Source: an optimization exercise on an open RTL-to-GDS flow (aim: small area and a short achievable clock period). Production flows keep margins and buffers that such runs may drop. Only simulation tests tie the RTL to the original design; equivalence was not proved. Some runs may be left out. An edit can pass the tests and still lose a function that they never use.

===== design/flow/config.mk =====
export PLATFORM = sky130hd
export DESIGN_NAME = hulkFinder
export DESIGN_NICKNAME = hulkFinder
export VERILOG_FILES = /design/flow/design.v
export SDC_FILE = /design/flow/constraint.sdc
export NUM_CORES = 4
export LEC_CHECK = 0
export CAP_MARGIN = 20
export CORE_MARGIN = 2
export CORE_UTILIZATION = 40
export SLEW_MARGIN = 20

===== design/flow/constraint.sdc =====
create_clock -name core_clock -period 11.0 [get_ports {clk}]
set_input_delay 2.2000 -clock core_clock [delete_from_list [all_inputs] [get_ports {clk}]]
set_output_delay 2.2000 -clock core_clock [all_outputs]
set_load 0.01 [all_outputs]

===== design/flow/design.v =====
module fiveBitToAsciiDecoder(
	input [4:0]data,
	input mode,
	output [7:0]char
	);
	reg [7:0] next_char;
	always@(*)
	begin
		case({mode,data})
			6'b000000 : next_char = 8'b01100001;
			6'b000001 : next_char = 8'b01100010;
			6'b000010 : next_char = 8'b01100011;
			6'b000011 : next_char = 8'b01100100;
			6'b000100 : next_char = 8'b01100101;
			6'b000101 : next_char = 8'b01100110;
			6'b000110 : next_char = 8'b01100111;
			6'b000111 : next_char = 8'b01101000;
			6'b001000 : next_char = 8'b01101001;
			6'b001001 : next_char = 8'b01101010;
			6'b001010 : next_char = 8'b01101011;
			6'b001011 : next_char = 8'b01101100;
			6'b001100 : next_char = 8'b01101101;
			6'b001101 : next_char = 8'b01101110;
			6'b001110 : next_char = 8'b01101111;
			6'b001111 : next_char = 8'b01110000;
			6'b010000 : next_char = 8'b01110001;
			6'b010001 : next_char = 8'b01110010;
			6'b010010 : next_char = 8'b01110011;
			6'b010011 : next_char = 8'b01110100;
			6'b010100 : next_char = 8'b01110101;
			6'b010101 : next_char = 8'b01110110;
			6'b010110 : next_char = 8'b01110111;
			6'b010111 : next_char = 8'b01111000;
			6'b011000 : next_char = 8'b01111001;
			6'b011001 : next_char = 8'b01111010;
			6'b011010 : next_char = 8'b00100000;
			6'b011011 : next_char = 8'b00101100;
			6'b011100 : next_char = 8'b00101110;
			6'b011101 : next_char = 8'b00100001;
			6'b011110 : next_char = 8'b00101101;
			6'b011111 : next_char = 8'b00111111;
			6'b100000 : next_char = 8'b01000001;
			6'b100001 : next_char = 8'b01000010;
			6'b100010 : next_char = 8'b01000011;
			6'b100011 : next_char = 8'b01000100;
			6'b100100 : next_char = 8'b01000101;
			6'b100101 : next_char = 8'b01000110;
			6'b100110 : next_char = 8'b01000111;
			6'b100111 : next_char = 8'b01001000;
			6'b101000 : next_char = 8'b01001001;
			6'b101001 : next_char = 8'b01001010;
			6'b101010 : next_char = 8'b01001011;
			6'b101011 : next_char = 8'b01001100;
			6'b101100 : next_char = 8'b01001101;
			6'b101101 : next_char = 8'b01001110;
			6'b101110 : next_char = 8'b01001111;
			6'b101111 : next_char = 8'b01010000;
			6'b110000 : next_char = 8'b01010001;
			6'b110001 : next_char = 8'b01010010;
			6'b110010 : next_char = 8'b01010011;
			6'b110011 : next_char = 8'b01010100;
			6'b110100 : next_char = 8'b01010101;
			6'b110101 : next_char = 8'b01010110;
			6'b110110 : next_char = 8'b01010111;
			6'b110111 : next_char = 8'b01011000;
			6'b111000 : next_char = 8'b01011001;
			6'b111001 : next_char = 8'b01011010;
			6'b111010 : next_char = 8'b00100000;
			6'b111011 : next_char = 8'b00101100;
			6'b111100 : next_char = 8'b00101110;
			6'b111101 : next_char = 8'b00100001;
			6'b111110 : next_char = 8'b00101101;
			6'b111111 : next_char = 8'b00111111;
			default : next_char = 8'b00000000;
		endcase
	end
	assign char = next_char;
endmodule
module random_generator(
	input  rst,
	input  clk,
	input  ena,
	output [29:0]lfsr_next
);
	reg  [29:0] lfsr_reg;
	wire 		  feedback;
	always@(posedge clk or posedge rst) begin
		if (rst) begin
				lfsr_reg <= 30'b1000000000;
			end
		else if (ena) begin
				lfsr_reg <= lfsr_next;
			end
	end
	assign feedback = lfsr_reg[29] ^ lfsr_reg[28] ^ lfsr_reg[25] ^ lfsr_reg[24];
	assign lfsr_next = {lfsr_reg[28:0], feedback};
endmodule
module singleTeaBlock(
	input	clk,
	input [30:0]inLfsrState,
	input [127:0]key,
	input [63:0]inData,
	input [31:0]sum,
	output [63:0]outData,
	output [30:0]outLfsrState,
	output [127:0]keyOutput
);
	reg [31:0] block1;
	reg [31:0] block2;
	reg [31:0] b1, b2;
	reg [30:0] lfsrStateReg;
	reg [127:0] keyReg;
	always@(posedge clk)
	begin
		b2 = inData[31:0];
		b1 = inData[63:32];
		b2 = b2 - (((b1 << 4)+key[63:32]) ^ (b1 + sum) ^ ((b1 >> 5)+key[31:0]));
		b1 = b1 - (((b2 << 4)+key[127:96]) ^ (b2 + sum) ^ ((b2 >> 5)+key[95:64]));
		block2 <= b2;
		block1 <= b1;
		lfsrStateReg <= inLfsrState;
		keyReg <= key;
	end
	assign outData = {block1,block2};
	assign outLfsrState = lfsrStateReg;
	assign keyOutput = keyReg;
endmodule
module pdfCheckerFsm(
	input rst,
	input clk,
	input ena,
	input [63:0]data,
	output rdy
);
	reg state_reg, state_next;
	localparam finding = 1'b0, foundState = 1'b1;
	always@(posedge clk or posedge rst)
	begin
		if(rst)
			begin
			state_reg <= finding;
			end
		else if (ena)
			begin
			state_reg <= state_next;
			end
	end
	always@(*)
	begin
		case(state_reg)
			finding:	
					begin
						if(data[63:8]=="%PDF-1.")	
							state_next = foundState;
						else 
							state_next = finding;
					end
			foundState:
					begin
					state_next = finding;
					end
		endcase
	end
	assign rdy = state_next;
endmodule
module hulkFinder(
	input clk,
	input ena,
	input rst,
	input mode,
	input [31:0] dataA, dataB,
	output [31:0] result,
	output rdy
	);
	wire	[29:0] lfsr;
	wire	[7:0] char0;
	wire	[7:0] char1;
	wire	[7:0] char2;
	wire	[7:0] char3;
	wire	[7:0] char4;
	wire	[7:0] char5;
	wire	[127:0] key;
	wire	[63:0] decrypted;
	reg	[79:0] firstKeyPart;
	wire [63:0] teaWire01;
	wire [63:0] teaWire12;
	wire [63:0] teaWire23;
	wire [63:0] teaWire34;
	wire [63:0] teaWire45;
	wire [63:0] teaWire56;
	wire [63:0] teaWire67;
	wire [63:0] teaWire78;
	wire [63:0] teaWire89;
	wire [63:0] teaWire910;
	wire [63:0] teaWire1011;
	wire [63:0] teaWire1112;
	wire [63:0] teaWire1213;
	wire [63:0] teaWire1314;
	wire [63:0] teaWire1415;
	wire [63:0] teaWire1516;
	wire [63:0] teaWire1617;
	wire [63:0] teaWire1718;
	wire [63:0] teaWire1819;
	wire [63:0] teaWire1920;
	wire [63:0] teaWire2021;
	wire [63:0] teaWire2122;
	wire [63:0] teaWire2223;
	wire [63:0] teaWire2324;
	wire [63:0] teaWire2425;
	wire [63:0] teaWire2526;
	wire [63:0] teaWire2627;
	wire [63:0] teaWire2728;
	wire [63:0] teaWire2829;
	wire [63:0] teaWire2930;
	wire [63:0] teaWire3031;
	wire [63:0] teaWire3132;
	wire [30:0] LfsrStateWire0;
	wire [30:0] LfsrStateWire1;
	wire [30:0] LfsrStateWire2;
	wire [30:0] LfsrStateWire3;
	wire [30:0] LfsrStateWire4;
	wire [30:0] LfsrStateWire5;
	wire [30:0] LfsrStateWire6;
	wire [30:0] LfsrStateWire7;
	wire [30:0] LfsrStateWire8;
	wire [30:0] LfsrStateWire9;
	wire [30:0] LfsrStateWire10;
	wire [30:0] LfsrStateWire11;
	wire [30:0] LfsrStateWire12;
	wire [30:0] LfsrStateWire13;
	wire [30:0] LfsrStateWire14;
	wire [30:0] LfsrStateWire15;
	wire [30:0] LfsrStateWire16;
	wire [30:0] LfsrStateWire17;
	wire [30:0] LfsrStateWire18;
	wire [30:0] LfsrStateWire19;
	wire [30:0] LfsrStateWire20;
	wire [30:0] LfsrStateWire21;
	wire [30:0] LfsrStateWire22;
	wire [30:0] LfsrStateWire23;
	wire [30:0] LfsrStateWire24;
	wire [30:0] LfsrStateWire25;
	wire [30:0] LfsrStateWire26;
	wire [30:0] LfsrStateWire27;
	wire [30:0] LfsrStateWire28;
	wire [30:0] LfsrStateWire29;
	wire [30:0] LfsrStateWire30;
	wire [30:0] LfsrStateWire31;
	wire [127:0] keyWire0;
	wire [127:0] keyWire1;
	wire [127:0] keyWire2;
	wire [127:0] keyWire3;
	wire [127:0] keyWire4;
	wire [127:0] keyWire5;
	wire [127:0] keyWire6;
	wire [127:0] keyWire7;
	wire [127:0] keyWire8;
	wire [127:0] keyWire9;
	wire [127:0] keyWire10;
	wire [127:0] keyWire11;
	wire [127:0] keyWire12;
	wire [127:0] keyWire13;
	wire [127:0] keyWire14;
	wire [127:0] keyWire15;
	wire [127:0] keyWire16;
	wire [127:0] keyWire17;
	wire [127:0] keyWire18;
	wire [127:0] keyWire19;
	wire [127:0] keyWire20;
	wire [127:0] keyWire21;
	wire [127:0] keyWire22;
	wire [127:0] keyWire23;
	wire [127:0] keyWire24;
	wire [127:0] keyWire25;
	wire [127:0] keyWire26;
	wire [127:0] keyWire27;
	wire [127:0] keyWire28;
	wire [127:0] keyWire29;
	wire [127:0] keyWire30;
	wire [127:0] keyWire31;
	assign result = {1'b0,LfsrStateWire31};
	always@(mode)
	begin
		if(mode==1'b0)
			firstKeyPart = 80'h48756c6b206973207468;
		else
			firstKeyPart = 80'h48554c4b204953205448;
	end
	assign key = {firstKeyPart,char5,char4,char3,char2,char1,char0};
	random_generator gen0(
		.rst	(rst),
		.clk	(clk),
		.ena	(ena),
		.lfsr_next(lfsr)
	);
	pdfCheckerFsm fsm0(
		.rst(rst),
		.clk(clk),
		.ena(ena),
		.data(decrypted),
		.rdy(rdy)
	);
	fiveBitToAsciiDecoder dec0(
		.data(lfsr[4:0]),
		.mode(mode),
		.char(char0)
	);
	fiveBitToAsciiDecoder dec1(
		.data(lfsr[9:5]),
		.mode(mode),
		.char(char1)
	);
	fiveBitToAsciiDecoder dec2(
		.data(lfsr[14:10]),
		.mode(mode),
		.char(char2)
	);
	fiveBitToAsciiDecoder dec3(
		.data(lfsr[19:15]),
		.mode(mode),
		.char(char3)
	);
	fiveBitToAsciiDecoder dec4(
		.data(lfsr[24:20]),
		.mode(mode),
		.char(char4)
	);
	fiveBitToAsciiDecoder dec5(
		.data(lfsr[29:25]),
		.mode(mode),
		.char(char5)
	);
	singleTeaBlock tea0(
		.key(key),
		.clk(clk),
		.inData({dataA,dataB}),
		.sum(32'hc6ef3720),
		.outData(teaWire01),
		.inLfsrState({mode, lfsr[29:0]}),
		.outLfsrState(LfsrStateWire0),
		.keyOutput(keyWire0)
	);
	singleTeaBlock tea1(
		.key(keyWire0),
		.clk(clk),
		.inData(teaWire01),
		.sum(32'h28b7bd67),
		.outData(teaWire12),
		.inLfsrState(LfsrStateWire0),
		.outLfsrState(LfsrStateWire1),
		.keyOutput(keyWire1)
	);
	singleTeaBlock tea2(
		.key(keyWire1),
		.clk(clk),
		.inData(teaWire12),
		.sum(32'h8a8043ae),
		.outData(teaWire23),
		.inLfsrState(LfsrStateWire1),
		.outLfsrState(LfsrStateWire2),
		.keyOutput(keyWire2)
	);
	singleTeaBlock tea3(
		.key(keyWire2),
		.clk(clk),
		.inData(teaWire23),
		.sum(32'hec48c9f5),
		.outData(teaWire34),
		.inLfsrState(LfsrStateWire2),
		.outLfsrState(LfsrStateWire3),
		.keyOutput(keyWire3)
	);
	singleTeaBlock tea4(
		.key(keyWire3),
		.clk(clk),
		.inData(teaWire34),
		.sum(32'h4e11503c),
		.outData(teaWire45),
		.inLfsrState(LfsrStateWire3),
		.outLfsrState(LfsrStateWire4),
		.keyOutput(keyWire4)
	);
	singleTeaBlock tea5(
		.key(keyWire4),
		.clk(clk),
		.inData(teaWire45),
		.sum(32'hafd9d683),
		.outData(teaWire56),
		.inLfsrState(LfsrStateWire4),
		.outLfsrState(LfsrStateWire5),
		.keyOutput(keyWire5)
	);
	singleTeaBlock tea6(
		.key(keyWire5),
		.clk(clk),
		.inData(teaWire56),
		.sum(32'h11a25cca),
		.outData(teaWire67),
		.inLfsrState(LfsrStateWire5),
		.outLfsrState(LfsrStateWire6),
		.keyOutput(keyWire6)
	);
	singleTeaBlock tea7(
		.key(keyWire6),
		.clk(clk),
		.inData(teaWire67),
		.sum(32'h736ae311),
		.outData(teaWire78),
		.inLfsrState(LfsrStateWire6),
		.outLfsrState(LfsrStateWire7),
		.keyOutput(keyWire7)
	);
	singleTeaBlock tea8(
		.key(keyWire7),
		.clk(clk),
		.inData(teaWire78),
		.sum(32'hd5336958),
		.outData(teaWire89),
		.inLfsrState(LfsrStateWire7),
		.outLfsrState(LfsrStateWire8),
		.keyOutput(keyWire8)
	);
	singleTeaBlock tea9(
		.key(keyWire8),
		.clk(clk),
		.inData(teaWire89),
		.sum(32'h36fbef9f),
		.outData(teaWire910),
		.inLfsrState(LfsrStateWire8),
		.outLfsrState(LfsrStateWire9),
		.keyOutput(keyWire9)
	);
	singleTeaBlock tea10(
		.key(keyWire9),
		.clk(clk),
		.inData(teaWire910),
		.sum(32'h98c475e6),
		.outData(teaWire1011),
		.inLfsrState(LfsrStateWire9),
		.outLfsrState(LfsrStateWire10),
		.keyOutput(keyWire10)
	);
	singleTeaBlock tea11(
		.key(keyWire10),
		.clk(clk),
		.inData(teaWire1011),
		.sum(32'hfa8cfc2d),
		.outData(teaWire1112),
		.inLfsrState(LfsrStateWire10),
		.outLfsrState(LfsrStateWire11),
		.keyOutput(keyWire11)
	);
	singleTeaBlock tea12(
		.key(keyWire11),
		.clk(clk),
		.inData(teaWire1112),
		.sum(32'h5c558274),
		.outData(teaWire1213),
		.inLfsrState(LfsrStateWire11),
		.outLfsrState(LfsrStateWire12),
		.keyOutput(keyWire12)
	);
	singleTeaBlock tea13(
		.key(keyWire12),
		.clk(clk),
		.inData(teaWire1213),
		.sum(32'hbe1e08bb),
		.outData(teaWire1314),
		.inLfsrState(LfsrStateWire12),
		.outLfsrState(LfsrStateWire13),
		.keyOutput(keyWire13)
	);
	singleTeaBlock tea14(
		.key(keyWire13),
		.clk(clk),
		.inData(teaWire1314),
		.sum(32'h1fe68f02),
		.outData(teaWire1415),
		.inLfsrState(LfsrStateWire13),
		.outLfsrState(LfsrStateWire14),
		.keyOutput(keyWire14)
	);
	singleTeaBlock tea15(
		.key(keyWire14),
		.clk(clk),
		.inData(teaWire1415),
		.sum(32'h81af1549),
		.outData(teaWire1516),
		.inLfsrState(LfsrStateWire14),
		.outLfsrState(LfsrStateWire15),
		.keyOutput(keyWire15)
	);
	singleTeaBlock tea16(
		.key(keyWire15),
		.clk(clk),
		.inData(teaWire1516),
		.sum(32'he3779b90),
		.outData(teaWire1617),
		.inLfsrState(LfsrStateWire15),
		.outLfsrState(LfsrStateWire16),
		.keyOutput(keyWire16)
	);
	singleTeaBlock tea17(
		.key(keyWire16),
		.clk(clk),
		.inData(teaWire1617),
		.sum(32'h454021d7),
		.outData(teaWire1718),
		.inLfsrState(LfsrStateWire16),
		.outLfsrState(LfsrStateWire17),
		.keyOutput(keyWire17)
	);
	singleTeaBlock tea18(
		.key(keyWire17),
		.clk(clk),
		.inData(teaWire1718),
		.sum(32'ha708a81e),
		.outData(teaWire1819),
		.inLfsrState(LfsrStateWire17),
		.outLfsrState(LfsrStateWire18),
		.keyOutput(keyWire18)
	);
	singleTeaBlock tea19(
		.key(keyWire18),
		.clk(clk),
		.inData(teaWire1819),
		.sum(32'h8d12e65),
		.outData(teaWire1920),
		.inLfsrState(LfsrStateWire18),
		.outLfsrState(LfsrStateWire19),
		.keyOutput(keyWire19)
	);
	singleTeaBlock tea20(
		.key(keyWire19),
		.clk(clk),
		.inData(teaWire1920),
		.sum(32'h6a99b4ac),
		.outData(teaWire2021),
		.inLfsrState(LfsrStateWire19),
		.outLfsrState(LfsrStateWire20),
		.keyOutput(keyWire20)
	);
	singleTeaBlock tea21(
		.key(keyWire20),
		.clk(clk),
		.inData(teaWire2021),
		.sum(32'hcc623af3),
		.outData(teaWire2122),
		.inLfsrState(LfsrStateWire20),
		.outLfsrState(LfsrStateWire21),
		.keyOutput(keyWire21)
	);
	singleTeaBlock tea22(
		.key(keyWire21),
		.clk(clk),
		.inData(teaWire2122),
		.sum(32'h2e2ac13a),
		.outData(teaWire2223),
		.inLfsrState(LfsrStateWire21),
		.outLfsrState(LfsrStateWire22),
		.keyOutput(keyWire22)
	);
	singleTeaBlock tea23(
		.key(keyWire22),
		.clk(clk),
		.inData(teaWire2223),
		.sum(32'h8ff34781),
		.outData(teaWire2324),
		.inLfsrState(LfsrStateWire22),
		.outLfsrState(LfsrStateWire23),
		.keyOutput(keyWire23)
	);
	singleTeaBlock tea24(
		.key(keyWire23),
		.clk(clk),
		.inData(teaWire2324),
		.sum(32'hf1bbcdc8),
		.outData(teaWire2425),
		.inLfsrState(LfsrStateWire23),
		.outLfsrState(LfsrStateWire24),
		.keyOutput(keyWire24)
	);
	singleTeaBlock tea25(
		.key(keyWire24),
		.clk(clk),
		.inData(teaWire2425),
		.sum(32'h5384540f),
		.outData(teaWire2526),
		.inLfsrState(LfsrStateWire24),
		.outLfsrState(LfsrStateWire25),
		.keyOutput(keyWire25)
	);
	singleTeaBlock tea26(
		.key(keyWire25),
		.clk(clk),
		.inData(teaWire2526),
		.sum(32'hb54cda56),
		.outData(teaWire2627),
		.inLfsrState(LfsrStateWire25),
		.outLfsrState(LfsrStateWire26),
		.keyOutput(keyWire26)
	);
	singleTeaBlock tea27(
		.key(keyWire26),
		.clk(clk),
		.inData(teaWire2627),
		.sum(32'h1715609d),
		.outData(teaWire2728),
		.inLfsrState(LfsrStateWire26),
		.outLfsrState(LfsrStateWire27),
		.keyOutput(keyWire27)
	);
	singleTeaBlock tea28(
		.key(keyWire27),
		.clk(clk),
		.inData(teaWire2728),
		.sum(32'h78dde6e4),
		.outData(teaWire2829),
		.inLfsrState(LfsrStateWire27),
		.outLfsrState(LfsrStateWire28),
		.keyOutput(keyWire28)
	);
	singleTeaBlock tea29(
		.clk(clk),
		.key(keyWire28),
		.inData(teaWire2829),
		.sum(32'hdaa66d2b),
		.outData(teaWire2930),
		.inLfsrState(LfsrStateWire28),
		.outLfsrState(LfsrStateWire29),
		.keyOutput(keyWire29)
	);
	singleTeaBlock tea30(
		.clk(clk),
		.key(keyWire29),
		.inData(teaWire2930),
		.sum(32'h3c6ef372),
		.outData(teaWire3031),
		.inLfsrState(LfsrStateWire29),
		.outLfsrState(LfsrStateWire30),
		.keyOutput(keyWire30)
	);
	singleTeaBlock tea31(
		.clk(clk),
		.key(keyWire30),
		.inData(teaWire3031),
		.sum(32'h9e3779b9),
		.outData(decrypted),
		.inLfsrState(LfsrStateWire30),
		.outLfsrState(LfsrStateWire31),
		.keyOutput(keyWire31)
	);
endmodule

===== design/flow/run.sh =====
#!/bin/bash
# synth_recipe.tcl (not shown) runs the flow's synth.tcl, then flattens the netlist and writes it again
# the make line also repeats each setting of config.mk as NAME=value (left out here)
make -C /OpenROAD-flow-scripts/flow DESIGN_CONFIG=/design/flow/config.mk WORK_HOME=/design/flow/orfs CLKGATE_MAP_FILE= SYNTH_SCRIPT=/design/flow/synth_recipe.tcl finish

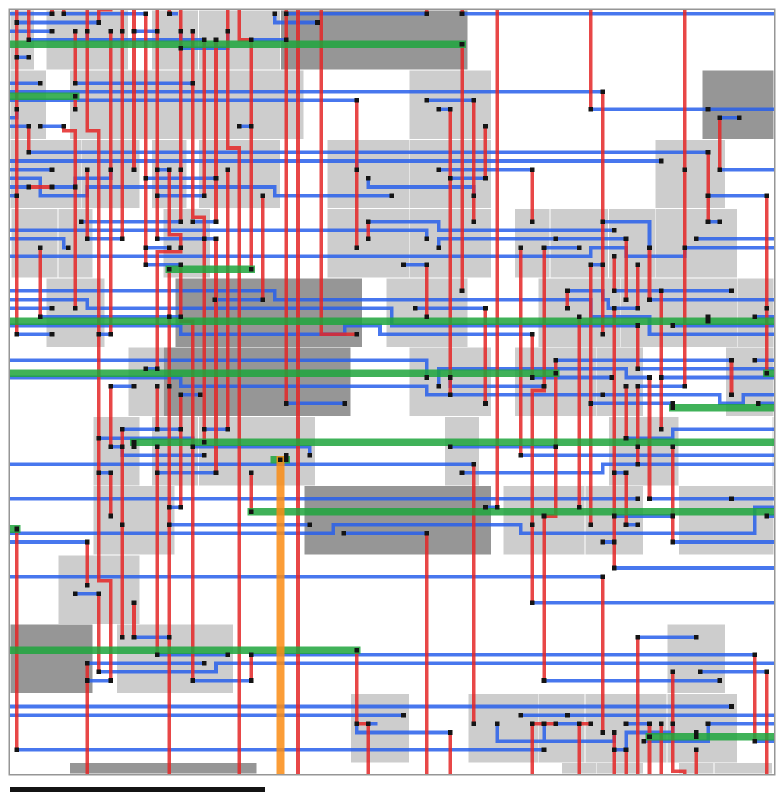
Run 1: close-up of the layout
Scale bar: 10 µm. Window x 218 to 248, y 685 to 715 µm. Cells in gray, sequential cells in the stronger gray; small squares are vias.
| color | layer |
|---|---|
| blue | metal 1 |
| orange | metal 4 |
| red | metal 2 |
| green | metal 3 |
netlist names of flops here include: tea9.block1 (3), tea9.keyReg (1)
cells with their middle in the window: 51
sequential cells in the window: 4
most frequent: xnor2_1 (15), a21oi_1 (6), ha_1 (5)

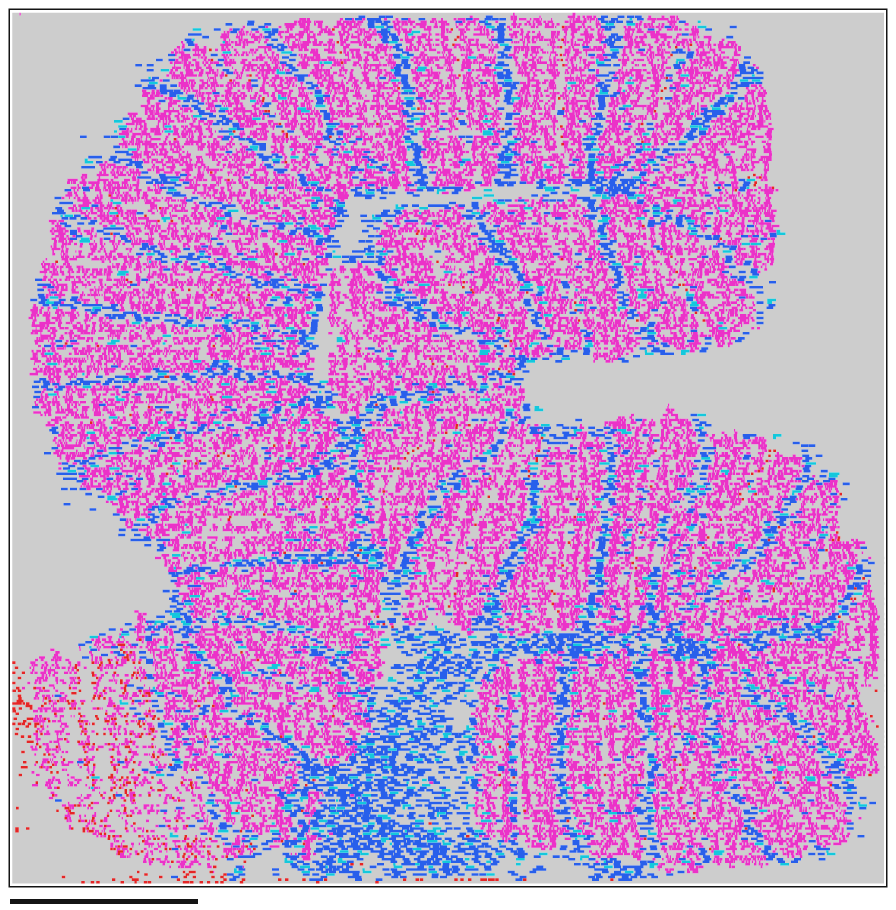
Run 1: cells colored by class
Scale bar: 200 µm. Fill, decap, tap and diode cells in gray.
| color | class | cells | share of their area |
|---|---|---|---|
| blue | sequential cells | 4396 | 24% |
| magenta | combinational and other logic | 34546 | 69% |
| cyan | clock drivers and dummy loads | 945 | 5.0% |
| red | remaining buffers and delay cells | 703 | 1.5% |

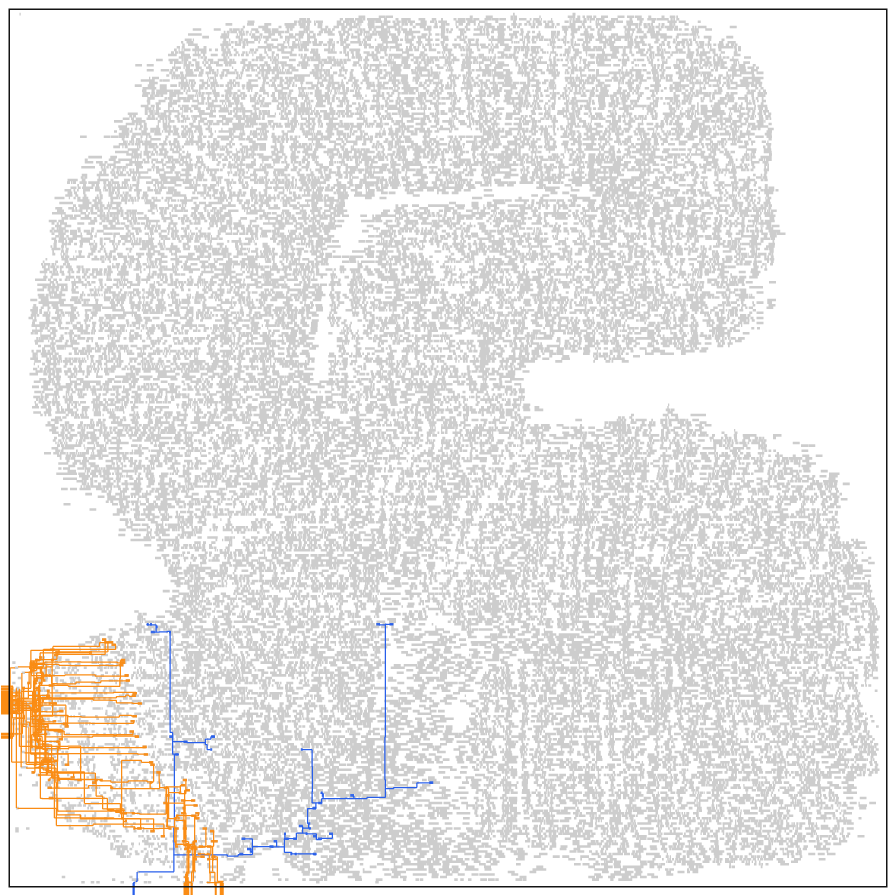
Run 1: I/O nets highlighted
| color | port | bits | direction | edge | end cells | buffers | wire |
|---|---|---|---|---|---|---|---|
| orange | dataA | 32 | input | 23 left, 9 bottom | 173 | 58 | 8070 µm |
| blue | ena | 1 | input | bottom | 43 | 2 | 1180 µm |
I/O pins: 101
buffers added on ports: 99

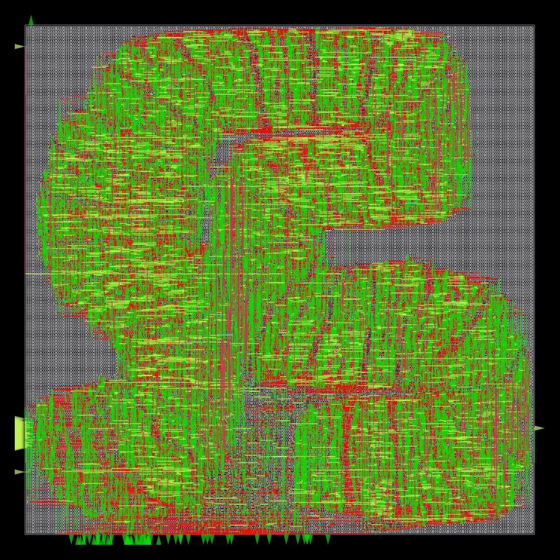
Run 1: routing view
top layer in use: met5
vias: 288000

==> impl_metrics.py, run 1 <==
metrics = {
    "status": {
        "outcome": "timing/DRC/antenna clean",
    },
    "drt": {
        "drc": 0,
        "wl_met3_um": 58900,
        "firstDrtPassIters": 7,
        "wl_um": 1090000,
        "wl_per_cell_um": 20.9,
        "routed_via_density": 5.53,
        "wl_met1_um": 525000,
        "wl_met2_um": 471000,
        "drtAntennaViolNets": 0,
        "first_iter_violations": 22400,
    },
    "final_layout": {
        "design_area_um2": 381000,
        "final_cells": 52100,
        "fillers": 83700,
        "seqCellArea_um2": 88200,
        "sh_seq_area_pct": 23.1,
        "seq_cell_count": 4396,
        "multiInputGateArea_um2": 248000,
        "nNetsFinal": 43900,
        "layout-drive-gt1-share_pct": 5.43,
        "n_all_buffers": 703,
        "nMultiInputCombCells": 32900,
        "buffer_area_share_pct": 1.46,
        "nClkBuffers": 677,
        "syn2layout_area_growth_pct": 10.3,
        "largest_class": "multi-input gates",
        "diodes": 27,
        "multi_input_area_share_pct": 65.2,
        "inv_count": 1626,
        "clock_area_share_pct": 4.80,
    },
    "global_routing": {
        "top_usage_layer": "met2",
        "use_met2_pct": 37.5,
        "track_usage_pct": 23.9,
        "grt_first_pass_wirelength_um": 1670000,
        "use_met1_pct": 34.5,
        "grt_pass1_vias": 280000,
        "grt_max_degree": 44,
        "grt_overflow": 0,
        "antenna_found_initial": 63,
        "grtUsageMet3_pct": 2.38,
    },
    "worst_setup_path": {
        "worstPathMaxFanout": 6,
        "cp-start-kind": "register",
        "setup.worst_path.end_class": "register",
        "startpoint": "tea7.block1[5]",
        "crit_path_end": "tea8.block1[31]",
        "critPathArrivalTime_ns": 11.02,
        "slowest_stage": "a2111oi_1",
        "cp_common_cell": "a21o_1",
        "crit_cells": 39,
        "cp.buffers_inverters": 1,
        "r2r.worst_path.cells": 39,
        "max_stage_delay_ns": 0.71,
        "crit_family": "compound AO/OA/AOI/OAI gates",
        "r2r-start": "tea7.block1[5]",
        "crit_type": "register to register",
        "r2r_slack_ns": 0.93,
        "critPathRequiredTime_ns": 11.95,
        "timing.rr.end": "tea8.block1[31]",
    },
    "clocking": {
        "clock-sinks": 4396,
        "clk_latency_ns": 1.13,
        "postCtsSetupBuffers": 0,
        "h-tree-depth": 6,
        "hold_buffers": 0,
        "clk_path_buf_depth": 4,
        "root_buffer": "clkbuf_16",
        "post_cts_resized": 0,
        "cts_tree": "done",
        "cts_buffers": 522,
        "clk_pin_slew_ns": 0.06,
    },
    "yosys": {
        "ys_seq_elements": 4396,
        "synth-xor-area-share_pct": 26.1,
        "synth_top_family_by_area": "XOR/XNOR gates",
        "muxShareOfSynthArea_pct": 0.256,
        "synth_ff_type": "dfxtp_1",
        "synth_nets": 43400,
        "yosysSeqAreaShare_pct": 25.5,
        "syn_avg_cell_area_um2": 8.70,
        "ys_async_sr_fraction_pct": 0.705,
        "synth-compound-area-share_pct": 18.8,
        "yosys_warnings": 5,
        "synthCells": 39700,
        "yosys-top-cells-count": "8581 x xnor2_1, 4365 x dfxtp_1, 3523 x ha_1",
        "synth_top_cell_by_area": "dfxtp_1",
        "synth_area_um2": 345000,
        "synthSimpleGateAreaFrac_pct": 13.1,
        "yosys.area_share.adder_pct": 13.5,
        "post-synth-top-count-cell": "xnor2_1",
        "yosys.cell_types.count": 139,
        "ys_top_cells_by_area": "dfxtp_1 25%, xnor2_1 22%, ha_1 13%, a21oi_1 3.7%, xor2_1 3.6%",
        "synth_edf_count": 0,
        "yosysTopAreaCellShare_pct": 25.3,
    },
    "floorplan": {
        "core-area_um2": 861000,
        "start_util_pct": 40.1,
        "n_tap_cell": 11500,
        "die_h_um": 933,
        "row_count": 341,
        "die-area_um2": 871000,
        "fp.dieW_um": 933,
    },
    "sta": {
        "slew_headroom_pct": 20.2,
        "setup_viol": 0,
        "post-route-period-util_pct": 91.6,
        "drv_slew": 0,
        "finalWorstPathRequiredPeriod_ns": 10.07,
        "hold_viol": 0,
        "worst_clock_skew_ns": 0.0654,
        "worst-slew-pin-transition_ns": 1.19,
        "max_freq_mhz": 99.3,
        "rsz0062_at_grt": "false",
    },
    "placed_design": {
        "place_area_um2": 362000,
        "dp_cells": 51100,
        "place_congestion": 0.920,
        "dp_hpwl_um": 876000,
    },
    "worst_hold_path": {
        "whs_endpoint": "tea29.lfsrStateReg[27]",
        "hp-start": "tea28.lfsrStateReg[27]",
        "holdPathStages": 0,
        "hold_class": "register to register",
    },
    "flow_run": {
        "drv_cap": 0,
    },
}
-- run 1: stage by stage --
step | hold slack [ns] | TNS [ns] | util [%] | worst slack (ns)
2_1_floorplan | 0.310 | 0 | - | 1.58
3_3_place_gp | 0.310 | -0.235 | 42.1 | -0.183
3_5_place_dp | 0.312 | 0 | 42.1 | 0.175
4_1_cts | 0.283 | 0 | 44.2 | 0.888
5_1_grt | 0.281 | 0 | 44.2 | 0.123
6_report | 0.283 | 0 | 44.2 | 0.926
-- run 1: cells in the final DEF (no fill, tap or decap), types with 302 or more instances in the layout --
master,Yosys,final
a21o_1,1421,1421
a21oi_1,2588,2588
a31oi_1,447,447
and2_1,302,302
and3_1,386,386
buf_4,3,602
clkbuf_16,0,538
dfxtp_1,4365,4365
ha_1,3523,3523
inv_1,1501,1501
nand2_1,2242,2242
nand2b_1,403,403
nand3_1,848,848
nor2_1,2436,2436
nor2b_1,479,479
nor3_1,823,822
o21a_1,477,477
o21ai_0,1640,1640
o21bai_1,457,457
xnor2_1,8581,8573
xor2_1,1428,1423
## Run 2: files that changed since run 1, shown whole
==> design/flow/design.v <==
module fiveBitToAsciiDecoder(
	input [4:0] data,
	output [5:0] code
	);
	reg [4:0] lo;
	wire letter = (data < 5'd26);
	always @(*) begin
		case (data)
			5'd26: lo = 5'h00;
			5'd27: lo = 5'h0c;
			5'd28: lo = 5'h0e;
			5'd29: lo = 5'h01;
			5'd30: lo = 5'h0d;
			5'd31: lo = 5'h1f;
			default: lo = data + 5'd1;
		endcase
	end
	assign code = {letter, lo};
endmodule
module asciiToFiveBitDecoder(
	input [5:0] code,
	output reg [4:0] data
	);
	always @(*) begin
		if (code[5])
			data = code[4:0] - 5'd1;
		else
			case (code[4:0])
				5'h0c: data = 5'd27;
				5'h0e: data = 5'd28;
				5'h01: data = 5'd29;
				5'h0d: data = 5'd30;
				5'h1f: data = 5'd31;
				default: data = 5'd26;
			endcase
	end
endmodule
module charOfCode(
	input [5:0] code,
	input mode,
	output [7:0] char
	);
	assign char = {1'b0, code[5], ~code[5] | ~mode, code[4:0]};
endmodule
module random_generator(
	input  rst,
	input  clk,
	input  ena,
	output [29:0] lfsr_next
);
	reg  [29:0] lfsr_reg;
	wire        feedback;
	always @(posedge clk or posedge rst) begin
		if (rst)
			lfsr_reg <= 30'b1000000000;
		else if (ena)
			lfsr_reg <= lfsr_next;
	end
	assign feedback = lfsr_reg[29] ^ lfsr_reg[28] ^ lfsr_reg[25] ^ lfsr_reg[24];
	assign lfsr_next = {lfsr_reg[28:0], feedback};
endmodule
module teaHalfRound(
	input  [31:0] u,
	input  [31:0] v,
	input  [31:0] ka,
	input  [31:0] kb,
	input  [31:0] sum,
	output [31:0] f,
	output [31:0] vOut
);
	assign f = ((u << 4) + ka) ^ (u + sum) ^ ((u >> 5) + kb);
	assign vOut = v - f;
endmodule
module teaFixedKey(
	input mode,
	output [31:0] k0,
	output [31:0] k1
);
	assign k0 = mode ? 32'h48554c4b : 32'h48756c6b;
	assign k1 = mode ? 32'h20495320 : 32'h20697320;
endmodule
module teaLfsrKey(
	input mode,
	input [35:0] codes,
	output [31:0] k2,
	output [31:0] k3
);
	wire [7:0] c0, c1, c2, c3, c4, c5;
	charOfCode d0(.code(codes[5:0]),   .mode(mode), .char(c0));
	charOfCode d1(.code(codes[11:6]),  .mode(mode), .char(c1));
	charOfCode d2(.code(codes[17:12]), .mode(mode), .char(c2));
	charOfCode d3(.code(codes[23:18]), .mode(mode), .char(c3));
	charOfCode d4(.code(codes[29:24]), .mode(mode), .char(c4));
	charOfCode d5(.code(codes[35:30]), .mode(mode), .char(c5));
	assign k2 = {(mode ? 16'h5448 : 16'h7468), c5, c4};
	assign k3 = {c3, c2, c1, c0};
endmodule
module singleTeaBlock #(
	parameter [31:0] SUM_A = 32'hc6ef3720,
	parameter [31:0] SUM_B = 32'h28b7bd67,
	parameter LAST = 0
)(
	input clk,
	input [36:0] inLfsrState,
	input [63:0] inData,
	output reg [63:0] outData,
	output reg [36:0] outLfsrState
);
	wire [31:0] k0, k1, k2, k3, f0, f1, v0n, v1n;
	teaFixedKey fk(.mode(inLfsrState[36]), .k0(k0), .k1(k1));
	teaLfsrKey lk(.mode(inLfsrState[36]), .codes(inLfsrState[35:0]), .k2(k2), .k3(k3));
	teaHalfRound h0(.u(inData[31:0]), .v(inData[63:32]), .ka(k0), .kb(k1), .sum(SUM_A), .f(f0), .vOut(v0n));
	teaHalfRound h1(.u(v0n), .v(inData[31:0]), .ka(k2), .kb(k3), .sum(SUM_B), .f(f1), .vOut(v1n));
	always @(posedge clk) begin
		outData <= {(LAST ? v0n - 32'h25504446 : v0n), v1n};
		outLfsrState <= inLfsrState;
	end
endmodule
module pdfCheckerFsm(
	input rst,
	input clk,
	input ena,
	input match,
	output rdy
);
	reg state_reg;
	always @(posedge clk or posedge rst) begin
		if (rst)
			state_reg <= 1'b0;
		else if (ena)
			state_reg <= rdy;
	end
	assign rdy = ~state_reg & match;
endmodule
module hulkFinder(
	input clk,
	input ena,
	input rst,
	input mode,
	input [31:0] dataA, dataB,
	output [31:0] result,
	output rdy
	);
	localparam [31:0] DELTA = 32'h9e3779b9;
	localparam [31:0] SUM1  = 32'hc6ef3720;
	wire [29:0] lfsr;
	wire [63:0] data [0:32];
	wire [36:0] lfsrState [0:32];
	random_generator gen0(
		.rst(rst),
		.clk(clk),
		.ena(ena),
		.lfsr_next(lfsr)
	);
	wire [31:0] k2in, k3in, f1in, v1in;
	reg  [63:0] data1;
	reg  [36:0] lfsrState1;
	wire [35:0] codesIn;
	genvar i;
	generate
		for (i = 0; i < 6; i = i + 1) begin : enc
			fiveBitToAsciiDecoder dec(.data(lfsr[5 * i +: 5]), .code(codesIn[6 * i +: 6]));
		end
	endgenerate
	teaLfsrKey lk0(.mode(mode), .codes(codesIn), .k2(k2in), .k3(k3in));
	teaHalfRound h0(.u(dataA), .v(dataB), .ka(k2in), .kb(k3in), .sum(SUM1), .f(f1in), .vOut(v1in));
	always @(posedge clk) begin
		data1 <= {dataA, v1in};
		lfsrState1 <= {mode, codesIn};
	end
	assign data[1] = data1;
	assign lfsrState[1] = lfsrState1;
	generate
		for (i = 1; i <= 31; i = i + 1) begin : stage
			singleTeaBlock #(
				.SUM_A(SUM1 - (i - 1) * DELTA),
				.SUM_B(SUM1 - i * DELTA),
				.LAST(i == 31)
			) tea (
				.clk(clk),
				.inLfsrState(lfsrState[i]),
				.inData(data[i]),
				.outData(data[i + 1]),
				.outLfsrState(lfsrState[i + 1])
			);
		end
	endgenerate
	wire [31:0] k0out, k1out, f0out, v0unused;
	teaFixedKey fk0(.mode(lfsrState[32][36]), .k0(k0out), .k1(k1out));
	teaHalfRound h63(.u(data[32][31:0]), .v(data[32][63:32]), .ka(k0out), .kb(k1out),
		.sum(SUM1 - 31 * DELTA), .f(f0out), .vOut(v0unused));
	wire match = (f0out == data[32][63:32]) && (data[32][31:8] == 24'h2d312e);
	pdfCheckerFsm fsm0(
		.rst(rst),
		.clk(clk),
		.ena(ena),
		.match(match),
		.rdy(rdy)
	);
	wire [29:0] lfsrOut;
	generate
		for (i = 0; i < 6; i = i + 1) begin : dec
			asciiToFiveBitDecoder dec(.code(lfsrState[32][6 * i +: 6]), .data(lfsrOut[5 * i +: 5]));
		end
	endgenerate
	assign result = {1'b0, lfsrState[32][36], lfsrOut};
endmodule
==> impl_metrics.py, run 2 <==
metrics = {
    "worst_setup_path": {
        "startpoint": "stage[7].tea.outLfsrState[36]",
        "r2r-start": "stage[7].tea.outLfsrState[36]",
        "crit_type": "register to register",
        "crit_cells": 38,
        "cp.buffers_inverters": 3,
        "r2r.worst_path.cells": 38,
        "critPathArrivalTime_ns": 10.59,
        "cp-start-kind": "register",
        "r2r_slack_ns": 1.34,
        "max_stage_delay_ns": 0.48,
        "worstPathMaxFanout": 8,
        "slowest_stage": "dfxtp_1",
    },
    "yosys": {
        "syn_avg_cell_area_um2": 8.33,
        "yosys.cell_types.count": 126,
        "synthSimpleGateAreaFrac_pct": 13.7,
        "ys_top_cells_by_area": "xnor2_1 23%, dfxtp_1 20%, ha_1 14%, xor2_1 4.5%, a21oi_1 3.9%",
        "yosys.area_share.adder_pct": 14.6,
        "ys_async_sr_fraction_pct": 0.950,
        "yosys_warnings": 36,
        "synth_nets": 42400,
        "synth_edf_count": 0,
        "synth_area_um2": 322000,
    },
    "sta": {
        "max_freq_mhz": 104,
        "post-route-period-util_pct": 87.8,
        "drv_slew": 0,
        "setup_tns_ns": 0,
        "rsz0062_at_grt": "false",
        "worst-slew-pin-transition_ns": 1.16,
        "setup_viol": 0,
    },
    "final_layout": {
        "diodes": 38,
        "nNetsFinal": 42400,
        "n_all_buffers": 505,
        "seqCellArea_um2": 65500,
        "inv_count": 1648,
        "layout-drive-gt1-share_pct": 4.33,
        "nClkBuffers": 472,
        "buffer_area_share_pct": 1.16,
        "largest_class": "multi-input gates",
        "sh_seq_area_pct": 18.7,
        "nMultiInputCombCells": 32800,
        "final_cells": 49600,
    },
    "placed_design": {
        "dp_cells": 48800,
        "place_area_um2": 336000,
        "portBuffers": 99,
        "dp_hpwl_um": 839000,
        "dp_slack_ns": 1.36,
    },
    "global_routing": {
        "grt_overflow": 0,
        "antenna_found_initial": 31,
        "use_met2_pct": 40.9,
        "use_met1_pct": 32.7,
        "grt_pass1_vias": 269000,
        "grt_first_pass_wirelength_um": 1590000,
    },
    "clocking": {
        "post_cts_resized": 0,
        "clk_pin_slew_ns": 0.06,
        "hold_buffers": 0,
        "h-tree-depth": 5,
        "root_buffer": "clkbuf_16",
    },
    "drt": {
        "wl_per_cell_um": 20.8,
        "firstDrtPassIters": 9,
        "via_count": 275000,
    },
    "floorplan": {
        "start_util_pct": 40.2,
        "core-area_um2": 803000,
    },
    "status": {
        "outcome": "timing/DRC/antenna clean",
    },
    "worst_hold_path": {
        "whs_endpoint": "stage[18].tea.outLfsrState[28]",
    },
}
==> run 2: cell types whose count changed after synthesis, sizes merged, moves of 105 or more <==
cell    change
xor2      +230
a21o      -105
dfxtp    -1133
o21a      +164
nand2     +138
clkbuf    +194
==> run 2: logic make-up (layout without fill, tap and decap cells) <==
kind of cell | Yosys count | count (layout)
XOR/XNOR | 10400 | 10400
AO/OA/AOI/OAI | 9519 | 9519
AND/OR/NAND/NOR | 9169 | 9169
adder cells (fa/ha/maj) | 3691 | 3691
flip-flops | 3263 | 3263
buffers and inverters | 2598 | 2853
multiplexers | 70 | 70
other | 1 | 39
==> run 2: worst reg2reg max path: cells and delay by family, from the launching register on <==
| family | cells | cell delay [ns] |
|---|---|---|
| XOR/XNOR | 9 | 2.10 |
| adder cells (fa/ha/maj) | 5 | 1.58 |
| buffers and inverters | 3 | 0.64 |
| AO/OA/AOI/OAI | 14 | 3.82 |
| flip-flops | 1 | 0.48 |
| AND/OR/NAND/NOR | 7 | 0.98 |
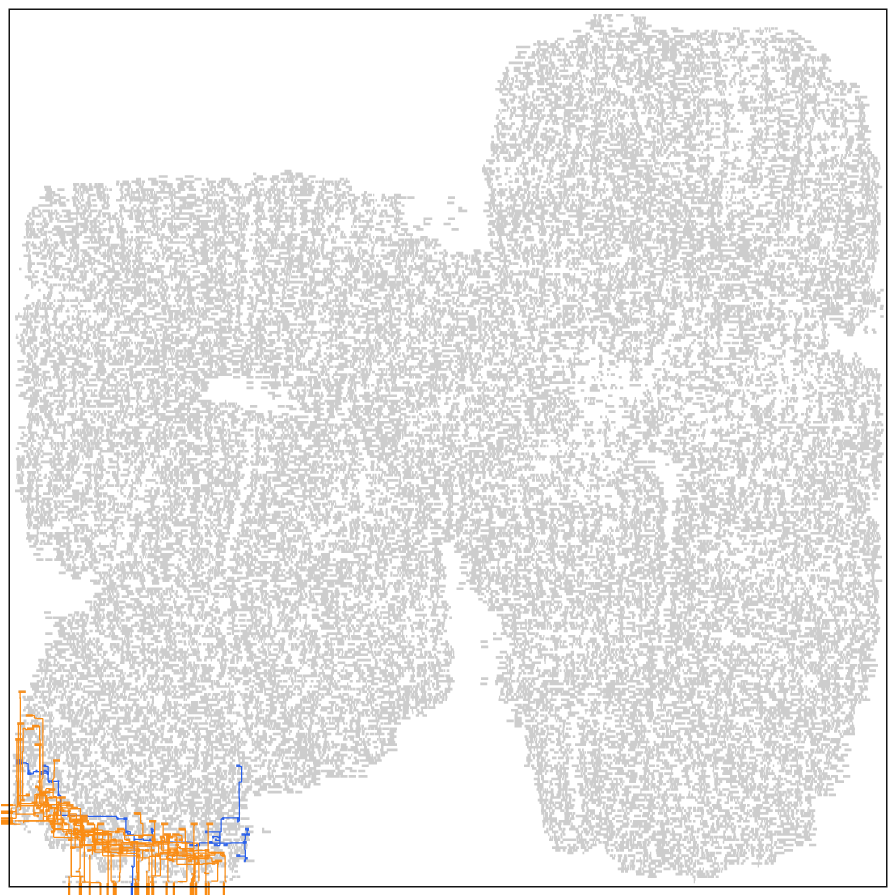
Run 2: I/O nets highlighted
| color | port | bits | direction | edge | end cells | buffers | wire |
|---|---|---|---|---|---|---|---|
| blue | ena | 1 | input | bottom | 42 | 1 | 609 µm |
| orange | dataA | 32 | input | 25 bottom, 7 left | 171 | 32 | 4880 µm |

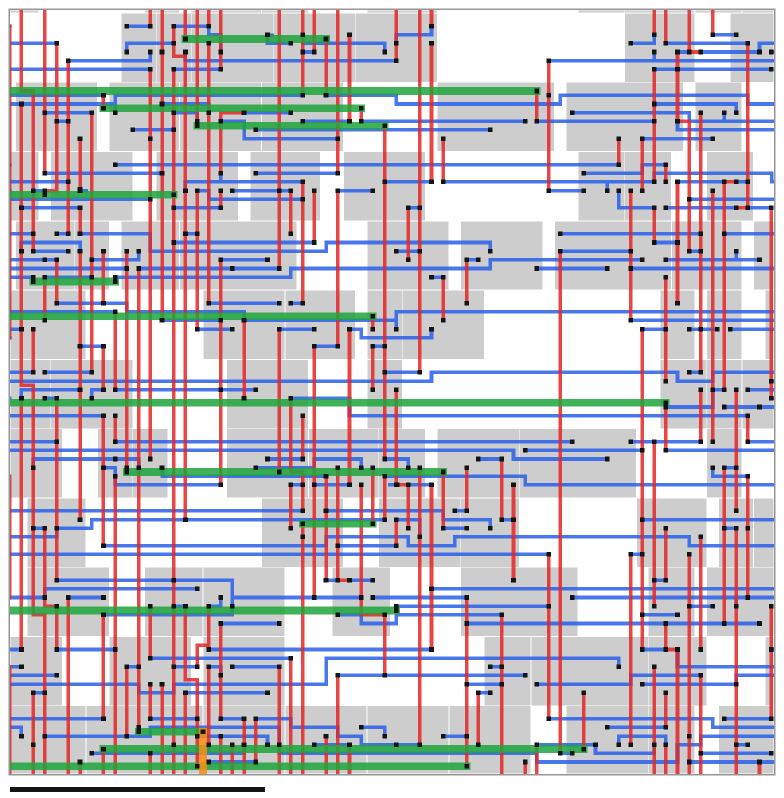
Run 2: close-up of the layout
Scale bar: 10 µm. Window x 210 to 240, y 661 to 691 µm. Cells in gray, sequential cells in the stronger gray; small squares are vias.
| color | layer |
|---|---|
| orange | metal 4 |
| red | metal 2 |
| blue | metal 1 |
| green | metal 3 |
most frequent: xnor2_1 (19), ha_1 (8)
sequential cells in the window: 0
cells with their middle in the window: 80

--- run 3 (diff from run 2) ---
--- a/design/flow/design.v
+++ b/design/flow/design.v
@@ -59,6 +59,82 @@
 	assign feedback = lfsr_reg[29] ^ lfsr_reg[28] ^ lfsr_reg[25] ^ lfsr_reg[24];
 	assign lfsr_next = {lfsr_reg[28:0], feedback};
 endmodule
+module pfxAdd #(parameter W = 32, parameter ARCH = 1)(
+	input [W-1:0] a,
+	input [W-1:0] b,
+	input ci,
+	output [W-1:0] s
+);
+	generate
+	if (ARCH == 0) begin : beh
+		assign s = a + b + ci;
+	end else begin : pfx
+	reg [W-1:0] g, p, g2, p2, c;
+	integer l, i, j;
+	always @(*) begin
+		g = a & b;
+		p = a ^ b;
+		g[0] = g[0] | (p[0] & ci);
+		if (ARCH == 1) begin
+			for (l = 0; (1 << l) < W; l = l + 1)
+				for (i = (2 << l) - 1; i < W; i = i + (2 << l)) begin
+					g[i] = g[i] | (p[i] & g[i - (1 << l)]);
+					p[i] = p[i] & p[i - (1 << l)];
+				end
+			for (l = 5; l >= 0; l = l - 1)
+				if ((2 << l) < W)
+					for (i = 3 * (1 << l) - 1; i < W; i = i + (2 << l)) begin
+						g[i] = g[i] | (p[i] & g[i - (1 << l)]);
+						p[i] = p[i] & p[i - (1 << l)];
+					end
+		end else if (ARCH == 2) begin
+			for (i = 1; i < W; i = i + 1) begin
+				g[i] = g[i] | (p[i] & g[i - 1]);
+				p[i] = p[i] & p[i - 1];
+			end
+		end else if (ARCH == 3) begin
+			for (l = 0; (1 << l) < W; l = l + 1)
+				for (i = 0; i < W; i = i + 1)
+					if ((i >> l) & 1) begin
+						j = ((i >> l) << l) - 1;
+						g[i] = g[i] | (p[i] & g[j]);
+						p[i] = p[i] & p[j];
+					end
+		end else if (ARCH == 4) begin
+			for (i = 1; i < W; i = i + 2) begin
+				g[i] = g[i] | (p[i] & g[i - 1]);
+				p[i] = p[i] & p[i - 1];
+			end
+			for (l = 1; (1 << l) < W; l = l + 1) begin
+				g2 = g; p2 = p;
+				for (i = 1; i < W; i = i + 2)
+					if (i >= (1 << l) + 1) begin
+						g2[i] = g[i] | (p[i] & g[i - (1 << l)]);
+						p2[i] = p[i] & p[i - (1 << l)];
+					end
+				g = g2; p = p2;
+			end
+			for (i = 2; i < W; i = i + 2) begin
+				g[i] = g[i] | (p[i] & g[i - 1]);
+				p[i] = p[i] & p[i - 1];
+			end
+		end else begin
+			for (l = 0; (1 << l) < W; l = l + 1) begin
+				g2 = g; p2 = p;
+				for (i = 0; i < W; i = i + 1)
+					if (i >= (1 << l)) begin
+						g2[i] = g[i] | (p[i] & g[i - (1 << l)]);
+						p2[i] = p[i] & p[i - (1 << l)];
+					end
+				g = g2; p = p2;
+			end
+		end
+		c = {g[W-2:0], ci};
+	end
+	assign s = a ^ b ^ c;
+	end
+	endgenerate
+endmodule
 module teaHalfRound(
 	input  [31:0] u,
 	input  [31:0] v,
@@ -68,8 +144,14 @@
 	output [31:0] f,
 	output [31:0] vOut
 );
-	assign f = ((u << 4) + ka) ^ (u + sum) ^ ((u >> 5) + kb);
-	assign vOut = v - f;
+	localparam ARCH_K = 1, ARCH_S = 3;
+	wire [31:0] a, b, c;
+	pfxAdd #(.W(28), .ARCH(ARCH_K)) ra(.a(u[27:0]), .b(ka[31:4]), .ci(1'b0), .s(a[31:4]));
+	assign a[3:0] = ka[3:0];
+	pfxAdd #(.W(32), .ARCH(ARCH_K)) rb(.a(u), .b(sum), .ci(1'b0), .s(b));
+	pfxAdd #(.W(32), .ARCH(ARCH_K)) rc(.a({5'b00000, u[31:5]}), .b(kb), .ci(1'b0), .s(c));
+	assign f = a ^ b ^ c;
+	pfxAdd #(.W(32), .ARCH(ARCH_S)) rs(.a(v), .b(~f), .ci(1'b1), .s(vOut));
 endmodule
 module teaFixedKey(
 	input mode,
--- a/design/flow/config.mk
+++ b/design/flow/config.mk
@@ -7,5 +7,6 @@
 export LEC_CHECK = 0
 export CAP_MARGIN = 20
 export CORE_MARGIN = 2
-export CORE_UTILIZATION = 40
+export CORE_UTILIZATION = 55
+export PLACE_DENSITY = 0.65
 export SLEW_MARGIN = 20
==> impl_metrics.py, run 3 <==
metrics = {
    "yosys": {
        "synth_edf_count": 0,
        "yosys.area_share.adder_pct": 29.0,
        "muxShareOfSynthArea_pct": 0.201,
        "ys_top_cells_by_area": "ha_1 22%, dfxtp_1 22%, xnor2_1 19%, fa_1 6.5%, xor2_1 4.5%",
        "yosys_warnings": 39,
        "syn_avg_cell_area_um2": 9.54,
        "synthCells": 30900,
        "synthSimpleGateAreaFrac_pct": 8.85,
        "synth_area_um2": 294000,
        "synth-xor-area-share_pct": 23.7,
        "yosys.cell_types.count": 140,
        "yosysSeqAreaShare_pct": 22.2,
        "post-synth-top-count-cell": "xnor2_1",
        "synth_nets": 37200,
        "ys_async_sr_fraction_pct": 0.950,
        "synth_top_cell_by_area": "ha_1",
        "synth_ff_type": "dfxtp_1",
    },
    "drt": {
        "firstDrtPassIters": 8,
    },
    "placed_design": {
        "dp_hpwl_um": 668000,
        "dp_cells": 38100,
        "place_area_um2": 306000,
        "dp_slack_ns": 1.01,
        "portBuffers": 99,
        "place_congestion": 0.918,
    },
    "final_layout": {
        "diodes": 9,
        "final_common_cell": "xnor2_1",
        "clock_area_share_pct": 4.14,
        "sh_seq_area_pct": 20.5,
        "inv_count": 2665,
        "final_cells": 38900,
        "seqCellArea_um2": 65500,
        "buffer_area_share_pct": 1.03,
        "n_all_buffers": 407,
        "largest_class": "multi-input gates",
        "nMultiInputCombCells": 24800,
        "nNetsFinal": 37800,
        "multiInputGateArea_um2": 218000,
        "nClkBuffers": 471,
        "multi_input_area_share_pct": 68.4,
        "fillers": 46200,
        "layout-drive-gt1-share_pct": 4.41,
    },
    "worst_setup_path": {
        "critPathArrivalTime_ns": 10.99,
        "crit_cells": 44,
        "cp.buffers_inverters": 2,
        "r2r-start": "stage[9].tea.outData[0]",
        "r2r.worst_path.cells": 44,
        "cp-start-kind": "register",
        "r2r_slack_ns": 0.91,
        "slowest_stage": "o21ai_0",
        "startpoint": "stage[9].tea.outData[0]",
        "max_stage_delay_ns": 0.51,
        "crit_path_end": "stage[10].tea.outData[31]",
        "crit_type": "register to register",
        "worstPathMaxFanout": 6,
    },
    "sta": {
        "worst_clock_skew_ns": 0.0586,
        "rsz0062_at_grt": "false",
        "whs_ns": 0.352,
        "slew_headroom_pct": 28.9,
        "drv_slew": 0,
        "post-route-period-util_pct": 91.7,
        "worst-slew-pin-transition_ns": 1.06,
        "setup_viol": 0,
        "max_freq_mhz": 99.1,
        "setup_tns_ns": 0,
    },
    "clocking": {
        "clk_pin_slew_ns": 0.06,
        "h-tree-depth": 5,
        "post_cts_resized": 0,
        "root_buffer": "clkbuf_16",
        "clk_path_buf_depth": 4,
        "cts_tree": "done",
        "hold_buffers": 0,
    },
    "floorplan": {
        "fp.dieW_um": 736,
        "row_count": 268,
        "die_h_um": 736,
        "n_tap_cell": 7020,
        "start_util_pct": 55.2,
        "core-area_um2": 533000,
    },
    "flow_run": {
        "drv_cap": 0,
    },
    "worst_hold_path": {
        "holdPathStages": 0,
        "whs_endpoint": "stage[28].tea.outLfsrState[1]",
    },
    "global_routing": {
        "grt_max_degree": 43,
        "antenna_found_initial": 25,
        "grt_pass1_vias": 221000,
        "track_usage_pct": 28.9,
        "grt_overflow": 0,
        "grt_first_pass_wirelength_um": 1250000,
    },
    "status": {
        "outcome": "timing/DRC/antenna clean",
    },
}
-- run 3: cell types whose count changed in the layout (fill, tap and decap cells not counted), sizes merged, moves of 933 or more --
| cell | before | now |
|---|---|---|
| inv | 1697 | 2711 |
| xnor2 | 8613 | 6416 |
| nand2 | 2381 | 1111 |
| o21ai | 1740 | 807 |
| ha | 3564 | 5293 |
| nor2 | 2488 | 1285 |
| a21oi | 2536 | 1260 |
-- run 3: logic make-up after synthesis --
kind of cell / after synthesis
XOR/XNOR: 7936
adder cells (fa/ha/maj): 6255
AO/OA/AOI/OAI: 5319
AND/OR/NAND/NOR: 5227
flip-flops: 3263
buffers and inverters: 2814
multiplexers: 56
other: 1
-- run 3: metal layers --
layer	track usage, %	part of all wire [%]	up-vias
li1	-	-	107000
met1	37.3	44	105000
met2	50.9	48	4706
met3	2.83	4.5	1297
met4	8.59	3.2	6
met5	0	0.0046	-
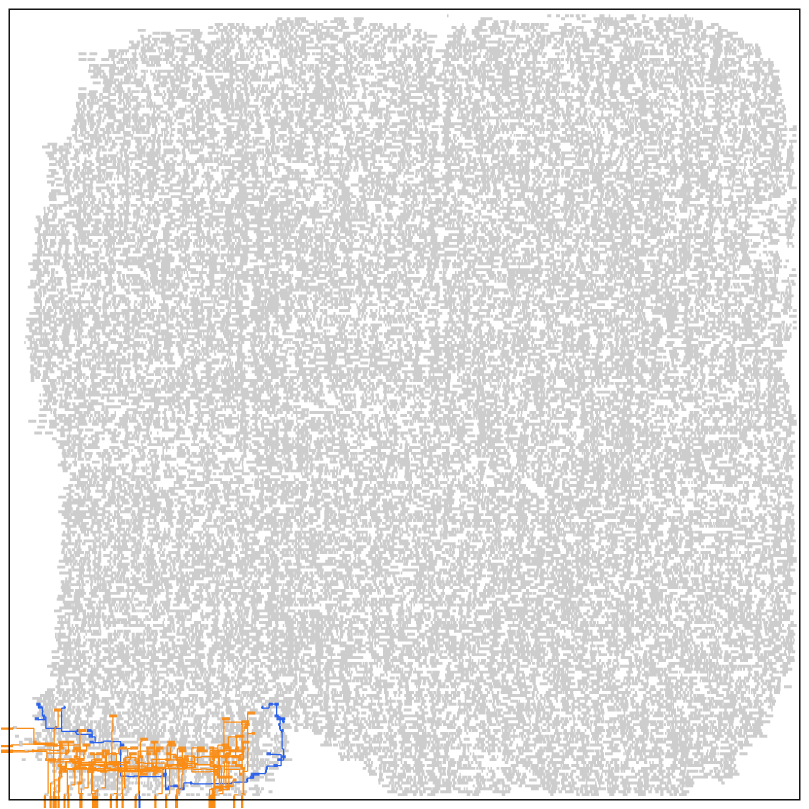
Run 3: I/O nets highlighted
| color | port | bits | direction | edge | end cells | buffers | wire |
|---|---|---|---|---|---|---|---|
| blue | ena | 1 | input | bottom | 42 | 1 | 536 µm |
| orange | dataA | 32 | input | 28 bottom, 4 left | 159 | 32 | 3510 µm |

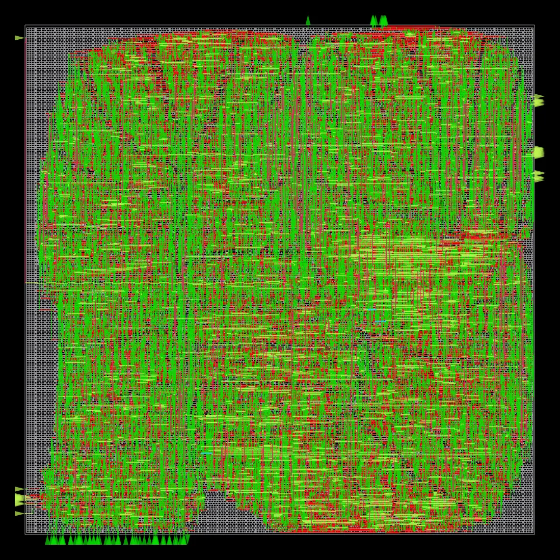
Run 3: routing view
Metal-1 WL: 352000 µm
per-cell routed wire length: 20.5 µm
vias: 218000
drt total wl: 796000 µm

--- run 4 (diff from run 3) ---
--- a/design/flow/config.mk
+++ b/design/flow/config.mk
@@ -9,4 +9,5 @@
 export CORE_MARGIN = 2
 export CORE_UTILIZATION = 55
 export PLACE_DENSITY = 0.65
+export SETUP_SLACK_MARGIN = 2.0
 export SLEW_MARGIN = 20
==> impl_metrics.py, run 4 <==
metrics = {
    "status": {
        "outcome": "timing/DRC/antenna clean",
    },
    "drt": {
        "firstDrtPassIters": 7,
        "via_count": 221000,
        "wl_um": 810000,
        "drtAntennaViolNets": 0,
        "wl_per_cell_um": 20.6,
    },
    "final_layout": {
        "clock_area_share_pct": 3.99,
        "nMultiInputCombCells": 24800,
        "inv_count": 2665,
        "largest-register": "stage.tea.outData",
        "fillers": 45100,
        "nClkBuffers": 471,
        "multi_input_area_share_pct": 68.3,
        "nNetsFinal": 38300,
        "seqCellArea_um2": 65700,
        "buffer_area_share_pct": 2.19,
        "multiInputGateArea_um2": 226000,
        "final_cells": 39400,
        "largest_class": "multi-input gates",
        "final_common_cell": "xnor2_1",
        "diodes": 10,
        "n_all_buffers": 927,
        "layout-drive-gt1-share_pct": 9.97,
    },
    "sta": {
        "slew_headroom_pct": 22.5,
        "worst_clock_skew_ns": 0.0582,
        "worst-slew-pin-transition_ns": 1.15,
        "drv_slew": 0,
        "finalWorstPathRequiredPeriod_ns": 8.82,
        "max_freq_mhz": 113,
        "setup_viol": 0,
        "whs_ns": 0.351,
        "rsz0062_at_grt": "true",
        "setup_tns_ns": 0,
        "post-route-period-util_pct": 80.2,
    },
    "placed_design": {
        "place_area_um2": 306000,
        "portBuffers": 99,
        "dp_cells": 38100,
        "dp_slack_ns": 1.01,
        "dp_hpwl_um": 668000,
    },
    "yosys": {
        "synthSimpleGateAreaFrac_pct": 8.85,
        "post-synth-top-count-cell": "xnor2_1",
        "synth_ff_type": "dfxtp_1",
        "ys_async_sr_fraction_pct": 0.950,
        "synth_top_cell_by_area": "ha_1",
        "yosysSeqAreaShare_pct": 22.2,
        "muxShareOfSynthArea_pct": 0.201,
        "synth-xor-area-share_pct": 23.7,
        "yosys.area_share.adder_pct": 29.0,
        "synth_edf_count": 0,
        "yosys-top-cells-count": "6409 x xnor2_1, 5293 x ha_1, 3232 x dfxtp_1",
        "yosys.cell_types.count": 140,
        "ys_top_cells_by_area": "ha_1 22%, dfxtp_1 22%, xnor2_1 19%, fa_1 6.5%, xor2_1 4.5%",
        "yosys_warnings": 39,
        "synthCells": 30900,
        "synth_nets": 37200,
        "synth_area_um2": 294000,
        "syn_avg_cell_area_um2": 9.54,
    },
    "worst_setup_path": {
        "r2r-start": "stage[23].tea.outData[0]",
        "crit_type": "register to register",
        "r2r_slack_ns": 2.18,
        "crit_path_end": "stage[24].tea.outData[31]",
        "setup.worst_path.end_class": "register",
        "max_stage_delay_ns": 0.59,
        "slowest_stage": "or4_4",
        "cp-start-kind": "register",
        "r2r.worst_path.cells": 45,
        "startpoint": "stage[23].tea.outData[0]",
        "critPathArrivalTime_ns": 9.77,
        "worstPathMaxFanout": 5,
    },
    "global_routing": {
        "grt_first_pass_wirelength_um": 1250000,
        "antenna_found_initial": 23,
        "grt_overflow": 0,
        "track_usage_pct": 29.0,
        "grt_max_degree": 43,
        "grt_pass1_vias": 222000,
    },
    "floorplan": {
        "start_util_pct": 55.2,
        "row_count": 268,
        "die_h_um": 736,
        "fp.dieW_um": 736,
        "core-area_um2": 533000,
        "n_tap_cell": 7020,
    },
    "worst_hold_path": {
        "hp-start": "stage[27].tea.outLfsrState[1]",
        "holdPathStages": 0,
        "whs_endpoint": "stage[28].tea.outLfsrState[1]",
    },
    "clocking": {
        "cts_buffers": 376,
        "clk_path_buf_depth": 4,
        "h-tree-depth": 5,
        "cts_tree": "done",
        "clk_pin_slew_ns": 0.06,
        "hold_buffers": 0,
        "root_buffer": "clkbuf_16",
        "post_cts_resized": 400,
    },
    "flow_run": {
        "drv_cap": 0,
    },
}
==> run 4: cell types whose count changed in the layout (fill, tap and decap cells not counted), sizes merged <==
| cell | before | now |
|---|---|---|
| buf | 309 | 829 |
| clkdlybuf4s50 | 98 | 97 |
| diode | 9 | 10 |
| dlygate4sd2 | 0 | 1 |
| clkinvlp | 47 | 75 |
| inv | 2711 | 2684 |
| clkinv | 83 | 82 |
==> run 4: per-layer routing <==
layer  vias up  GRT usage, %  wire length (µm)
li1     108000             -                 -
met1    107000          37.4            355000
met2      4666          51.2            393000
met3      1388          2.78             36000
met4         4          8.66             26700
met5         -             0                23
==> run 4: logic make-up after synthesis <==
kind of cell	count (synthesis)
flip-flops	3263
AND/OR/NAND/NOR	5227
adder cells (fa/ha/maj)	6255
AO/OA/AOI/OAI	5319
XOR/XNOR	7936
other	1
multiplexers	56
buffers and inverters	2814
==> run 4: worst max-delay path: cells and delay by family, from the launching register on <==
kind	cells	cell delay [ns]
buffers and inverters	3	0.33
AOI/OAI and AO/OA	17	3.14
and+or+nand+nor	10	1.92
DFF	1	0.37
xor gates and xnor gates	9	1.43
adders and majority gates	6	1.52
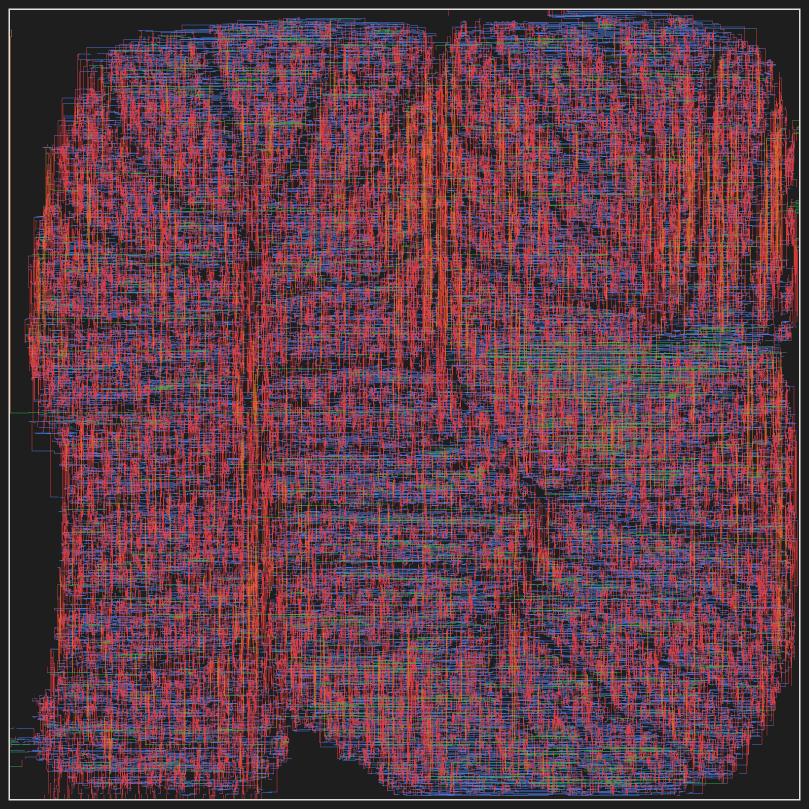
Run 4: signal wires by layer
| color | layer | wire length |
|---|---|---|
| orange | metal 4 | 26.7 mm |
| purple | metal 5 | 23.9 µm |
| red | metal 2 | 393 mm |
| blue | metal 1 | 355 mm |
| green | metal 3 | 36.0 mm |

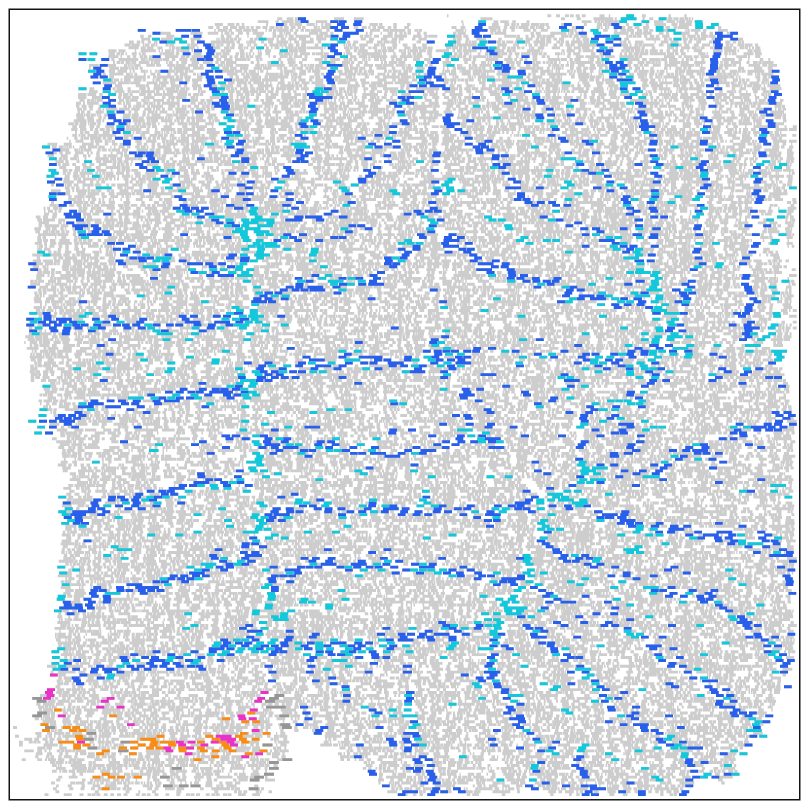
Run 4: where the registers sit
Other sequential cells in the stronger gray, the rest of the logic in the fainter gray.
| color | name in the netlist | placed flops | where |
|---|---|---|---|
| blue | stage.tea.outData | 1984 | all over the die |
| cyan | stage.tea.outLfsrState | 1147 | all over the die |
| magenta | lfsrState1 | 37 | lower left |
| orange | data1 | 64 | lower left |
fin util: 62.1%
sequential portion of the cell area: 19.8%

--- run 5 (diff from run 4) ---
--- a/design/flow/config.mk
+++ b/design/flow/config.mk
@@ -9,5 +9,5 @@
 export CORE_MARGIN = 2
 export CORE_UTILIZATION = 55
 export PLACE_DENSITY = 0.65
-export SETUP_SLACK_MARGIN = 2.0
+export SETUP_SLACK_MARGIN = 4.0
 export SLEW_MARGIN = 20
==> impl_metrics.py, run 5 <==
metrics = {
    "sta": {
        "worst-slew-pin-transition_ns": 1.05,
        "max_freq_mhz": 115,
        "worst_clock_skew_ns": 0.0684,
        "rsz0062_at_grt": "true",
        "finalWorstPathRequiredPeriod_ns": 8.71,
        "whs_ns": 0.342,
        "drv_slew": 0,
        "setup_viol": 0,
    },
    "yosys": {
        "synth_nets": 37200,
        "ys_async_sr_fraction_pct": 0.950,
        "yosysSeqAreaShare_pct": 22.2,
        "synthCells": 30900,
        "synth_area_um2": 294000,
        "synth_ff_type": "dfxtp_1",
        "syn_avg_cell_area_um2": 9.54,
        "synth_top_cell_by_area": "ha_1",
        "yosys.cell_types.count": 140,
        "yosys.area_share.adder_pct": 29.0,
        "yosys_warnings": 39,
        "muxShareOfSynthArea_pct": 0.201,
        "synth-xor-area-share_pct": 23.7,
        "post-synth-top-count-cell": "xnor2_1",
        "ys_top_cells_by_area": "ha_1 22%, dfxtp_1 22%, xnor2_1 19%, fa_1 6.5%, xor2_1 4.5%",
        "yosys-top-cells-count": "6409 x xnor2_1, 5293 x ha_1, 3232 x dfxtp_1",
        "synth_edf_count": 0,
    },
    "status": {
        "outcome": "timing/DRC/antenna clean",
    },
    "floorplan": {
        "start_util_pct": 55.2,
        "fp.dieW_um": 736,
        "n_tap_cell": 7020,
        "core-area_um2": 533000,
        "die_h_um": 736,
    },
    "worst_setup_path": {
        "crit_type": "register to register",
        "r2r.worst_path.cells": 41,
        "cp-start-kind": "register",
        "crit_cells": 41,
        "critPathArrivalTime_ns": 9.66,
        "crit_path_end": "stage[24].tea.outData[30]",
        "crit_family": "adder cells",
        "startpoint": "stage[23].tea.outLfsrState[36]",
        "r2r-start": "stage[23].tea.outLfsrState[36]",
        "worstPathMaxFanout": 8,
        "setup.worst_path.end_class": "register",
        "r2r_slack_ns": 2.29,
        "slowest_stage": "fa_2",
    },
    "final_layout": {
        "nNetsFinal": 40300,
        "largest-register": "stage.tea.outData",
        "diodes": 28,
        "buffer_area_share_pct": 6.38,
        "multiInputGateArea_um2": 246000,
        "nClkBuffers": 467,
        "largest_register_ffs": 1984,
        "largest_class": "multi-input gates",
        "layout-drive-gt1-share_pct": 24.3,
        "final_cells": 41400,
        "nMultiInputCombCells": 24800,
        "final_common_cell": "xnor2_1",
        "inv_count": 2665,
        "multi_input_area_share_pct": 66.9,
        "fillers": 40500,
    },
    "drt": {
        "firstDrtPassIters": 6,
        "topRoutingLayerUsed": "met5",
        "via_count": 233000,
        "wl_met3_um": 41900,
        "wl_per_cell_um": 21.3,
    },
    "global_routing": {
        "grt_first_pass_wirelength_um": 1340000,
        "track_usage_pct": 31.1,
        "use_met2_pct": 54.5,
        "top_usage_layer": "met2",
        "antenna_found_initial": 22,
        "grt_pass1_vias": 236000,
        "use_met1_pct": 39.4,
        "grt_overflow": 0,
        "grt_max_degree": 43,
        "grtUsageMet3_pct": 3.37,
    },
    "clocking": {
        "root_buffer": "clkbuf_16",
        "cts_tree": "done",
        "clk_path_buf_depth": 4,
        "clk_pin_slew_ns": 0.06,
        "hold_buffers": 0,
        "cts_buffers": 371,
    },
    "placed_design": {
        "dp_cells": 38000,
        "place_area_um2": 310000,
        "dp_hpwl_um": 677000,
        "dp_slack_ns": 1.55,
    },
    "worst_hold_path": {
        "whs_endpoint": "stage[4].tea.outLfsrState[1]",
    },
    "flow_run": {
        "drv_cap": 0,
    },
}
run 5: changes by cell type in the layout (fill, tap and decap cells not counted), moves of 196 or more:
cell	change
ha_2	+201
buf_6	+308
dfxtp_1	-198
xnor2_1	-449
ha_4	+302
ha_1	-503
nor2_1	-196
o21ai_0	-201
xnor2_2	+375
a21oi_2	+275
a21oi_1	-364
buf_4	+1684
run 5: worst register-to-register path: cells and delay by family, from the launching register on:
| family | cells | cell delay [ns] |
|---|---|---|
| and+or+nand+nor | 11 | 2.12 |
| buffers and inverters | 5 | 0.67 |
| DFF | 1 | 0.31 |
| xor gates and xnor gates | 7 | 1.04 |
| adders and majority gates | 7 | 2.37 |
| AOI/OAI and AO/OA | 11 | 2.14 |
run 5: what timing repair did:
item | CTS | global route
endpoints found under the setup margin | 642 | 587
resized for setup | 3127 | 2033
pin swaps | 2350 | 2053
buffers inserted | 1707 | 932
run 5: logic make-up (layout without fill, tap and decap cells):
logic type / count (synthesis) / count (layout)
xor+xnor: 7936 / 7936
fa+ha+maj: 6255 / 6255
compound gates: 5319 / 5319
simple gates: 5227 / 5227
flops: 3263 / 3263
buf+inv: 2814 / 6275
mux: 56 / 56
other cells: 1 / 29
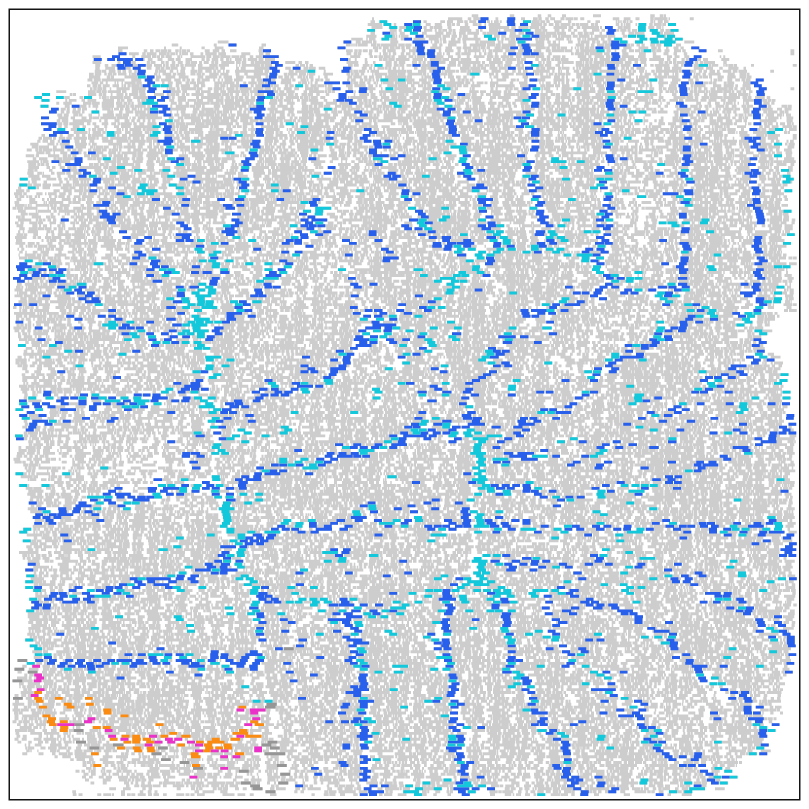
Run 5: where the registers sit
Other sequential cells in the stronger gray, the rest of the logic in the fainter gray.
| color | name in the netlist | placed flops | where |
|---|---|---|---|
| orange | data1 | 64 | lower left |
| magenta | lfsrState1 | 37 | lower left |
| blue | stage.tea.outData | 1984 | all over the die |
| cyan | stage.tea.outLfsrState | 1147 | all over the die |
not colored: 31
register area: 66200 µm²
fin util: 69.0%
sequential portion of the cell area: 18.0%

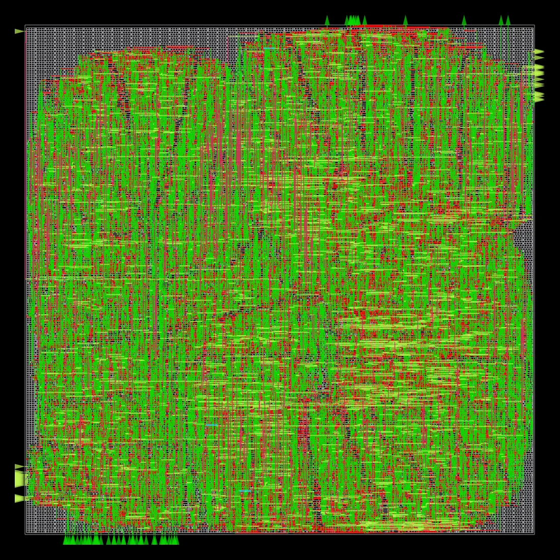
Run 5: routing view
Metal-1 WL: 375000 µm
met2 wire length: 428000 µm

--- run 6 (diff from run 5) ---
--- a/design/flow/config.mk
+++ b/design/flow/config.mk
@@ -9,5 +9,5 @@
 export CORE_MARGIN = 2
 export CORE_UTILIZATION = 55
 export PLACE_DENSITY = 0.65
-export SETUP_SLACK_MARGIN = 4.0
+export SETUP_SLACK_MARGIN = 1.5
 export SLEW_MARGIN = 20
==> impl_metrics.py, run 6 <==
metrics = {
    "global_routing": {
        "grt_first_pass_wirelength_um": 1250000,
        "grtUsageMet3_pct": 2.83,
        "top_usage_layer": "met2",
        "grt_max_degree": 43,
        "grt_pass1_vias": 221000,
        "grt_overflow": 0,
        "antenna_found_initial": 25,
        "use_met1_pct": 37.3,
        "use_met2_pct": 51.0,
    },
    "final_layout": {
        "nNetsFinal": 38000,
        "largest_register_ffs": 1984,
        "layout-drive-gt1-share_pct": 6.37,
        "finish.utilization_pct": 60.6,
        "largest-register": "stage.tea.outData",
        "final_common_cell": "xnor2_1",
    },
    "yosys": {
        "yosys.cell_types.count": 140,
        "yosysSeqAreaShare_pct": 22.2,
        "synth_nets": 37200,
        "synth_area_um2": 294000,
        "synth-xor-area-share_pct": 23.7,
        "post-synth-top-count-cell": "xnor2_1",
        "yosys.area_share.adder_pct": 29.0,
        "ys_async_sr_fraction_pct": 0.950,
        "muxShareOfSynthArea_pct": 0.201,
        "ys_top_cells_by_area": "ha_1 22%, dfxtp_1 22%, xnor2_1 19%, fa_1 6.5%, xor2_1 4.5%",
        "synth_top_cell_by_area": "ha_1",
        "synthCells": 30900,
        "yosys-top-cells-count": "6409 x xnor2_1, 5293 x ha_1, 3232 x dfxtp_1",
        "synth_edf_count": 0,
        "synth_ff_type": "dfxtp_1",
        "yosys_warnings": 39,
        "syn_avg_cell_area_um2": 9.54,
    },
    "clocking": {
        "clk_pin_slew_ns": 0.06,
        "clk_latency_ns": 1.05,
        "clk_path_buf_depth": 4,
        "root_buffer": "clkbuf_16",
        "cts_buffers": 376,
        "cts_tree": "done",
    },
    "sta": {
        "whs_ns": 0.354,
        "setup_viol": 0,
        "worst_clock_skew_ns": 0.0549,
        "worst-slew-pin-transition_ns": 1.16,
        "drv_slew": 0,
        "max_freq_mhz": 108,
        "rsz0062_at_grt": "true",
        "finalWorstPathRequiredPeriod_ns": 9.22,
        "slew_headroom_pct": 22.2,
    },
    "drt": {
        "firstDrtPassIters": 6,
        "wl_met3_um": 37800,
        "topRoutingLayerUsed": "met5",
    },
    "floorplan": {
        "die_h_um": 736,
        "start_util_pct": 55.2,
        "fp.dieW_um": 736,
        "core-area_um2": 533000,
    },
    "worst_setup_path": {
        "max_stage_delay_ns": 0.61,
        "worstPathMaxFanout": 5,
        "cp-start-kind": "register",
        "crit_type": "register to output pin",
        "r2r-start": "stage[18].tea.outData[4]",
        "crit_family": "compound AO/OA/AOI/OAI gates",
        "setup.worst_path.end_class": "output pin",
        "crit_cells": 22,
        "r2r.worst_path.cells": 40,
        "slowest_stage": "clkdlybuf4s50_1",
        "r2r_slack_ns": 1.88,
        "critPathArrivalTime_ns": 7.02,
        "startpoint": "stage[31].tea.outLfsrState[36]",
        "crit_path_end": "rdy",
    },
    "flow_run": {
        "drv_cap": 0,
    },
    "status": {
        "outcome": "timing/DRC/antenna clean",
    },
    "placed_design": {
        "dp_hpwl_um": 668000,
        "place_area_um2": 306000,
    },
    "worst_hold_path": {
        "whs_endpoint": "stage[29].tea.outLfsrState[1]",
    },
}
run 6: layout make-up:
class                      instances  area (µm²)
multi-input combinational      24800      221000
clock buffer                     471       10300
tap                             7020        8780
timing repair buffer             558        4440
clock inverter                   221        2900
inverter                        2665       10100
sequential                      3263       65500
fill                           45800      210000
antenna                            8        20.0
run 6: through the flow:
stage | setup slack, ns | instances
after floorplan | 2.21 | 30900
after global placement | 1.07 | 38100
after detailed placement | 1.01 | 38100
after CTS | 1.42 | 38800
after global routing | 1.40 | 39000
final | 1.78 | 39000
run 6: worst reg2reg max path: cells and delay by family, from the launching register on:
family                     cells  cell delay [ns]
DFF                            1             0.40
buffers and inverters          1             0.10
and+or+nand+nor                6             1.09
xor gates and xnor gates       8             1.31
AOI/OAI and AO/OA             20             4.45
adders and majority gates      5             1.67
run 6: repair_timing:
action / in CTS / in global routing
setup buffers: 7 / 144
pin swaps: 1 / 130
hold buffers: 0 / 0
gates resized for setup: 57 / 578
setup endpoints to repair: 48 / 170
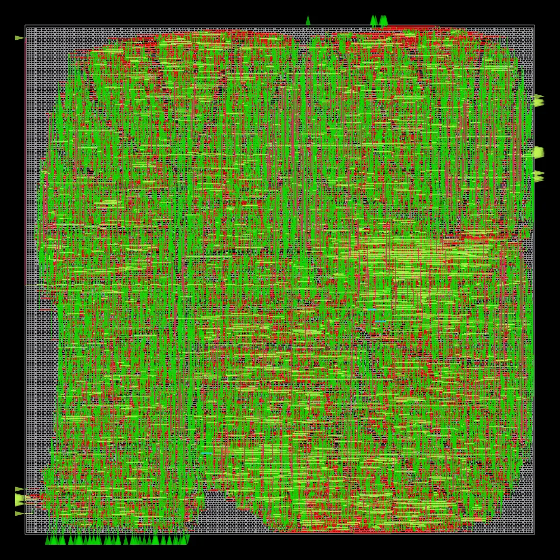
Run 6: routing view
met2 wire length: 386000 µm
Metal-1 WL: 351000 µm
per-cell routed wire length: 20.5 µm
Overall Global Routing Usage: 28.9%
vias: 219000

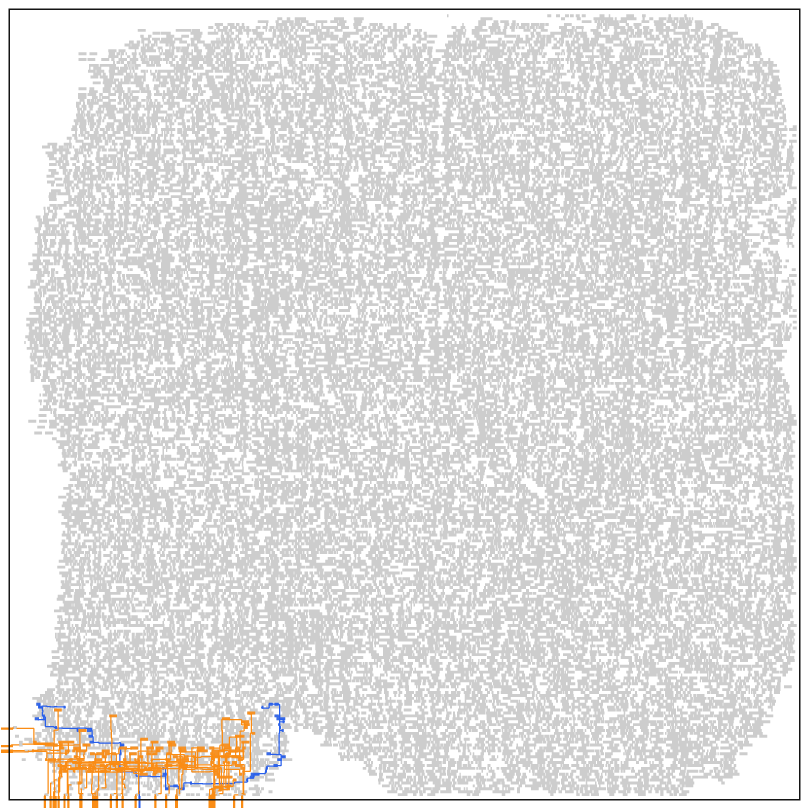
Run 6: I/O nets highlighted
| color | port | bits | direction | edge | end cells | buffers | wire |
|---|---|---|---|---|---|---|---|
| orange | dataA | 32 | input | 28 bottom, 4 left | 159 | 32 | 3540 µm |
| blue | ena | 1 | input | bottom | 42 | 1 | 519 µm |

--- run 7 (diff from run 6) ---
--- a/design/flow/config.mk
+++ b/design/flow/config.mk
@@ -7,7 +7,7 @@
 export LEC_CHECK = 0
 export CAP_MARGIN = 20
 export CORE_MARGIN = 2
-export CORE_UTILIZATION = 55
-export PLACE_DENSITY = 0.65
-export SETUP_SLACK_MARGIN = 1.5
+export CORE_UTILIZATION = 65
+export PLACE_DENSITY = 0.72
+export SETUP_SLACK_MARGIN = 2.5
 export SLEW_MARGIN = 20
==> impl_metrics.py, run 7 <==
metrics = {
    "clocking": {
        "clk_path_buf_depth": 4,
        "cts_tree": "done",
        "clk_latency_ns": 1.05,
        "h-tree-depth": 5,
        "post_cts_resized": 1288,
        "postCtsSetupBuffers": 409,
        "root_buffer": "clkbuf_16",
        "cts_buffers": 358,
        "clock-sinks": 3263,
        "clk_pin_slew_ns": 0.07,
        "hold_buffers": 0,
    },
    "final_layout": {
        "mostFrequentLayoutCells": "6036 x xnor2_1, 4975 x ha_1, 3032 x dfxtp_1, 2493 x inv_1, 1499 x buf_4",
        "nNetsFinal": 39000,
        "syn2layout_area_growth_pct": 16.1,
        "finish.utilization_pct": 75.7,
        "top_regs": "stage.tea.outData: 1984 flops, stage.tea.outLfsrState: 1147 flops, data1: 64 flops",
        "final_common_cell": "xnor2_1",
        "largest_register_ffs": 1984,
        "final_cells": 39000,
        "largest-register": "stage.tea.outData",
        "layout-drive-gt1-share_pct": 15.5,
    },
    "placed_design": {
        "portBuffers": 99,
        "dp_hpwl_um": 659000,
        "place_congestion": 0.954,
        "dp_cells": 37100,
    },
    "global_routing": {
        "grt_overflow": 0,
        "grt_max_degree": 43,
        "grt_first_pass_wirelength_um": 1280000,
        "use_met2_pct": 59.4,
        "grt_pass1_vias": 229000,
        "top_usage_layer": "met2",
        "use_met1_pct": 44.2,
        "antenna_found_initial": 13,
        "grtUsageMet3_pct": 4.35,
    },
    "yosys": {
        "ys_seq_elements": 3263,
        "yosysTopAreaCellShare_pct": 22.5,
        "yosysSeqAreaShare_pct": 22.2,
        "synth_ff_type": "dfxtp_1",
        "syn_avg_cell_area_um2": 9.54,
        "synth_top_family_by_area": "adder cells",
        "synth-compound-area-share_pct": 12.4,
        "synthCells": 30900,
        "yosys.cell_types.count": 140,
        "synth_area_um2": 294000,
        "synth_edf_count": 0,
        "ys_top_cells_by_area": "ha_1 22%, dfxtp_1 22%, xnor2_1 19%, fa_1 6.5%, xor2_1 4.5%",
        "synth-xor-area-share_pct": 23.7,
        "yosys.area_share.adder_pct": 29.0,
        "yosys-top-cells-count": "6409 x xnor2_1, 5293 x ha_1, 3232 x dfxtp_1",
        "yosys_warnings": 39,
        "synth_nets": 37200,
        "ys_async_sr_fraction_pct": 0.950,
        "synthSimpleGateAreaFrac_pct": 8.85,
        "synth_top_cell_by_area": "ha_1",
        "post-synth-top-count-cell": "xnor2_1",
        "muxShareOfSynthArea_pct": 0.201,
    },
    "worst_setup_path": {
        "crit_type": "register to register",
        "cp-start-kind": "register",
        "crit_path_end": "stage[24].tea.outData[31]",
        "startpoint": "stage[23].tea.outData[0]",
        "cp_common_cell": "xnor2_1",
        "r2r.worst_path.cells": 41,
        "max_stage_delay_ns": 0.59,
        "worstPathMaxFanout": 4,
        "r2r-start": "stage[23].tea.outData[0]",
        "setup.worst_path.end_class": "register",
        "critPathArrivalTime_ns": 9.58,
        "timing.rr.end": "stage[24].tea.outData[31]",
        "slowest_stage": "fa_2",
        "critPathRequiredTime_ns": 11.93,
        "r2r_slack_ns": 2.35,
    },
    "sta": {
        "setup_viol": 0,
        "post-route-period-util_pct": 78.7,
        "max_freq_mhz": 116,
        "worst-slew-pin-transition_ns": 1.14,
        "hold_viol": 0,
        "finalWorstPathRequiredPeriod_ns": 8.65,
        "drv_slew": 0,
        "worst_clock_skew_ns": 0.0517,
        "setup_tns_ns": 0,
        "rsz0062_at_grt": "true",
        "slew_headroom_pct": 23.6,
        "whs_ns": 0.348,
    },
    "drt": {
        "first_iter_violations": 15300,
        "drc": 0,
        "wl_met3_um": 50200,
        "firstDrtPassIters": 7,
        "wl_met2_um": 400000,
        "topRoutingLayerUsed": "met5",
        "drtAntennaViolNets": 0,
        "wl_met1_um": 348000,
        "routed_via_density": 5.89,
    },
    "flow_run": {
        "drv_cap": 0,
    },
    "floorplan": {
        "die_h_um": 677,
        "fp.dieW_um": 677,
        "row_count": 247,
        "start_util_pct": 65.2,
        "ios": 101,
        "die-area_um2": 458000,
        "core-area_um2": 452000,
    },
    "worst_hold_path": {
        "hp-start": "stage[22].tea.outLfsrState[31]",
        "holdPathStages": 0,
        "whs_endpoint": "stage[23].tea.outLfsrState[31]",
        "hold_class": "register to register",
    },
    "status": {
        "outcome": "timing/DRC/antenna clean",
    },
}
## run 7: critical path, delay by kind of cell, from the launching register on
| kind | cells | cell delay [ns] |
|---|---|---|
| and+or+nand+nor | 12 | 2.32 |
| DFF | 1 | 0.35 |
| buffers and inverters | 2 | 0.26 |
| adders and majority gates | 7 | 2.07 |
| xor gates and xnor gates | 8 | 1.06 |
| AOI/OAI and AO/OA | 12 | 2.44 |
## run 7: final cells by class
cell class	instances	area, µm²
Multi-Input combinational cell	24800	233000
Fill cell	32100	110000
Sequential cell	3263	65900
Timing Repair Buffer	1632	12700
Inverter	2665	10200
Clock buffer	454	9970
Tap cell	5976	7480
Clock inverter	211	2770
Antenna cell	5	12.5
## run 7: logic make-up (layout without fill, tap and decap cells)
kind of cell               Yosys count  in the layout
buffers and inverters             2814           4962
adders and majority gates         6255           6255
AOI/OAI and AO/OA                 5319           5319
other                                1              6
and+or+nand+nor                   5227           5227
muxes                               56             56
xor gates and xnor gates          7936           7936
DFF                               3263           3263
## run 7: metrics by stage
stage               setup WS, ns  area [µm²]
floorplan                   2.48      295000
global placement            1.21      305000
detailed placement          1.08      305000
CTS                         2.46      326000
global route                1.90      342000
finish                      2.35      342000
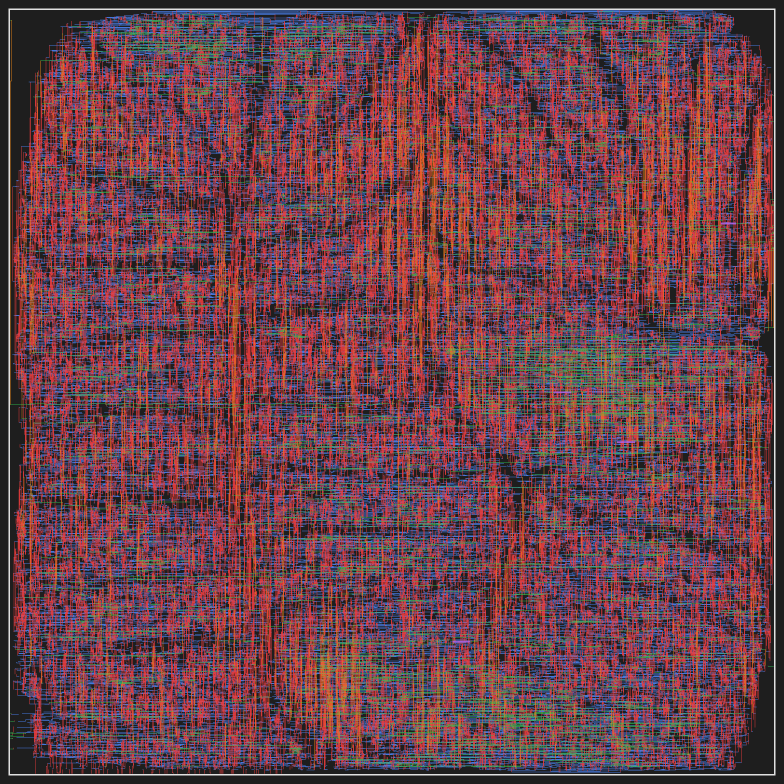
Run 7: signal wires by layer
| color | layer | wire length |
|---|---|---|
| orange | metal 4 | 38.8 mm |
| green | metal 3 | 50.2 mm |
| purple | metal 5 | 54.3 µm |
| red | metal 2 | 400 mm |
| blue | metal 1 | 348 mm |
vias: 230000
Overall Global Routing Usage: 34.6%
per-cell routed wire length: 21.5 µm
drt total wl: 837000 µm

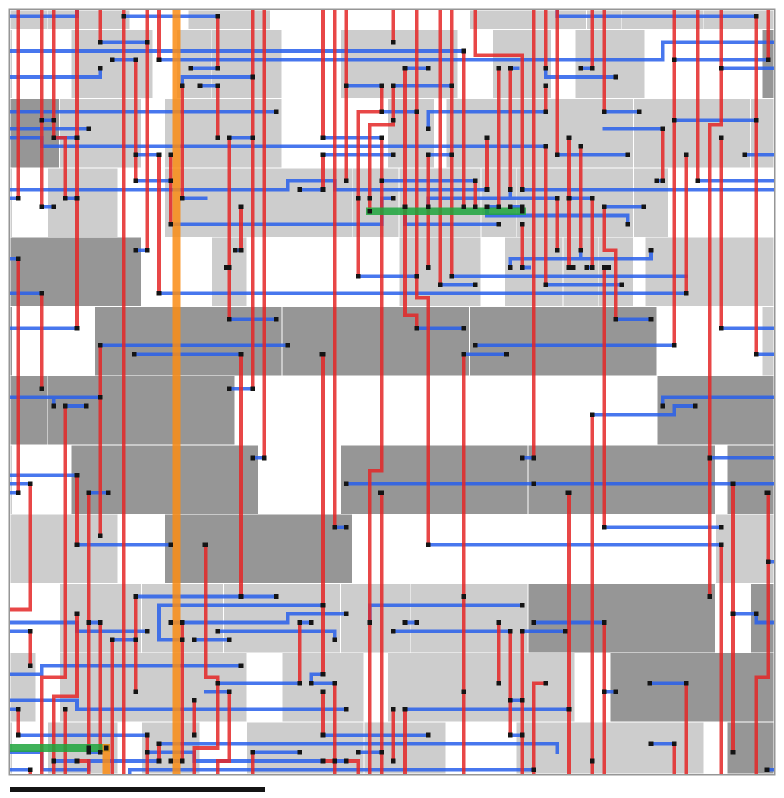
Run 7: close-up of the layout
Scale bar: 10 µm. Window x 154 to 184, y 493 to 523 µm. Cells in gray, sequential cells in the stronger gray; small squares are vias.
| color | layer |
|---|---|
| blue | metal 1 |
| red | metal 2 |
| green | metal 3 |
| orange | metal 4 |
sequential cells in the window: 12
netlist names of flops here include: stage.tea.outData (7), stage.tea.outLfsrState (5)
cells with their middle in the window: 49
most frequent: dfxtp_1 (12), ha_1 (7), fa_1 (6)

--- run 8 (diff from run 7) ---
--- a/design/flow/design.v
+++ b/design/flow/design.v
@@ -144,7 +144,7 @@
 	output [31:0] f,
 	output [31:0] vOut
 );
-	localparam ARCH_K = 1, ARCH_S = 3;
+	localparam ARCH_K = 5, ARCH_S = 3;
 	wire [31:0] a, b, c;
 	pfxAdd #(.W(28), .ARCH(ARCH_K)) ra(.a(u[27:0]), .b(ka[31:4]), .ci(1'b0), .s(a[31:4]));
 	assign a[3:0] = ka[3:0];
--- a/design/flow/config.mk
+++ b/design/flow/config.mk
@@ -7,7 +7,7 @@
 export LEC_CHECK = 0
 export CAP_MARGIN = 20
 export CORE_MARGIN = 2
-export CORE_UTILIZATION = 65
-export PLACE_DENSITY = 0.72
-export SETUP_SLACK_MARGIN = 2.5
+export CORE_UTILIZATION = 55
+export PLACE_DENSITY = 0.65
+export SETUP_SLACK_MARGIN = 2.0
 export SLEW_MARGIN = 20
==> impl_metrics.py, run 8 <==
metrics = {
    "worst_setup_path": {
        "crit_cells": 36,
        "r2r.worst_path.cells": 36,
        "cp_common_cell": "ha_1",
        "startpoint": "stage[16].tea.outLfsrState[36]",
        "slowest_stage": "fa_1",
        "r2r_slack_ns": 2.18,
        "crit_type": "register to register",
        "crit_family": "compound AO/OA/AOI/OAI gates",
        "critPathArrivalTime_ns": 9.71,
        "max_stage_delay_ns": 0.57,
        "worstPathMaxFanout": 9,
        "cp.buffers_inverters": 3,
        "r2r-start": "stage[16].tea.outLfsrState[36]",
        "critPathRequiredTime_ns": 11.89,
        "cp-start-kind": "register",
        "crit_path_end": "stage[17].tea.outData[31]",
        "setup.worst_path.end_class": "register",
        "timing.rr.end": "stage[17].tea.outData[31]",
    },
    "yosys": {
        "synth_top_cell_by_area": "xnor2_1",
        "ys_async_sr_fraction_pct": 0.950,
        "synthSimpleGateAreaFrac_pct": 12.3,
        "yosys_warnings": 39,
        "post-synth-top-count-cell": "xnor2_1",
        "synth_top_family_by_area": "XOR/XNOR gates",
        "syn_avg_cell_area_um2": 8.60,
        "yosys-top-cells-count": "8428 x xnor2_1, 3467 x ha_1, 3232 x dfxtp_1",
        "ys_top_cells_by_area": "xnor2_1 24%, dfxtp_1 21%, ha_1 14%, xor2_1 4.8%, a21oi_1 3.2%",
        "synth_area_um2": 306000,
        "ys_seq_elements": 3263,
        "yosys.cell_types.count": 127,
        "synth-xor-area-share_pct": 29.5,
        "yosysSeqAreaShare_pct": 21.4,
        "synthCells": 35600,
        "muxShareOfSynthArea_pct": 0.281,
        "synth_ff_type": "dfxtp_1",
        "synth-compound-area-share_pct": 16.4,
        "synth_edf_count": 0,
        "yosys.area_share.adder_pct": 16.7,
        "synth_nets": 39500,
        "yosysTopAreaCellShare_pct": 24.1,
    },
    "worst_hold_path": {
        "hold_class": "register to register",
        "hp-start": "stage[29].tea.outLfsrState[14]",
        "whs_endpoint": "stage[30].tea.outLfsrState[14]",
        "holdPathStages": 0,
    },
    "placed_design": {
        "dp_hpwl_um": 728000,
        "portBuffers": 99,
        "place_congestion": 0.944,
        "dp_slack_ns": 1.10,
        "place_area_um2": 315000,
    },
    "sta": {
        "setup_tns_ns": 0,
        "post-route-period-util_pct": 80.1,
        "max_freq_mhz": 113,
        "hold_viol": 0,
        "finalWorstPathRequiredPeriod_ns": 8.82,
        "rsz0062_at_grt": "true",
        "drv_slew": 0,
        "setup_viol": 0,
        "worst_clock_skew_ns": 0.0507,
        "postLayoutSetupSlackWorst_ns": 2.18,
        "slew_headroom_pct": 22.6,
        "worst-slew-pin-transition_ns": 1.13,
    },
    "flow_run": {
        "drv_cap": 0,
    },
    "final_layout": {
        "top_regs": "stage.tea.outData: 1984 flops, stage.tea.outLfsrState: 1147 flops, data1: 64 flops",
        "fillers": 49300,
        "layout-drive-gt1-share_pct": 6.90,
        "syn2layout_area_growth_pct": 9.41,
        "mostFrequentLayoutCells": "8321 x xnor2_1, 3413 x ha_1, 3155 x dfxtp_1, 2194 x nor2_1, 2014 x nand2_1",
        "largest_register_ffs": 1984,
        "nNetsFinal": 39600,
        "final_common_cell": "xnor2_1",
        "largest-register": "stage.tea.outData",
        "design_area_um2": 335000,
    },
    "clocking": {
        "hold_buffers": 0,
        "clk_latency_ns": 1.04,
        "cts_tree": "done",
        "h-tree-depth": 5,
        "cts_buffers": 374,
        "clk_path_buf_depth": 4,
        "root_buffer": "clkbuf_16",
        "clock-sinks": 3263,
        "clk_pin_slew_ns": 0.06,
    },
    "drt": {
        "routed_via_density": 5.78,
        "firstDrtPassIters": 9,
        "via_count": 251000,
        "first_iter_violations": 18100,
        "wl_per_cell_um": 20.8,
        "drtAntennaViolNets": 0,
        "drc": 0,
        "wl_um": 902000,
    },
    "floorplan": {
        "die-area_um2": 563000,
        "fp.dieW_um": 750,
        "die_h_um": 750,
        "start_util_pct": 55.1,
        "row_count": 274,
        "core-area_um2": 556000,
        "ios": 101,
    },
    "global_routing": {
        "grt_pass1_vias": 246000,
        "grt_overflow": 0,
        "track_usage_pct": 30.8,
        "grt_first_pass_wirelength_um": 1400000,
        "antenna_found_initial": 23,
        "grt_max_degree": 43,
    },
    "status": {
        "outcome": "timing/DRC/antenna clean",
    },
}
-- run 8: area by class of cell --
cell class	instances	area, µm²	share of cell area (%)
multi-input combinational	29600	235000	70.1
sequential	3263	65600	19.6
clock buffer	455	10200	3.06
tap	7452	9320	2.78
inverter	1861	7090	2.12
timing repair buffer	608	4890	1.46
clock inverter	238	2940	0.877
antenna	21	52.6	0.0157
-- run 8: stage by stage --
stage	std cells	hold slack, ns	util [%]
after floorplan	35600	0.329	-
after global placement	42500	0.344	56.7
after detailed placement	42500	0.346	56.7
after CTS	43300	0.353	59.3
after global routing	43500	0.361	60.3
final	43500	0.351	60.3
-- run 8: layer usage --
layer  vias up  global-route usage [%]  share of wire [%]
met5         -                       0                  0
met1    120000                    41.1                 45
li1     122000                       -                  -
met2      7014                    52.0                 46
met3      1561                    3.02                5.3
met4         0                    10.1                3.5
-- run 8: what timing repair did --
item,4_1_cts,5_1_grt
buffers inserted,40,185
resized for setup,178,867
endpoints found under the setup margin,79,134
pin swaps,18,198
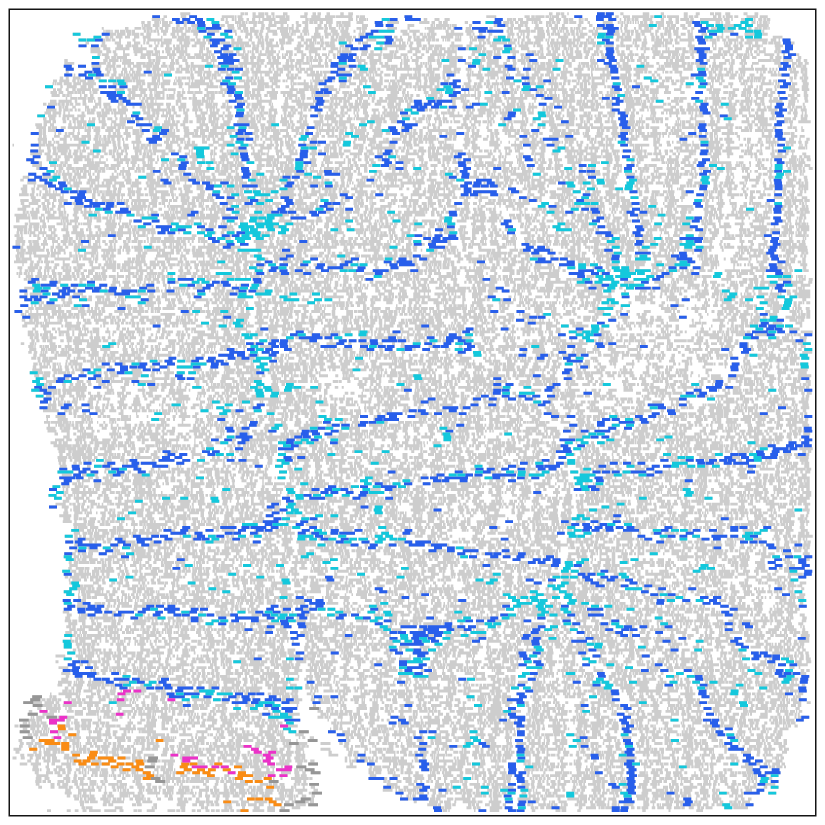
Run 8: where the registers sit
Other sequential cells in the stronger gray, the rest of the logic in the fainter gray.
| color | name in the netlist | placed flops | where |
|---|---|---|---|
| blue | stage.tea.outData | 1984 | all over the die |
| magenta | lfsrState1 | 37 | lower left |
| orange | data1 | 64 | lower left |
| cyan | stage.tea.outLfsrState | 1147 | all over the die |
not colored: 31
sequential portion of the cell area: 19.6%
fin util: 60.3%
register area: 65600 µm²

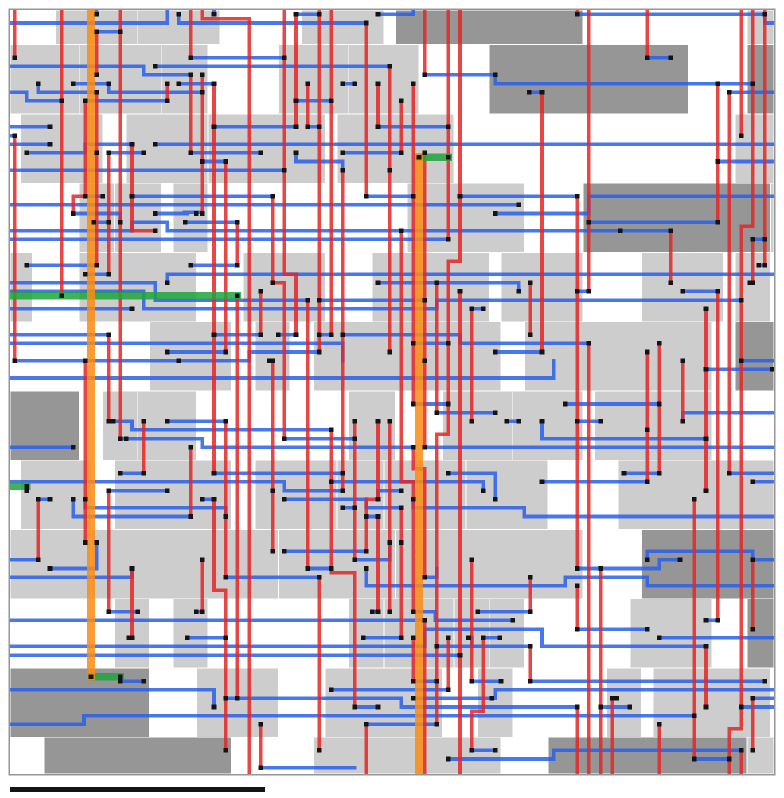
Run 8: close-up of the layout
Scale bar: 10 µm. Window x 173 to 203, y 548 to 578 µm. Cells in gray, sequential cells in the stronger gray; small squares are vias.
| color | layer |
|---|---|
| red | metal 2 |
| green | metal 3 |
| orange | metal 4 |
| blue | metal 1 |
sequential cells in the window: 6
cells with their middle in the window: 59
most frequent: inv_1 (12), xnor2_1 (11), ha_1 (10)
netlist names of flops here include: stage.tea.outData (5), stage.tea.outLfsrState (1)

--- run 9 (diff from run 8) ---
--- a/design/flow/design.v
+++ b/design/flow/design.v
@@ -144,7 +144,7 @@
 	output [31:0] f,
 	output [31:0] vOut
 );
-	localparam ARCH_K = 5, ARCH_S = 3;
+	localparam ARCH_K = 1, ARCH_S = 3;
 	wire [31:0] a, b, c;
 	pfxAdd #(.W(28), .ARCH(ARCH_K)) ra(.a(u[27:0]), .b(ka[31:4]), .ci(1'b0), .s(a[31:4]));
 	assign a[3:0] = ka[3:0];
--- a/design/flow/config.mk
+++ b/design/flow/config.mk
@@ -5,9 +5,10 @@
 export SDC_FILE = /design/flow/constraint.sdc
 export NUM_CORES = 4
 export LEC_CHECK = 0
-export CAP_MARGIN = 20
+export CAP_MARGIN = 10
 export CORE_MARGIN = 2
 export CORE_UTILIZATION = 55
+export CTS_BUF_LIST = sky130_fd_sc_hd__clkbuf_8
 export PLACE_DENSITY = 0.65
 export SETUP_SLACK_MARGIN = 2.0
-export SLEW_MARGIN = 20
+export SLEW_MARGIN = 10
==> impl_metrics.py, run 9 <==
metrics = {
    "clocking": {
        "clk_path_buf_depth": 4,
        "hold_buffers": 0,
        "clk_latency_ns": 1.33,
        "clk_pin_slew_ns": 0.07,
        "cts_buffers": 587,
        "clock-sinks": 3263,
        "cts_tree": "done",
        "h-tree-depth": 6,
        "root_buffer": "clkbuf_8",
    },
    "worst_setup_path": {
        "crit_family": "compound AO/OA/AOI/OAI gates",
        "timing.rr.end": "stage[18].tea.outData[31]",
        "critPathArrivalTime_ns": 9.95,
        "r2r-start": "stage[17].tea.outData[0]",
        "setup.worst_path.end_class": "register",
        "crit_type": "register to register",
        "max_stage_delay_ns": 0.44,
        "worstPathMaxFanout": 4,
        "cp_common_cell": "xnor2_1",
        "cp.buffers_inverters": 3,
        "r2r_slack_ns": 2.23,
        "critPathRequiredTime_ns": 12.18,
        "slowest_stage": "o41a_1",
        "cp-start-kind": "register",
        "r2r.worst_path.cells": 42,
    },
    "global_routing": {
        "track_usage_pct": 29.0,
        "grt_overflow": 0,
        "grt_pass1_vias": 223000,
        "use_met2_pct": 51.0,
        "use_met1_pct": 37.4,
        "antenna_found_initial": 24,
        "top_usage_layer": "met2",
        "grtUsageMet3_pct": 2.84,
        "grt_first_pass_wirelength_um": 1260000,
        "grt_max_degree": 43,
    },
    "yosys": {
        "synth_nets": 37200,
        "yosysTopAreaCellShare_pct": 22.5,
        "syn_avg_cell_area_um2": 9.54,
        "post-synth-top-count-cell": "xnor2_1",
        "yosys-top-cells-count": "6409 x xnor2_1, 5293 x ha_1, 3232 x dfxtp_1",
        "synth_ff_type": "dfxtp_1",
        "yosysSeqAreaShare_pct": 22.2,
        "synth_edf_count": 0,
        "ys_async_sr_fraction_pct": 0.950,
        "ys_top_cells_by_area": "ha_1 22%, dfxtp_1 22%, xnor2_1 19%, fa_1 6.5%, xor2_1 4.5%",
        "yosys_warnings": 39,
        "synth_top_cell_by_area": "ha_1",
        "synth_area_um2": 294000,
        "yosys.cell_types.count": 140,
        "ys_seq_elements": 3263,
        "synthCells": 30900,
    },
    "sta": {
        "postLayoutSetupSlackWorst_ns": 2.23,
        "setup_viol": 0,
        "worst-slew-pin-transition_ns": 1.15,
        "finalWorstPathRequiredPeriod_ns": 8.77,
        "max_freq_mhz": 114,
        "drv_slew": 0,
        "slew_headroom_pct": 22.6,
        "post-route-period-util_pct": 79.7,
        "whs_ns": 0.345,
        "hold_viol": 0,
        "setup_tns_ns": 0,
        "rsz0062_at_grt": "true",
        "worst_clock_skew_ns": 0.0637,
    },
    "final_layout": {
        "clock_area_share_pct": 3.98,
        "seq_cell_count": 3263,
        "nClkBuffers": 719,
        "largest_register_ffs": 1984,
        "mostFrequentLayoutCells": "6202 x xnor2_1, 5185 x ha_1, 3134 x dfxtp_1, 2665 x inv_1, 1453 x xor2_1",
        "final_cells": 39700,
        "top_regs": "stage.tea.outData: 1984 flops, stage.tea.outLfsrState: 1147 flops, data1: 64 flops",
        "largest_class": "multi-input gates",
        "multiInputGateArea_um2": 226000,
        "syn2layout_area_growth_pct": 12.3,
        "nNetsFinal": 38500,
        "sh_seq_area_pct": 19.9,
        "nMultiInputCombCells": 24800,
        "diodes": 15,
        "n_all_buffers": 912,
        "buffer_area_share_pct": 2.16,
        "largest-register": "stage.tea.outData",
        "fillers": 45400,
        "inv_count": 2665,
        "layout-drive-gt1-share_pct": 10.7,
        "final_common_cell": "xnor2_1",
        "design_area_um2": 331000,
        "multi_input_area_share_pct": 68.3,
    },
    "placed_design": {
        "dp_slack_ns": 1.01,
        "dp_cells": 38100,
        "dp_hpwl_um": 668000,
        "portBuffers": 99,
        "place_area_um2": 306000,
        "place_congestion": 0.918,
    },
    "drt": {
        "firstDrtPassIters": 6,
        "via_count": 222000,
        "wl_met3_um": 35600,
        "first_iter_violations": 12700,
        "wl_um": 811000,
        "routed_via_density": 5.58,
        "wl_met1_um": 356000,
        "drc": 0,
        "wl_per_cell_um": 20.4,
        "drtAntennaViolNets": 0,
        "wl_met2_um": 392000,
        "topRoutingLayerUsed": "met5",
    },
    "status": {
        "outcome": "timing/DRC/antenna clean",
    },
    "worst_hold_path": {
        "holdPathStages": 0,
        "whs_endpoint": "stage[11].tea.outLfsrState[33]",
        "hp-start": "stage[10].tea.outLfsrState[33]",
        "hold_class": "register to register",
    },
    "floorplan": {
        "row_count": 268,
        "n_tap_cell": 7020,
        "die_h_um": 736,
        "core-area_um2": 533000,
        "ios": 101,
        "fp.dieW_um": 736,
        "start_util_pct": 55.2,
        "die-area_um2": 541000,
    },
    "flow_run": {
        "drv_cap": 0,
    },
}
-- run 9: cells by family after synthesis --
| kind of cell | share of synthesized area [%] |
|---|---|
| compound gates | 12.4 |
| simple gates | 8.85 |
| mux | 0.201 |
| xor+xnor | 23.7 |
| buf+inv | 3.59 |
| flops | 22.2 |
| fa+ha+maj | 29.0 |
| other cells | 0.00127 |
-- run 9: worst max-delay path by stage --
stage,to,slack [ns],from,cells after the start
final,stage[18].tea.outData[31],2.23,stage[17].tea.outData[0],42
after global routing,stage[23].tea.outData[31],1.74,stage[22].tea.outData[2],45
after CTS,rdy,1.85,stage[31].tea.outData[0],22
after detailed placement,stage[10].tea.outData[31],1.01,stage[9].tea.outData[0],44
after global placement,stage[10].tea.outData[31],1.07,stage[9].tea.outData[0],44
after floorplan,stage[4].tea.outData[31],2.21,stage[3].tea.outData[0],40
-- run 9: timing repair --
action                     in CTS  in global routing
setup endpoints to repair     160                202
setup buffers                  87                417
gates resized for setup       386               1329
pin swaps                      78                619
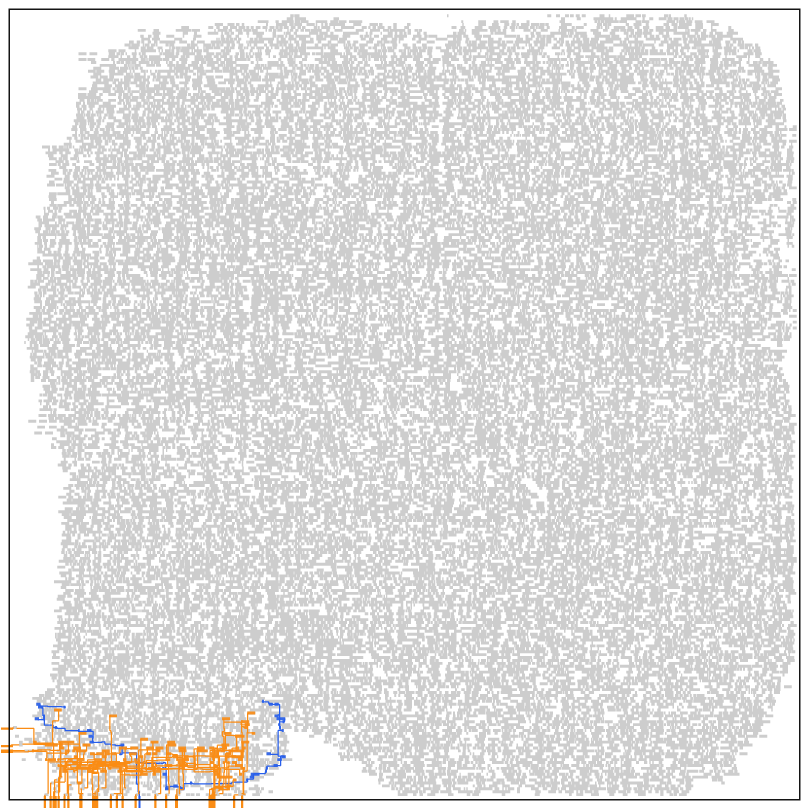
Run 9: I/O nets highlighted
| color | port | bits | direction | edge | end cells | buffers | wire |
|---|---|---|---|---|---|---|---|
| orange | dataA | 32 | input | 28 bottom, 4 left | 159 | 32 | 3540 µm |
| blue | ena | 1 | input | bottom | 42 | 1 | 521 µm |

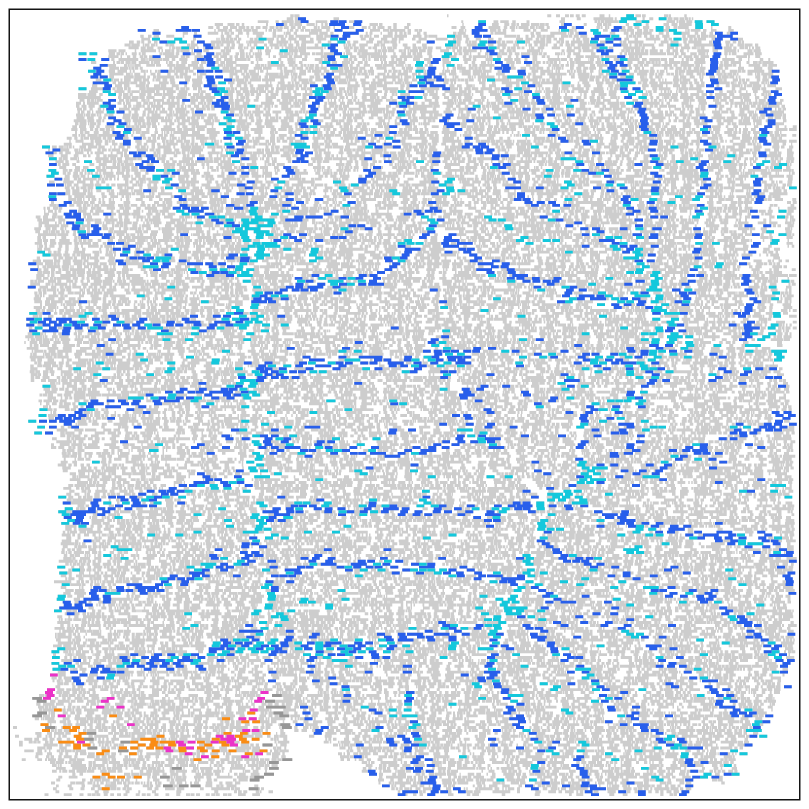
Run 9: where the registers sit
Other sequential cells in the stronger gray, the rest of the logic in the fainter gray.
| color | name in the netlist | placed flops | where |
|---|---|---|---|
| magenta | lfsrState1 | 37 | lower left |
| blue | stage.tea.outData | 1984 | all over the die |
| cyan | stage.tea.outLfsrState | 1147 | all over the die |
| orange | data1 | 64 | lower left |
register area: 65700 µm²
fin util: 62.0%

--- run 10 (diff from run 9) ---
--- a/design/flow/config.mk
+++ b/design/flow/config.mk
@@ -9,6 +9,6 @@
 export CORE_MARGIN = 2
 export CORE_UTILIZATION = 55
 export CTS_BUF_LIST = sky130_fd_sc_hd__clkbuf_8
-export PLACE_DENSITY = 0.65
+export PLACE_DENSITY = 0.78
 export SETUP_SLACK_MARGIN = 2.0
 export SLEW_MARGIN = 10
==> impl_metrics.py, run 10 <==
metrics = {
    "yosys": {
        "synth_ff_type": "dfxtp_1",
        "syn_avg_cell_area_um2": 9.54,
        "synth_edf_count": 0,
        "synth_area_um2": 294000,
        "ys_top_cells_by_area": "ha_1 22%, dfxtp_1 22%, xnor2_1 19%, fa_1 6.5%, xor2_1 4.5%",
        "post-synth-top-count-cell": "xnor2_1",
        "yosysTopAreaCellShare_pct": 22.5,
        "yosysSeqAreaShare_pct": 22.2,
        "ys_seq_elements": 3263,
        "yosys-top-cells-count": "6409 x xnor2_1, 5293 x ha_1, 3232 x dfxtp_1",
        "synth_nets": 37200,
        "ys_async_sr_fraction_pct": 0.950,
        "synthCells": 30900,
        "yosys.cell_types.count": 140,
        "yosys_warnings": 39,
        "synth_top_cell_by_area": "ha_1",
    },
    "drt": {
        "first_iter_violations": 15800,
        "drc": 0,
        "wl_per_cell_um": 20.6,
        "wl_met2_um": 379000,
        "topRoutingLayerUsed": "met5",
        "drtAntennaViolNets": 0,
        "firstDrtPassIters": 8,
        "via_count": 228000,
    },
    "clocking": {
        "clock-sinks": 3263,
        "post_cts_resized": 436,
        "h-tree-depth": 6,
        "clk_path_buf_depth": 4,
        "cts_buffers": 578,
        "hold_buffers": 0,
        "postCtsSetupBuffers": 95,
        "clk_latency_ns": 1.30,
        "cts_tree": "done",
    },
    "sta": {
        "setup_tns_ns": 0,
        "finalWorstPathRequiredPeriod_ns": 8.91,
        "drv_slew": 0,
        "post-route-period-util_pct": 81.0,
        "setup_viol": 0,
        "postLayoutSetupSlackWorst_ns": 2.09,
        "slew_headroom_pct": 9.26,
        "worst-slew-pin-transition_ns": 1.35,
        "max_freq_mhz": 112,
        "hold_viol": 0,
        "rsz0062_at_grt": "true",
    },
    "worst_setup_path": {
        "cp-start-kind": "register",
        "r2r.worst_path.cells": 45,
        "cp.buffers_inverters": 4,
        "critPathArrivalTime_ns": 10.12,
        "crit_type": "register to register",
        "slowest_stage": "or4_4",
        "crit_cells": 45,
        "setup.worst_path.end_class": "register",
        "max_stage_delay_ns": 0.60,
        "critPathRequiredTime_ns": 12.20,
        "worstPathMaxFanout": 4,
        "crit_family": "compound AO/OA/AOI/OAI gates",
    },
    "placed_design": {
        "dp_hpwl_um": 658000,
        "dp_cells": 38100,
        "dp_slack_ns": 0.978,
        "portBuffers": 99,
        "place_congestion": 0.947,
    },
    "final_layout": {
        "largest_class": "multi-input gates",
        "buffer_area_share_pct": 2.24,
        "largest_register_ffs": 1984,
        "layout-drive-gt1-share_pct": 11.1,
        "largest-register": "stage.tea.outData",
        "fillers": 42700,
        "final_common_cell": "xnor2_1",
        "syn2layout_area_growth_pct": 12.7,
        "nClkBuffers": 699,
        "inv_count": 2665,
        "nMultiInputCombCells": 24800,
        "final_cells": 39800,
        "diodes": 19,
        "sh_seq_area_pct": 19.8,
        "nNetsFinal": 38600,
        "multiInputGateArea_um2": 226000,
        "n_all_buffers": 950,
        "multi_input_area_share_pct": 68.2,
        "seqCellArea_um2": 65700,
        "clock_area_share_pct": 4.01,
        "seq_cell_count": 3263,
    },
    "floorplan": {
        "ios": 101,
        "die_h_um": 736,
        "core-area_um2": 533000,
        "n_tap_cell": 7020,
        "die-area_um2": 541000,
        "row_count": 268,
        "fp.dieW_um": 736,
        "start_util_pct": 55.2,
    },
    "global_routing": {
        "grt_overflow": 0,
        "grtUsageMet3_pct": 3.71,
        "antenna_found_initial": 26,
        "use_met1_pct": 38.2,
        "top_usage_layer": "met2",
        "use_met2_pct": 48.5,
        "grt_max_degree": 43,
        "track_usage_pct": 28.9,
        "grt_pass1_vias": 230000,
    },
    "flow_run": {
        "drv_cap": 0,
    },
    "status": {
        "outcome": "timing/DRC/antenna clean",
    },
    "worst_hold_path": {
        "holdPathStages": 0,
    },
}
run 10: cell counts after synthesis:
No cell type changed its count.
run 10: cells by family after synthesis:
family / share of synthesized area (%)
xor+xnor: 23.7
fa+ha+maj: 29.0
compound gates: 12.4
simple gates: 8.85
flops: 22.2
buf+inv: 3.59
mux: 0.201
other cells: 0.00127
run 10: stage by stage:
stage / area [µm²] / hold slack [ns] / utilization (%)
2_1_floorplan: 294000 / 0.329 / -
3_3_place_gp: 306000 / 0.339 / 57.3
3_5_place_dp: 306000 / 0.336 / 57.3
4_1_cts: 322000 / 0.346 / 60.3
5_1_grt: 332000 / 0.349 / 62.2
6_report: 332000 / 0.346 / 62.2
run 10: final timing paths:
path | start | endpoint | slack (ns)
worst max-delay path | stage[23].tea.outData[0] | stage[24].tea.outData[30] | 2.09
worst min-delay path | stage[29].tea.outLfsrState[24] | stage[30].tea.outLfsrState[24] | 0.35
worst max register to register | stage[23].tea.outData[0] | stage[24].tea.outData[30] | 2.09
worst min register to register | stage[29].tea.outLfsrState[24] | stage[30].tea.outLfsrState[24] | 0.35
max in group asynchronous | rst | gen0.lfsr_reg[16] | 9.18
min in group asynchronous | rst | fsm0.state_reg | 1.41
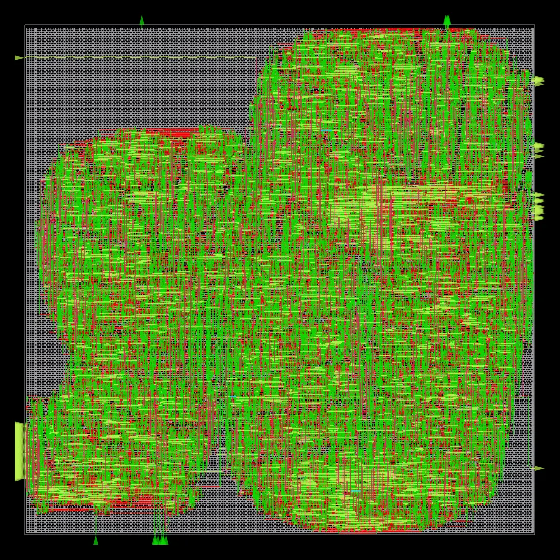
Run 10: routing view
Metal-1 WL: 355000 µm
wire length on met3: 52200 µm

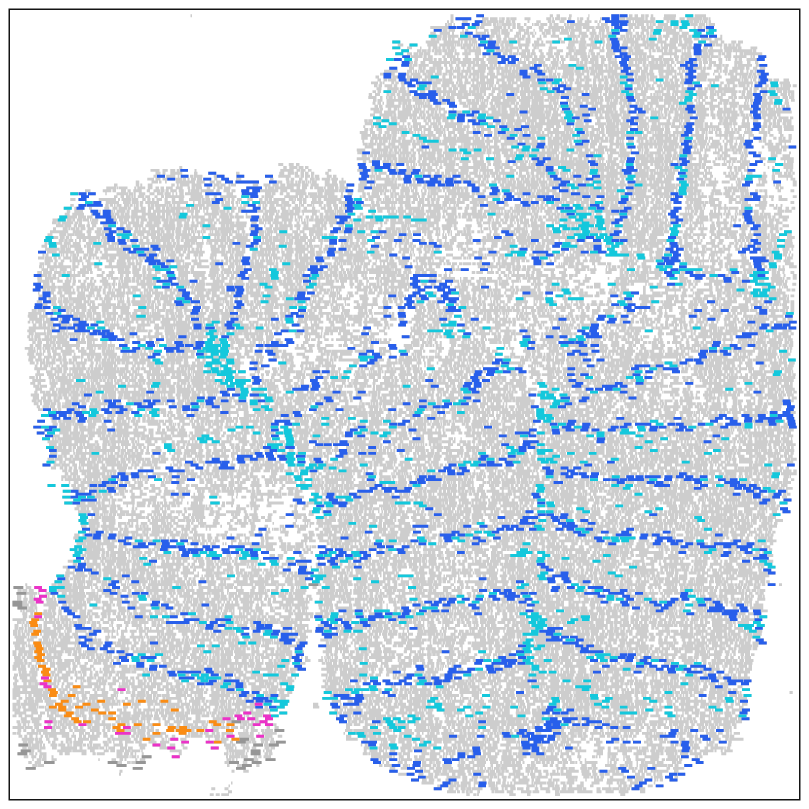
Run 10: where the registers sit
Other sequential cells in the stronger gray, the rest of the logic in the fainter gray.
| color | name in the netlist | placed flops | where |
|---|---|---|---|
| cyan | stage.tea.outLfsrState | 1147 | all over the die |
| magenta | lfsrState1 | 37 | lower left |
| orange | data1 | 64 | lower left |
| blue | stage.tea.outData | 1984 | all over the die |
not colored: 31

[port drivers added, routing unchanged]
No port has a modelled driver above. Below, the same layouts with a new extraction and two added sets of constraints. Step 1 sets driving cells, clkbuf_16 on the clock port and buf_2 on the other inputs (assumed; they add their load-dependent delay and slew). Step 2, shift: input delay + t, output delay - t, t = (earliest + latest rising clock arrival at the registers) / 2. This alone moves slack from input paths to output paths. Three values: ideal ports, drivers, drivers and shift; two values: the first two.
run	t (ns)	setup WS [ns]	latest minus earliest clock arrival (ns)
run 1	1.243	0.926 / 0.926 / 0.302	0.091 / 0.090
run 2	1.162	1.343 / 1.343 / 1.343	0.092 / 0.092
run 3	1.140	0.910 / 0.910 / 0.910	0.066 / 0.066
run 4	1.144	2.178 / 2.178 / 2.172	0.066 / 0.067
run 5	1.150	2.290 / 2.290 / 2.290	0.076 / 0.076
run 6	1.146	1.782 / 1.662 / 1.883	0.065 / 0.066
run 7	1.127	2.345 / 2.345 / 2.345	0.071 / 0.071
run 8	1.141	2.185 / 2.185 / 2.048	0.061 / 0.061
run 9	1.414	2.232 / 2.177 / 2.232	0.079 / 0.078
run 10	1.388	2.085 / 2.085 / 2.068	0.112 / 0.111
After both steps every run listed still meets setup and hold. For run 1, which loses most, drivers alone change the setup slack by 0.000 ns; drivers and shift together by -0.624 ns.
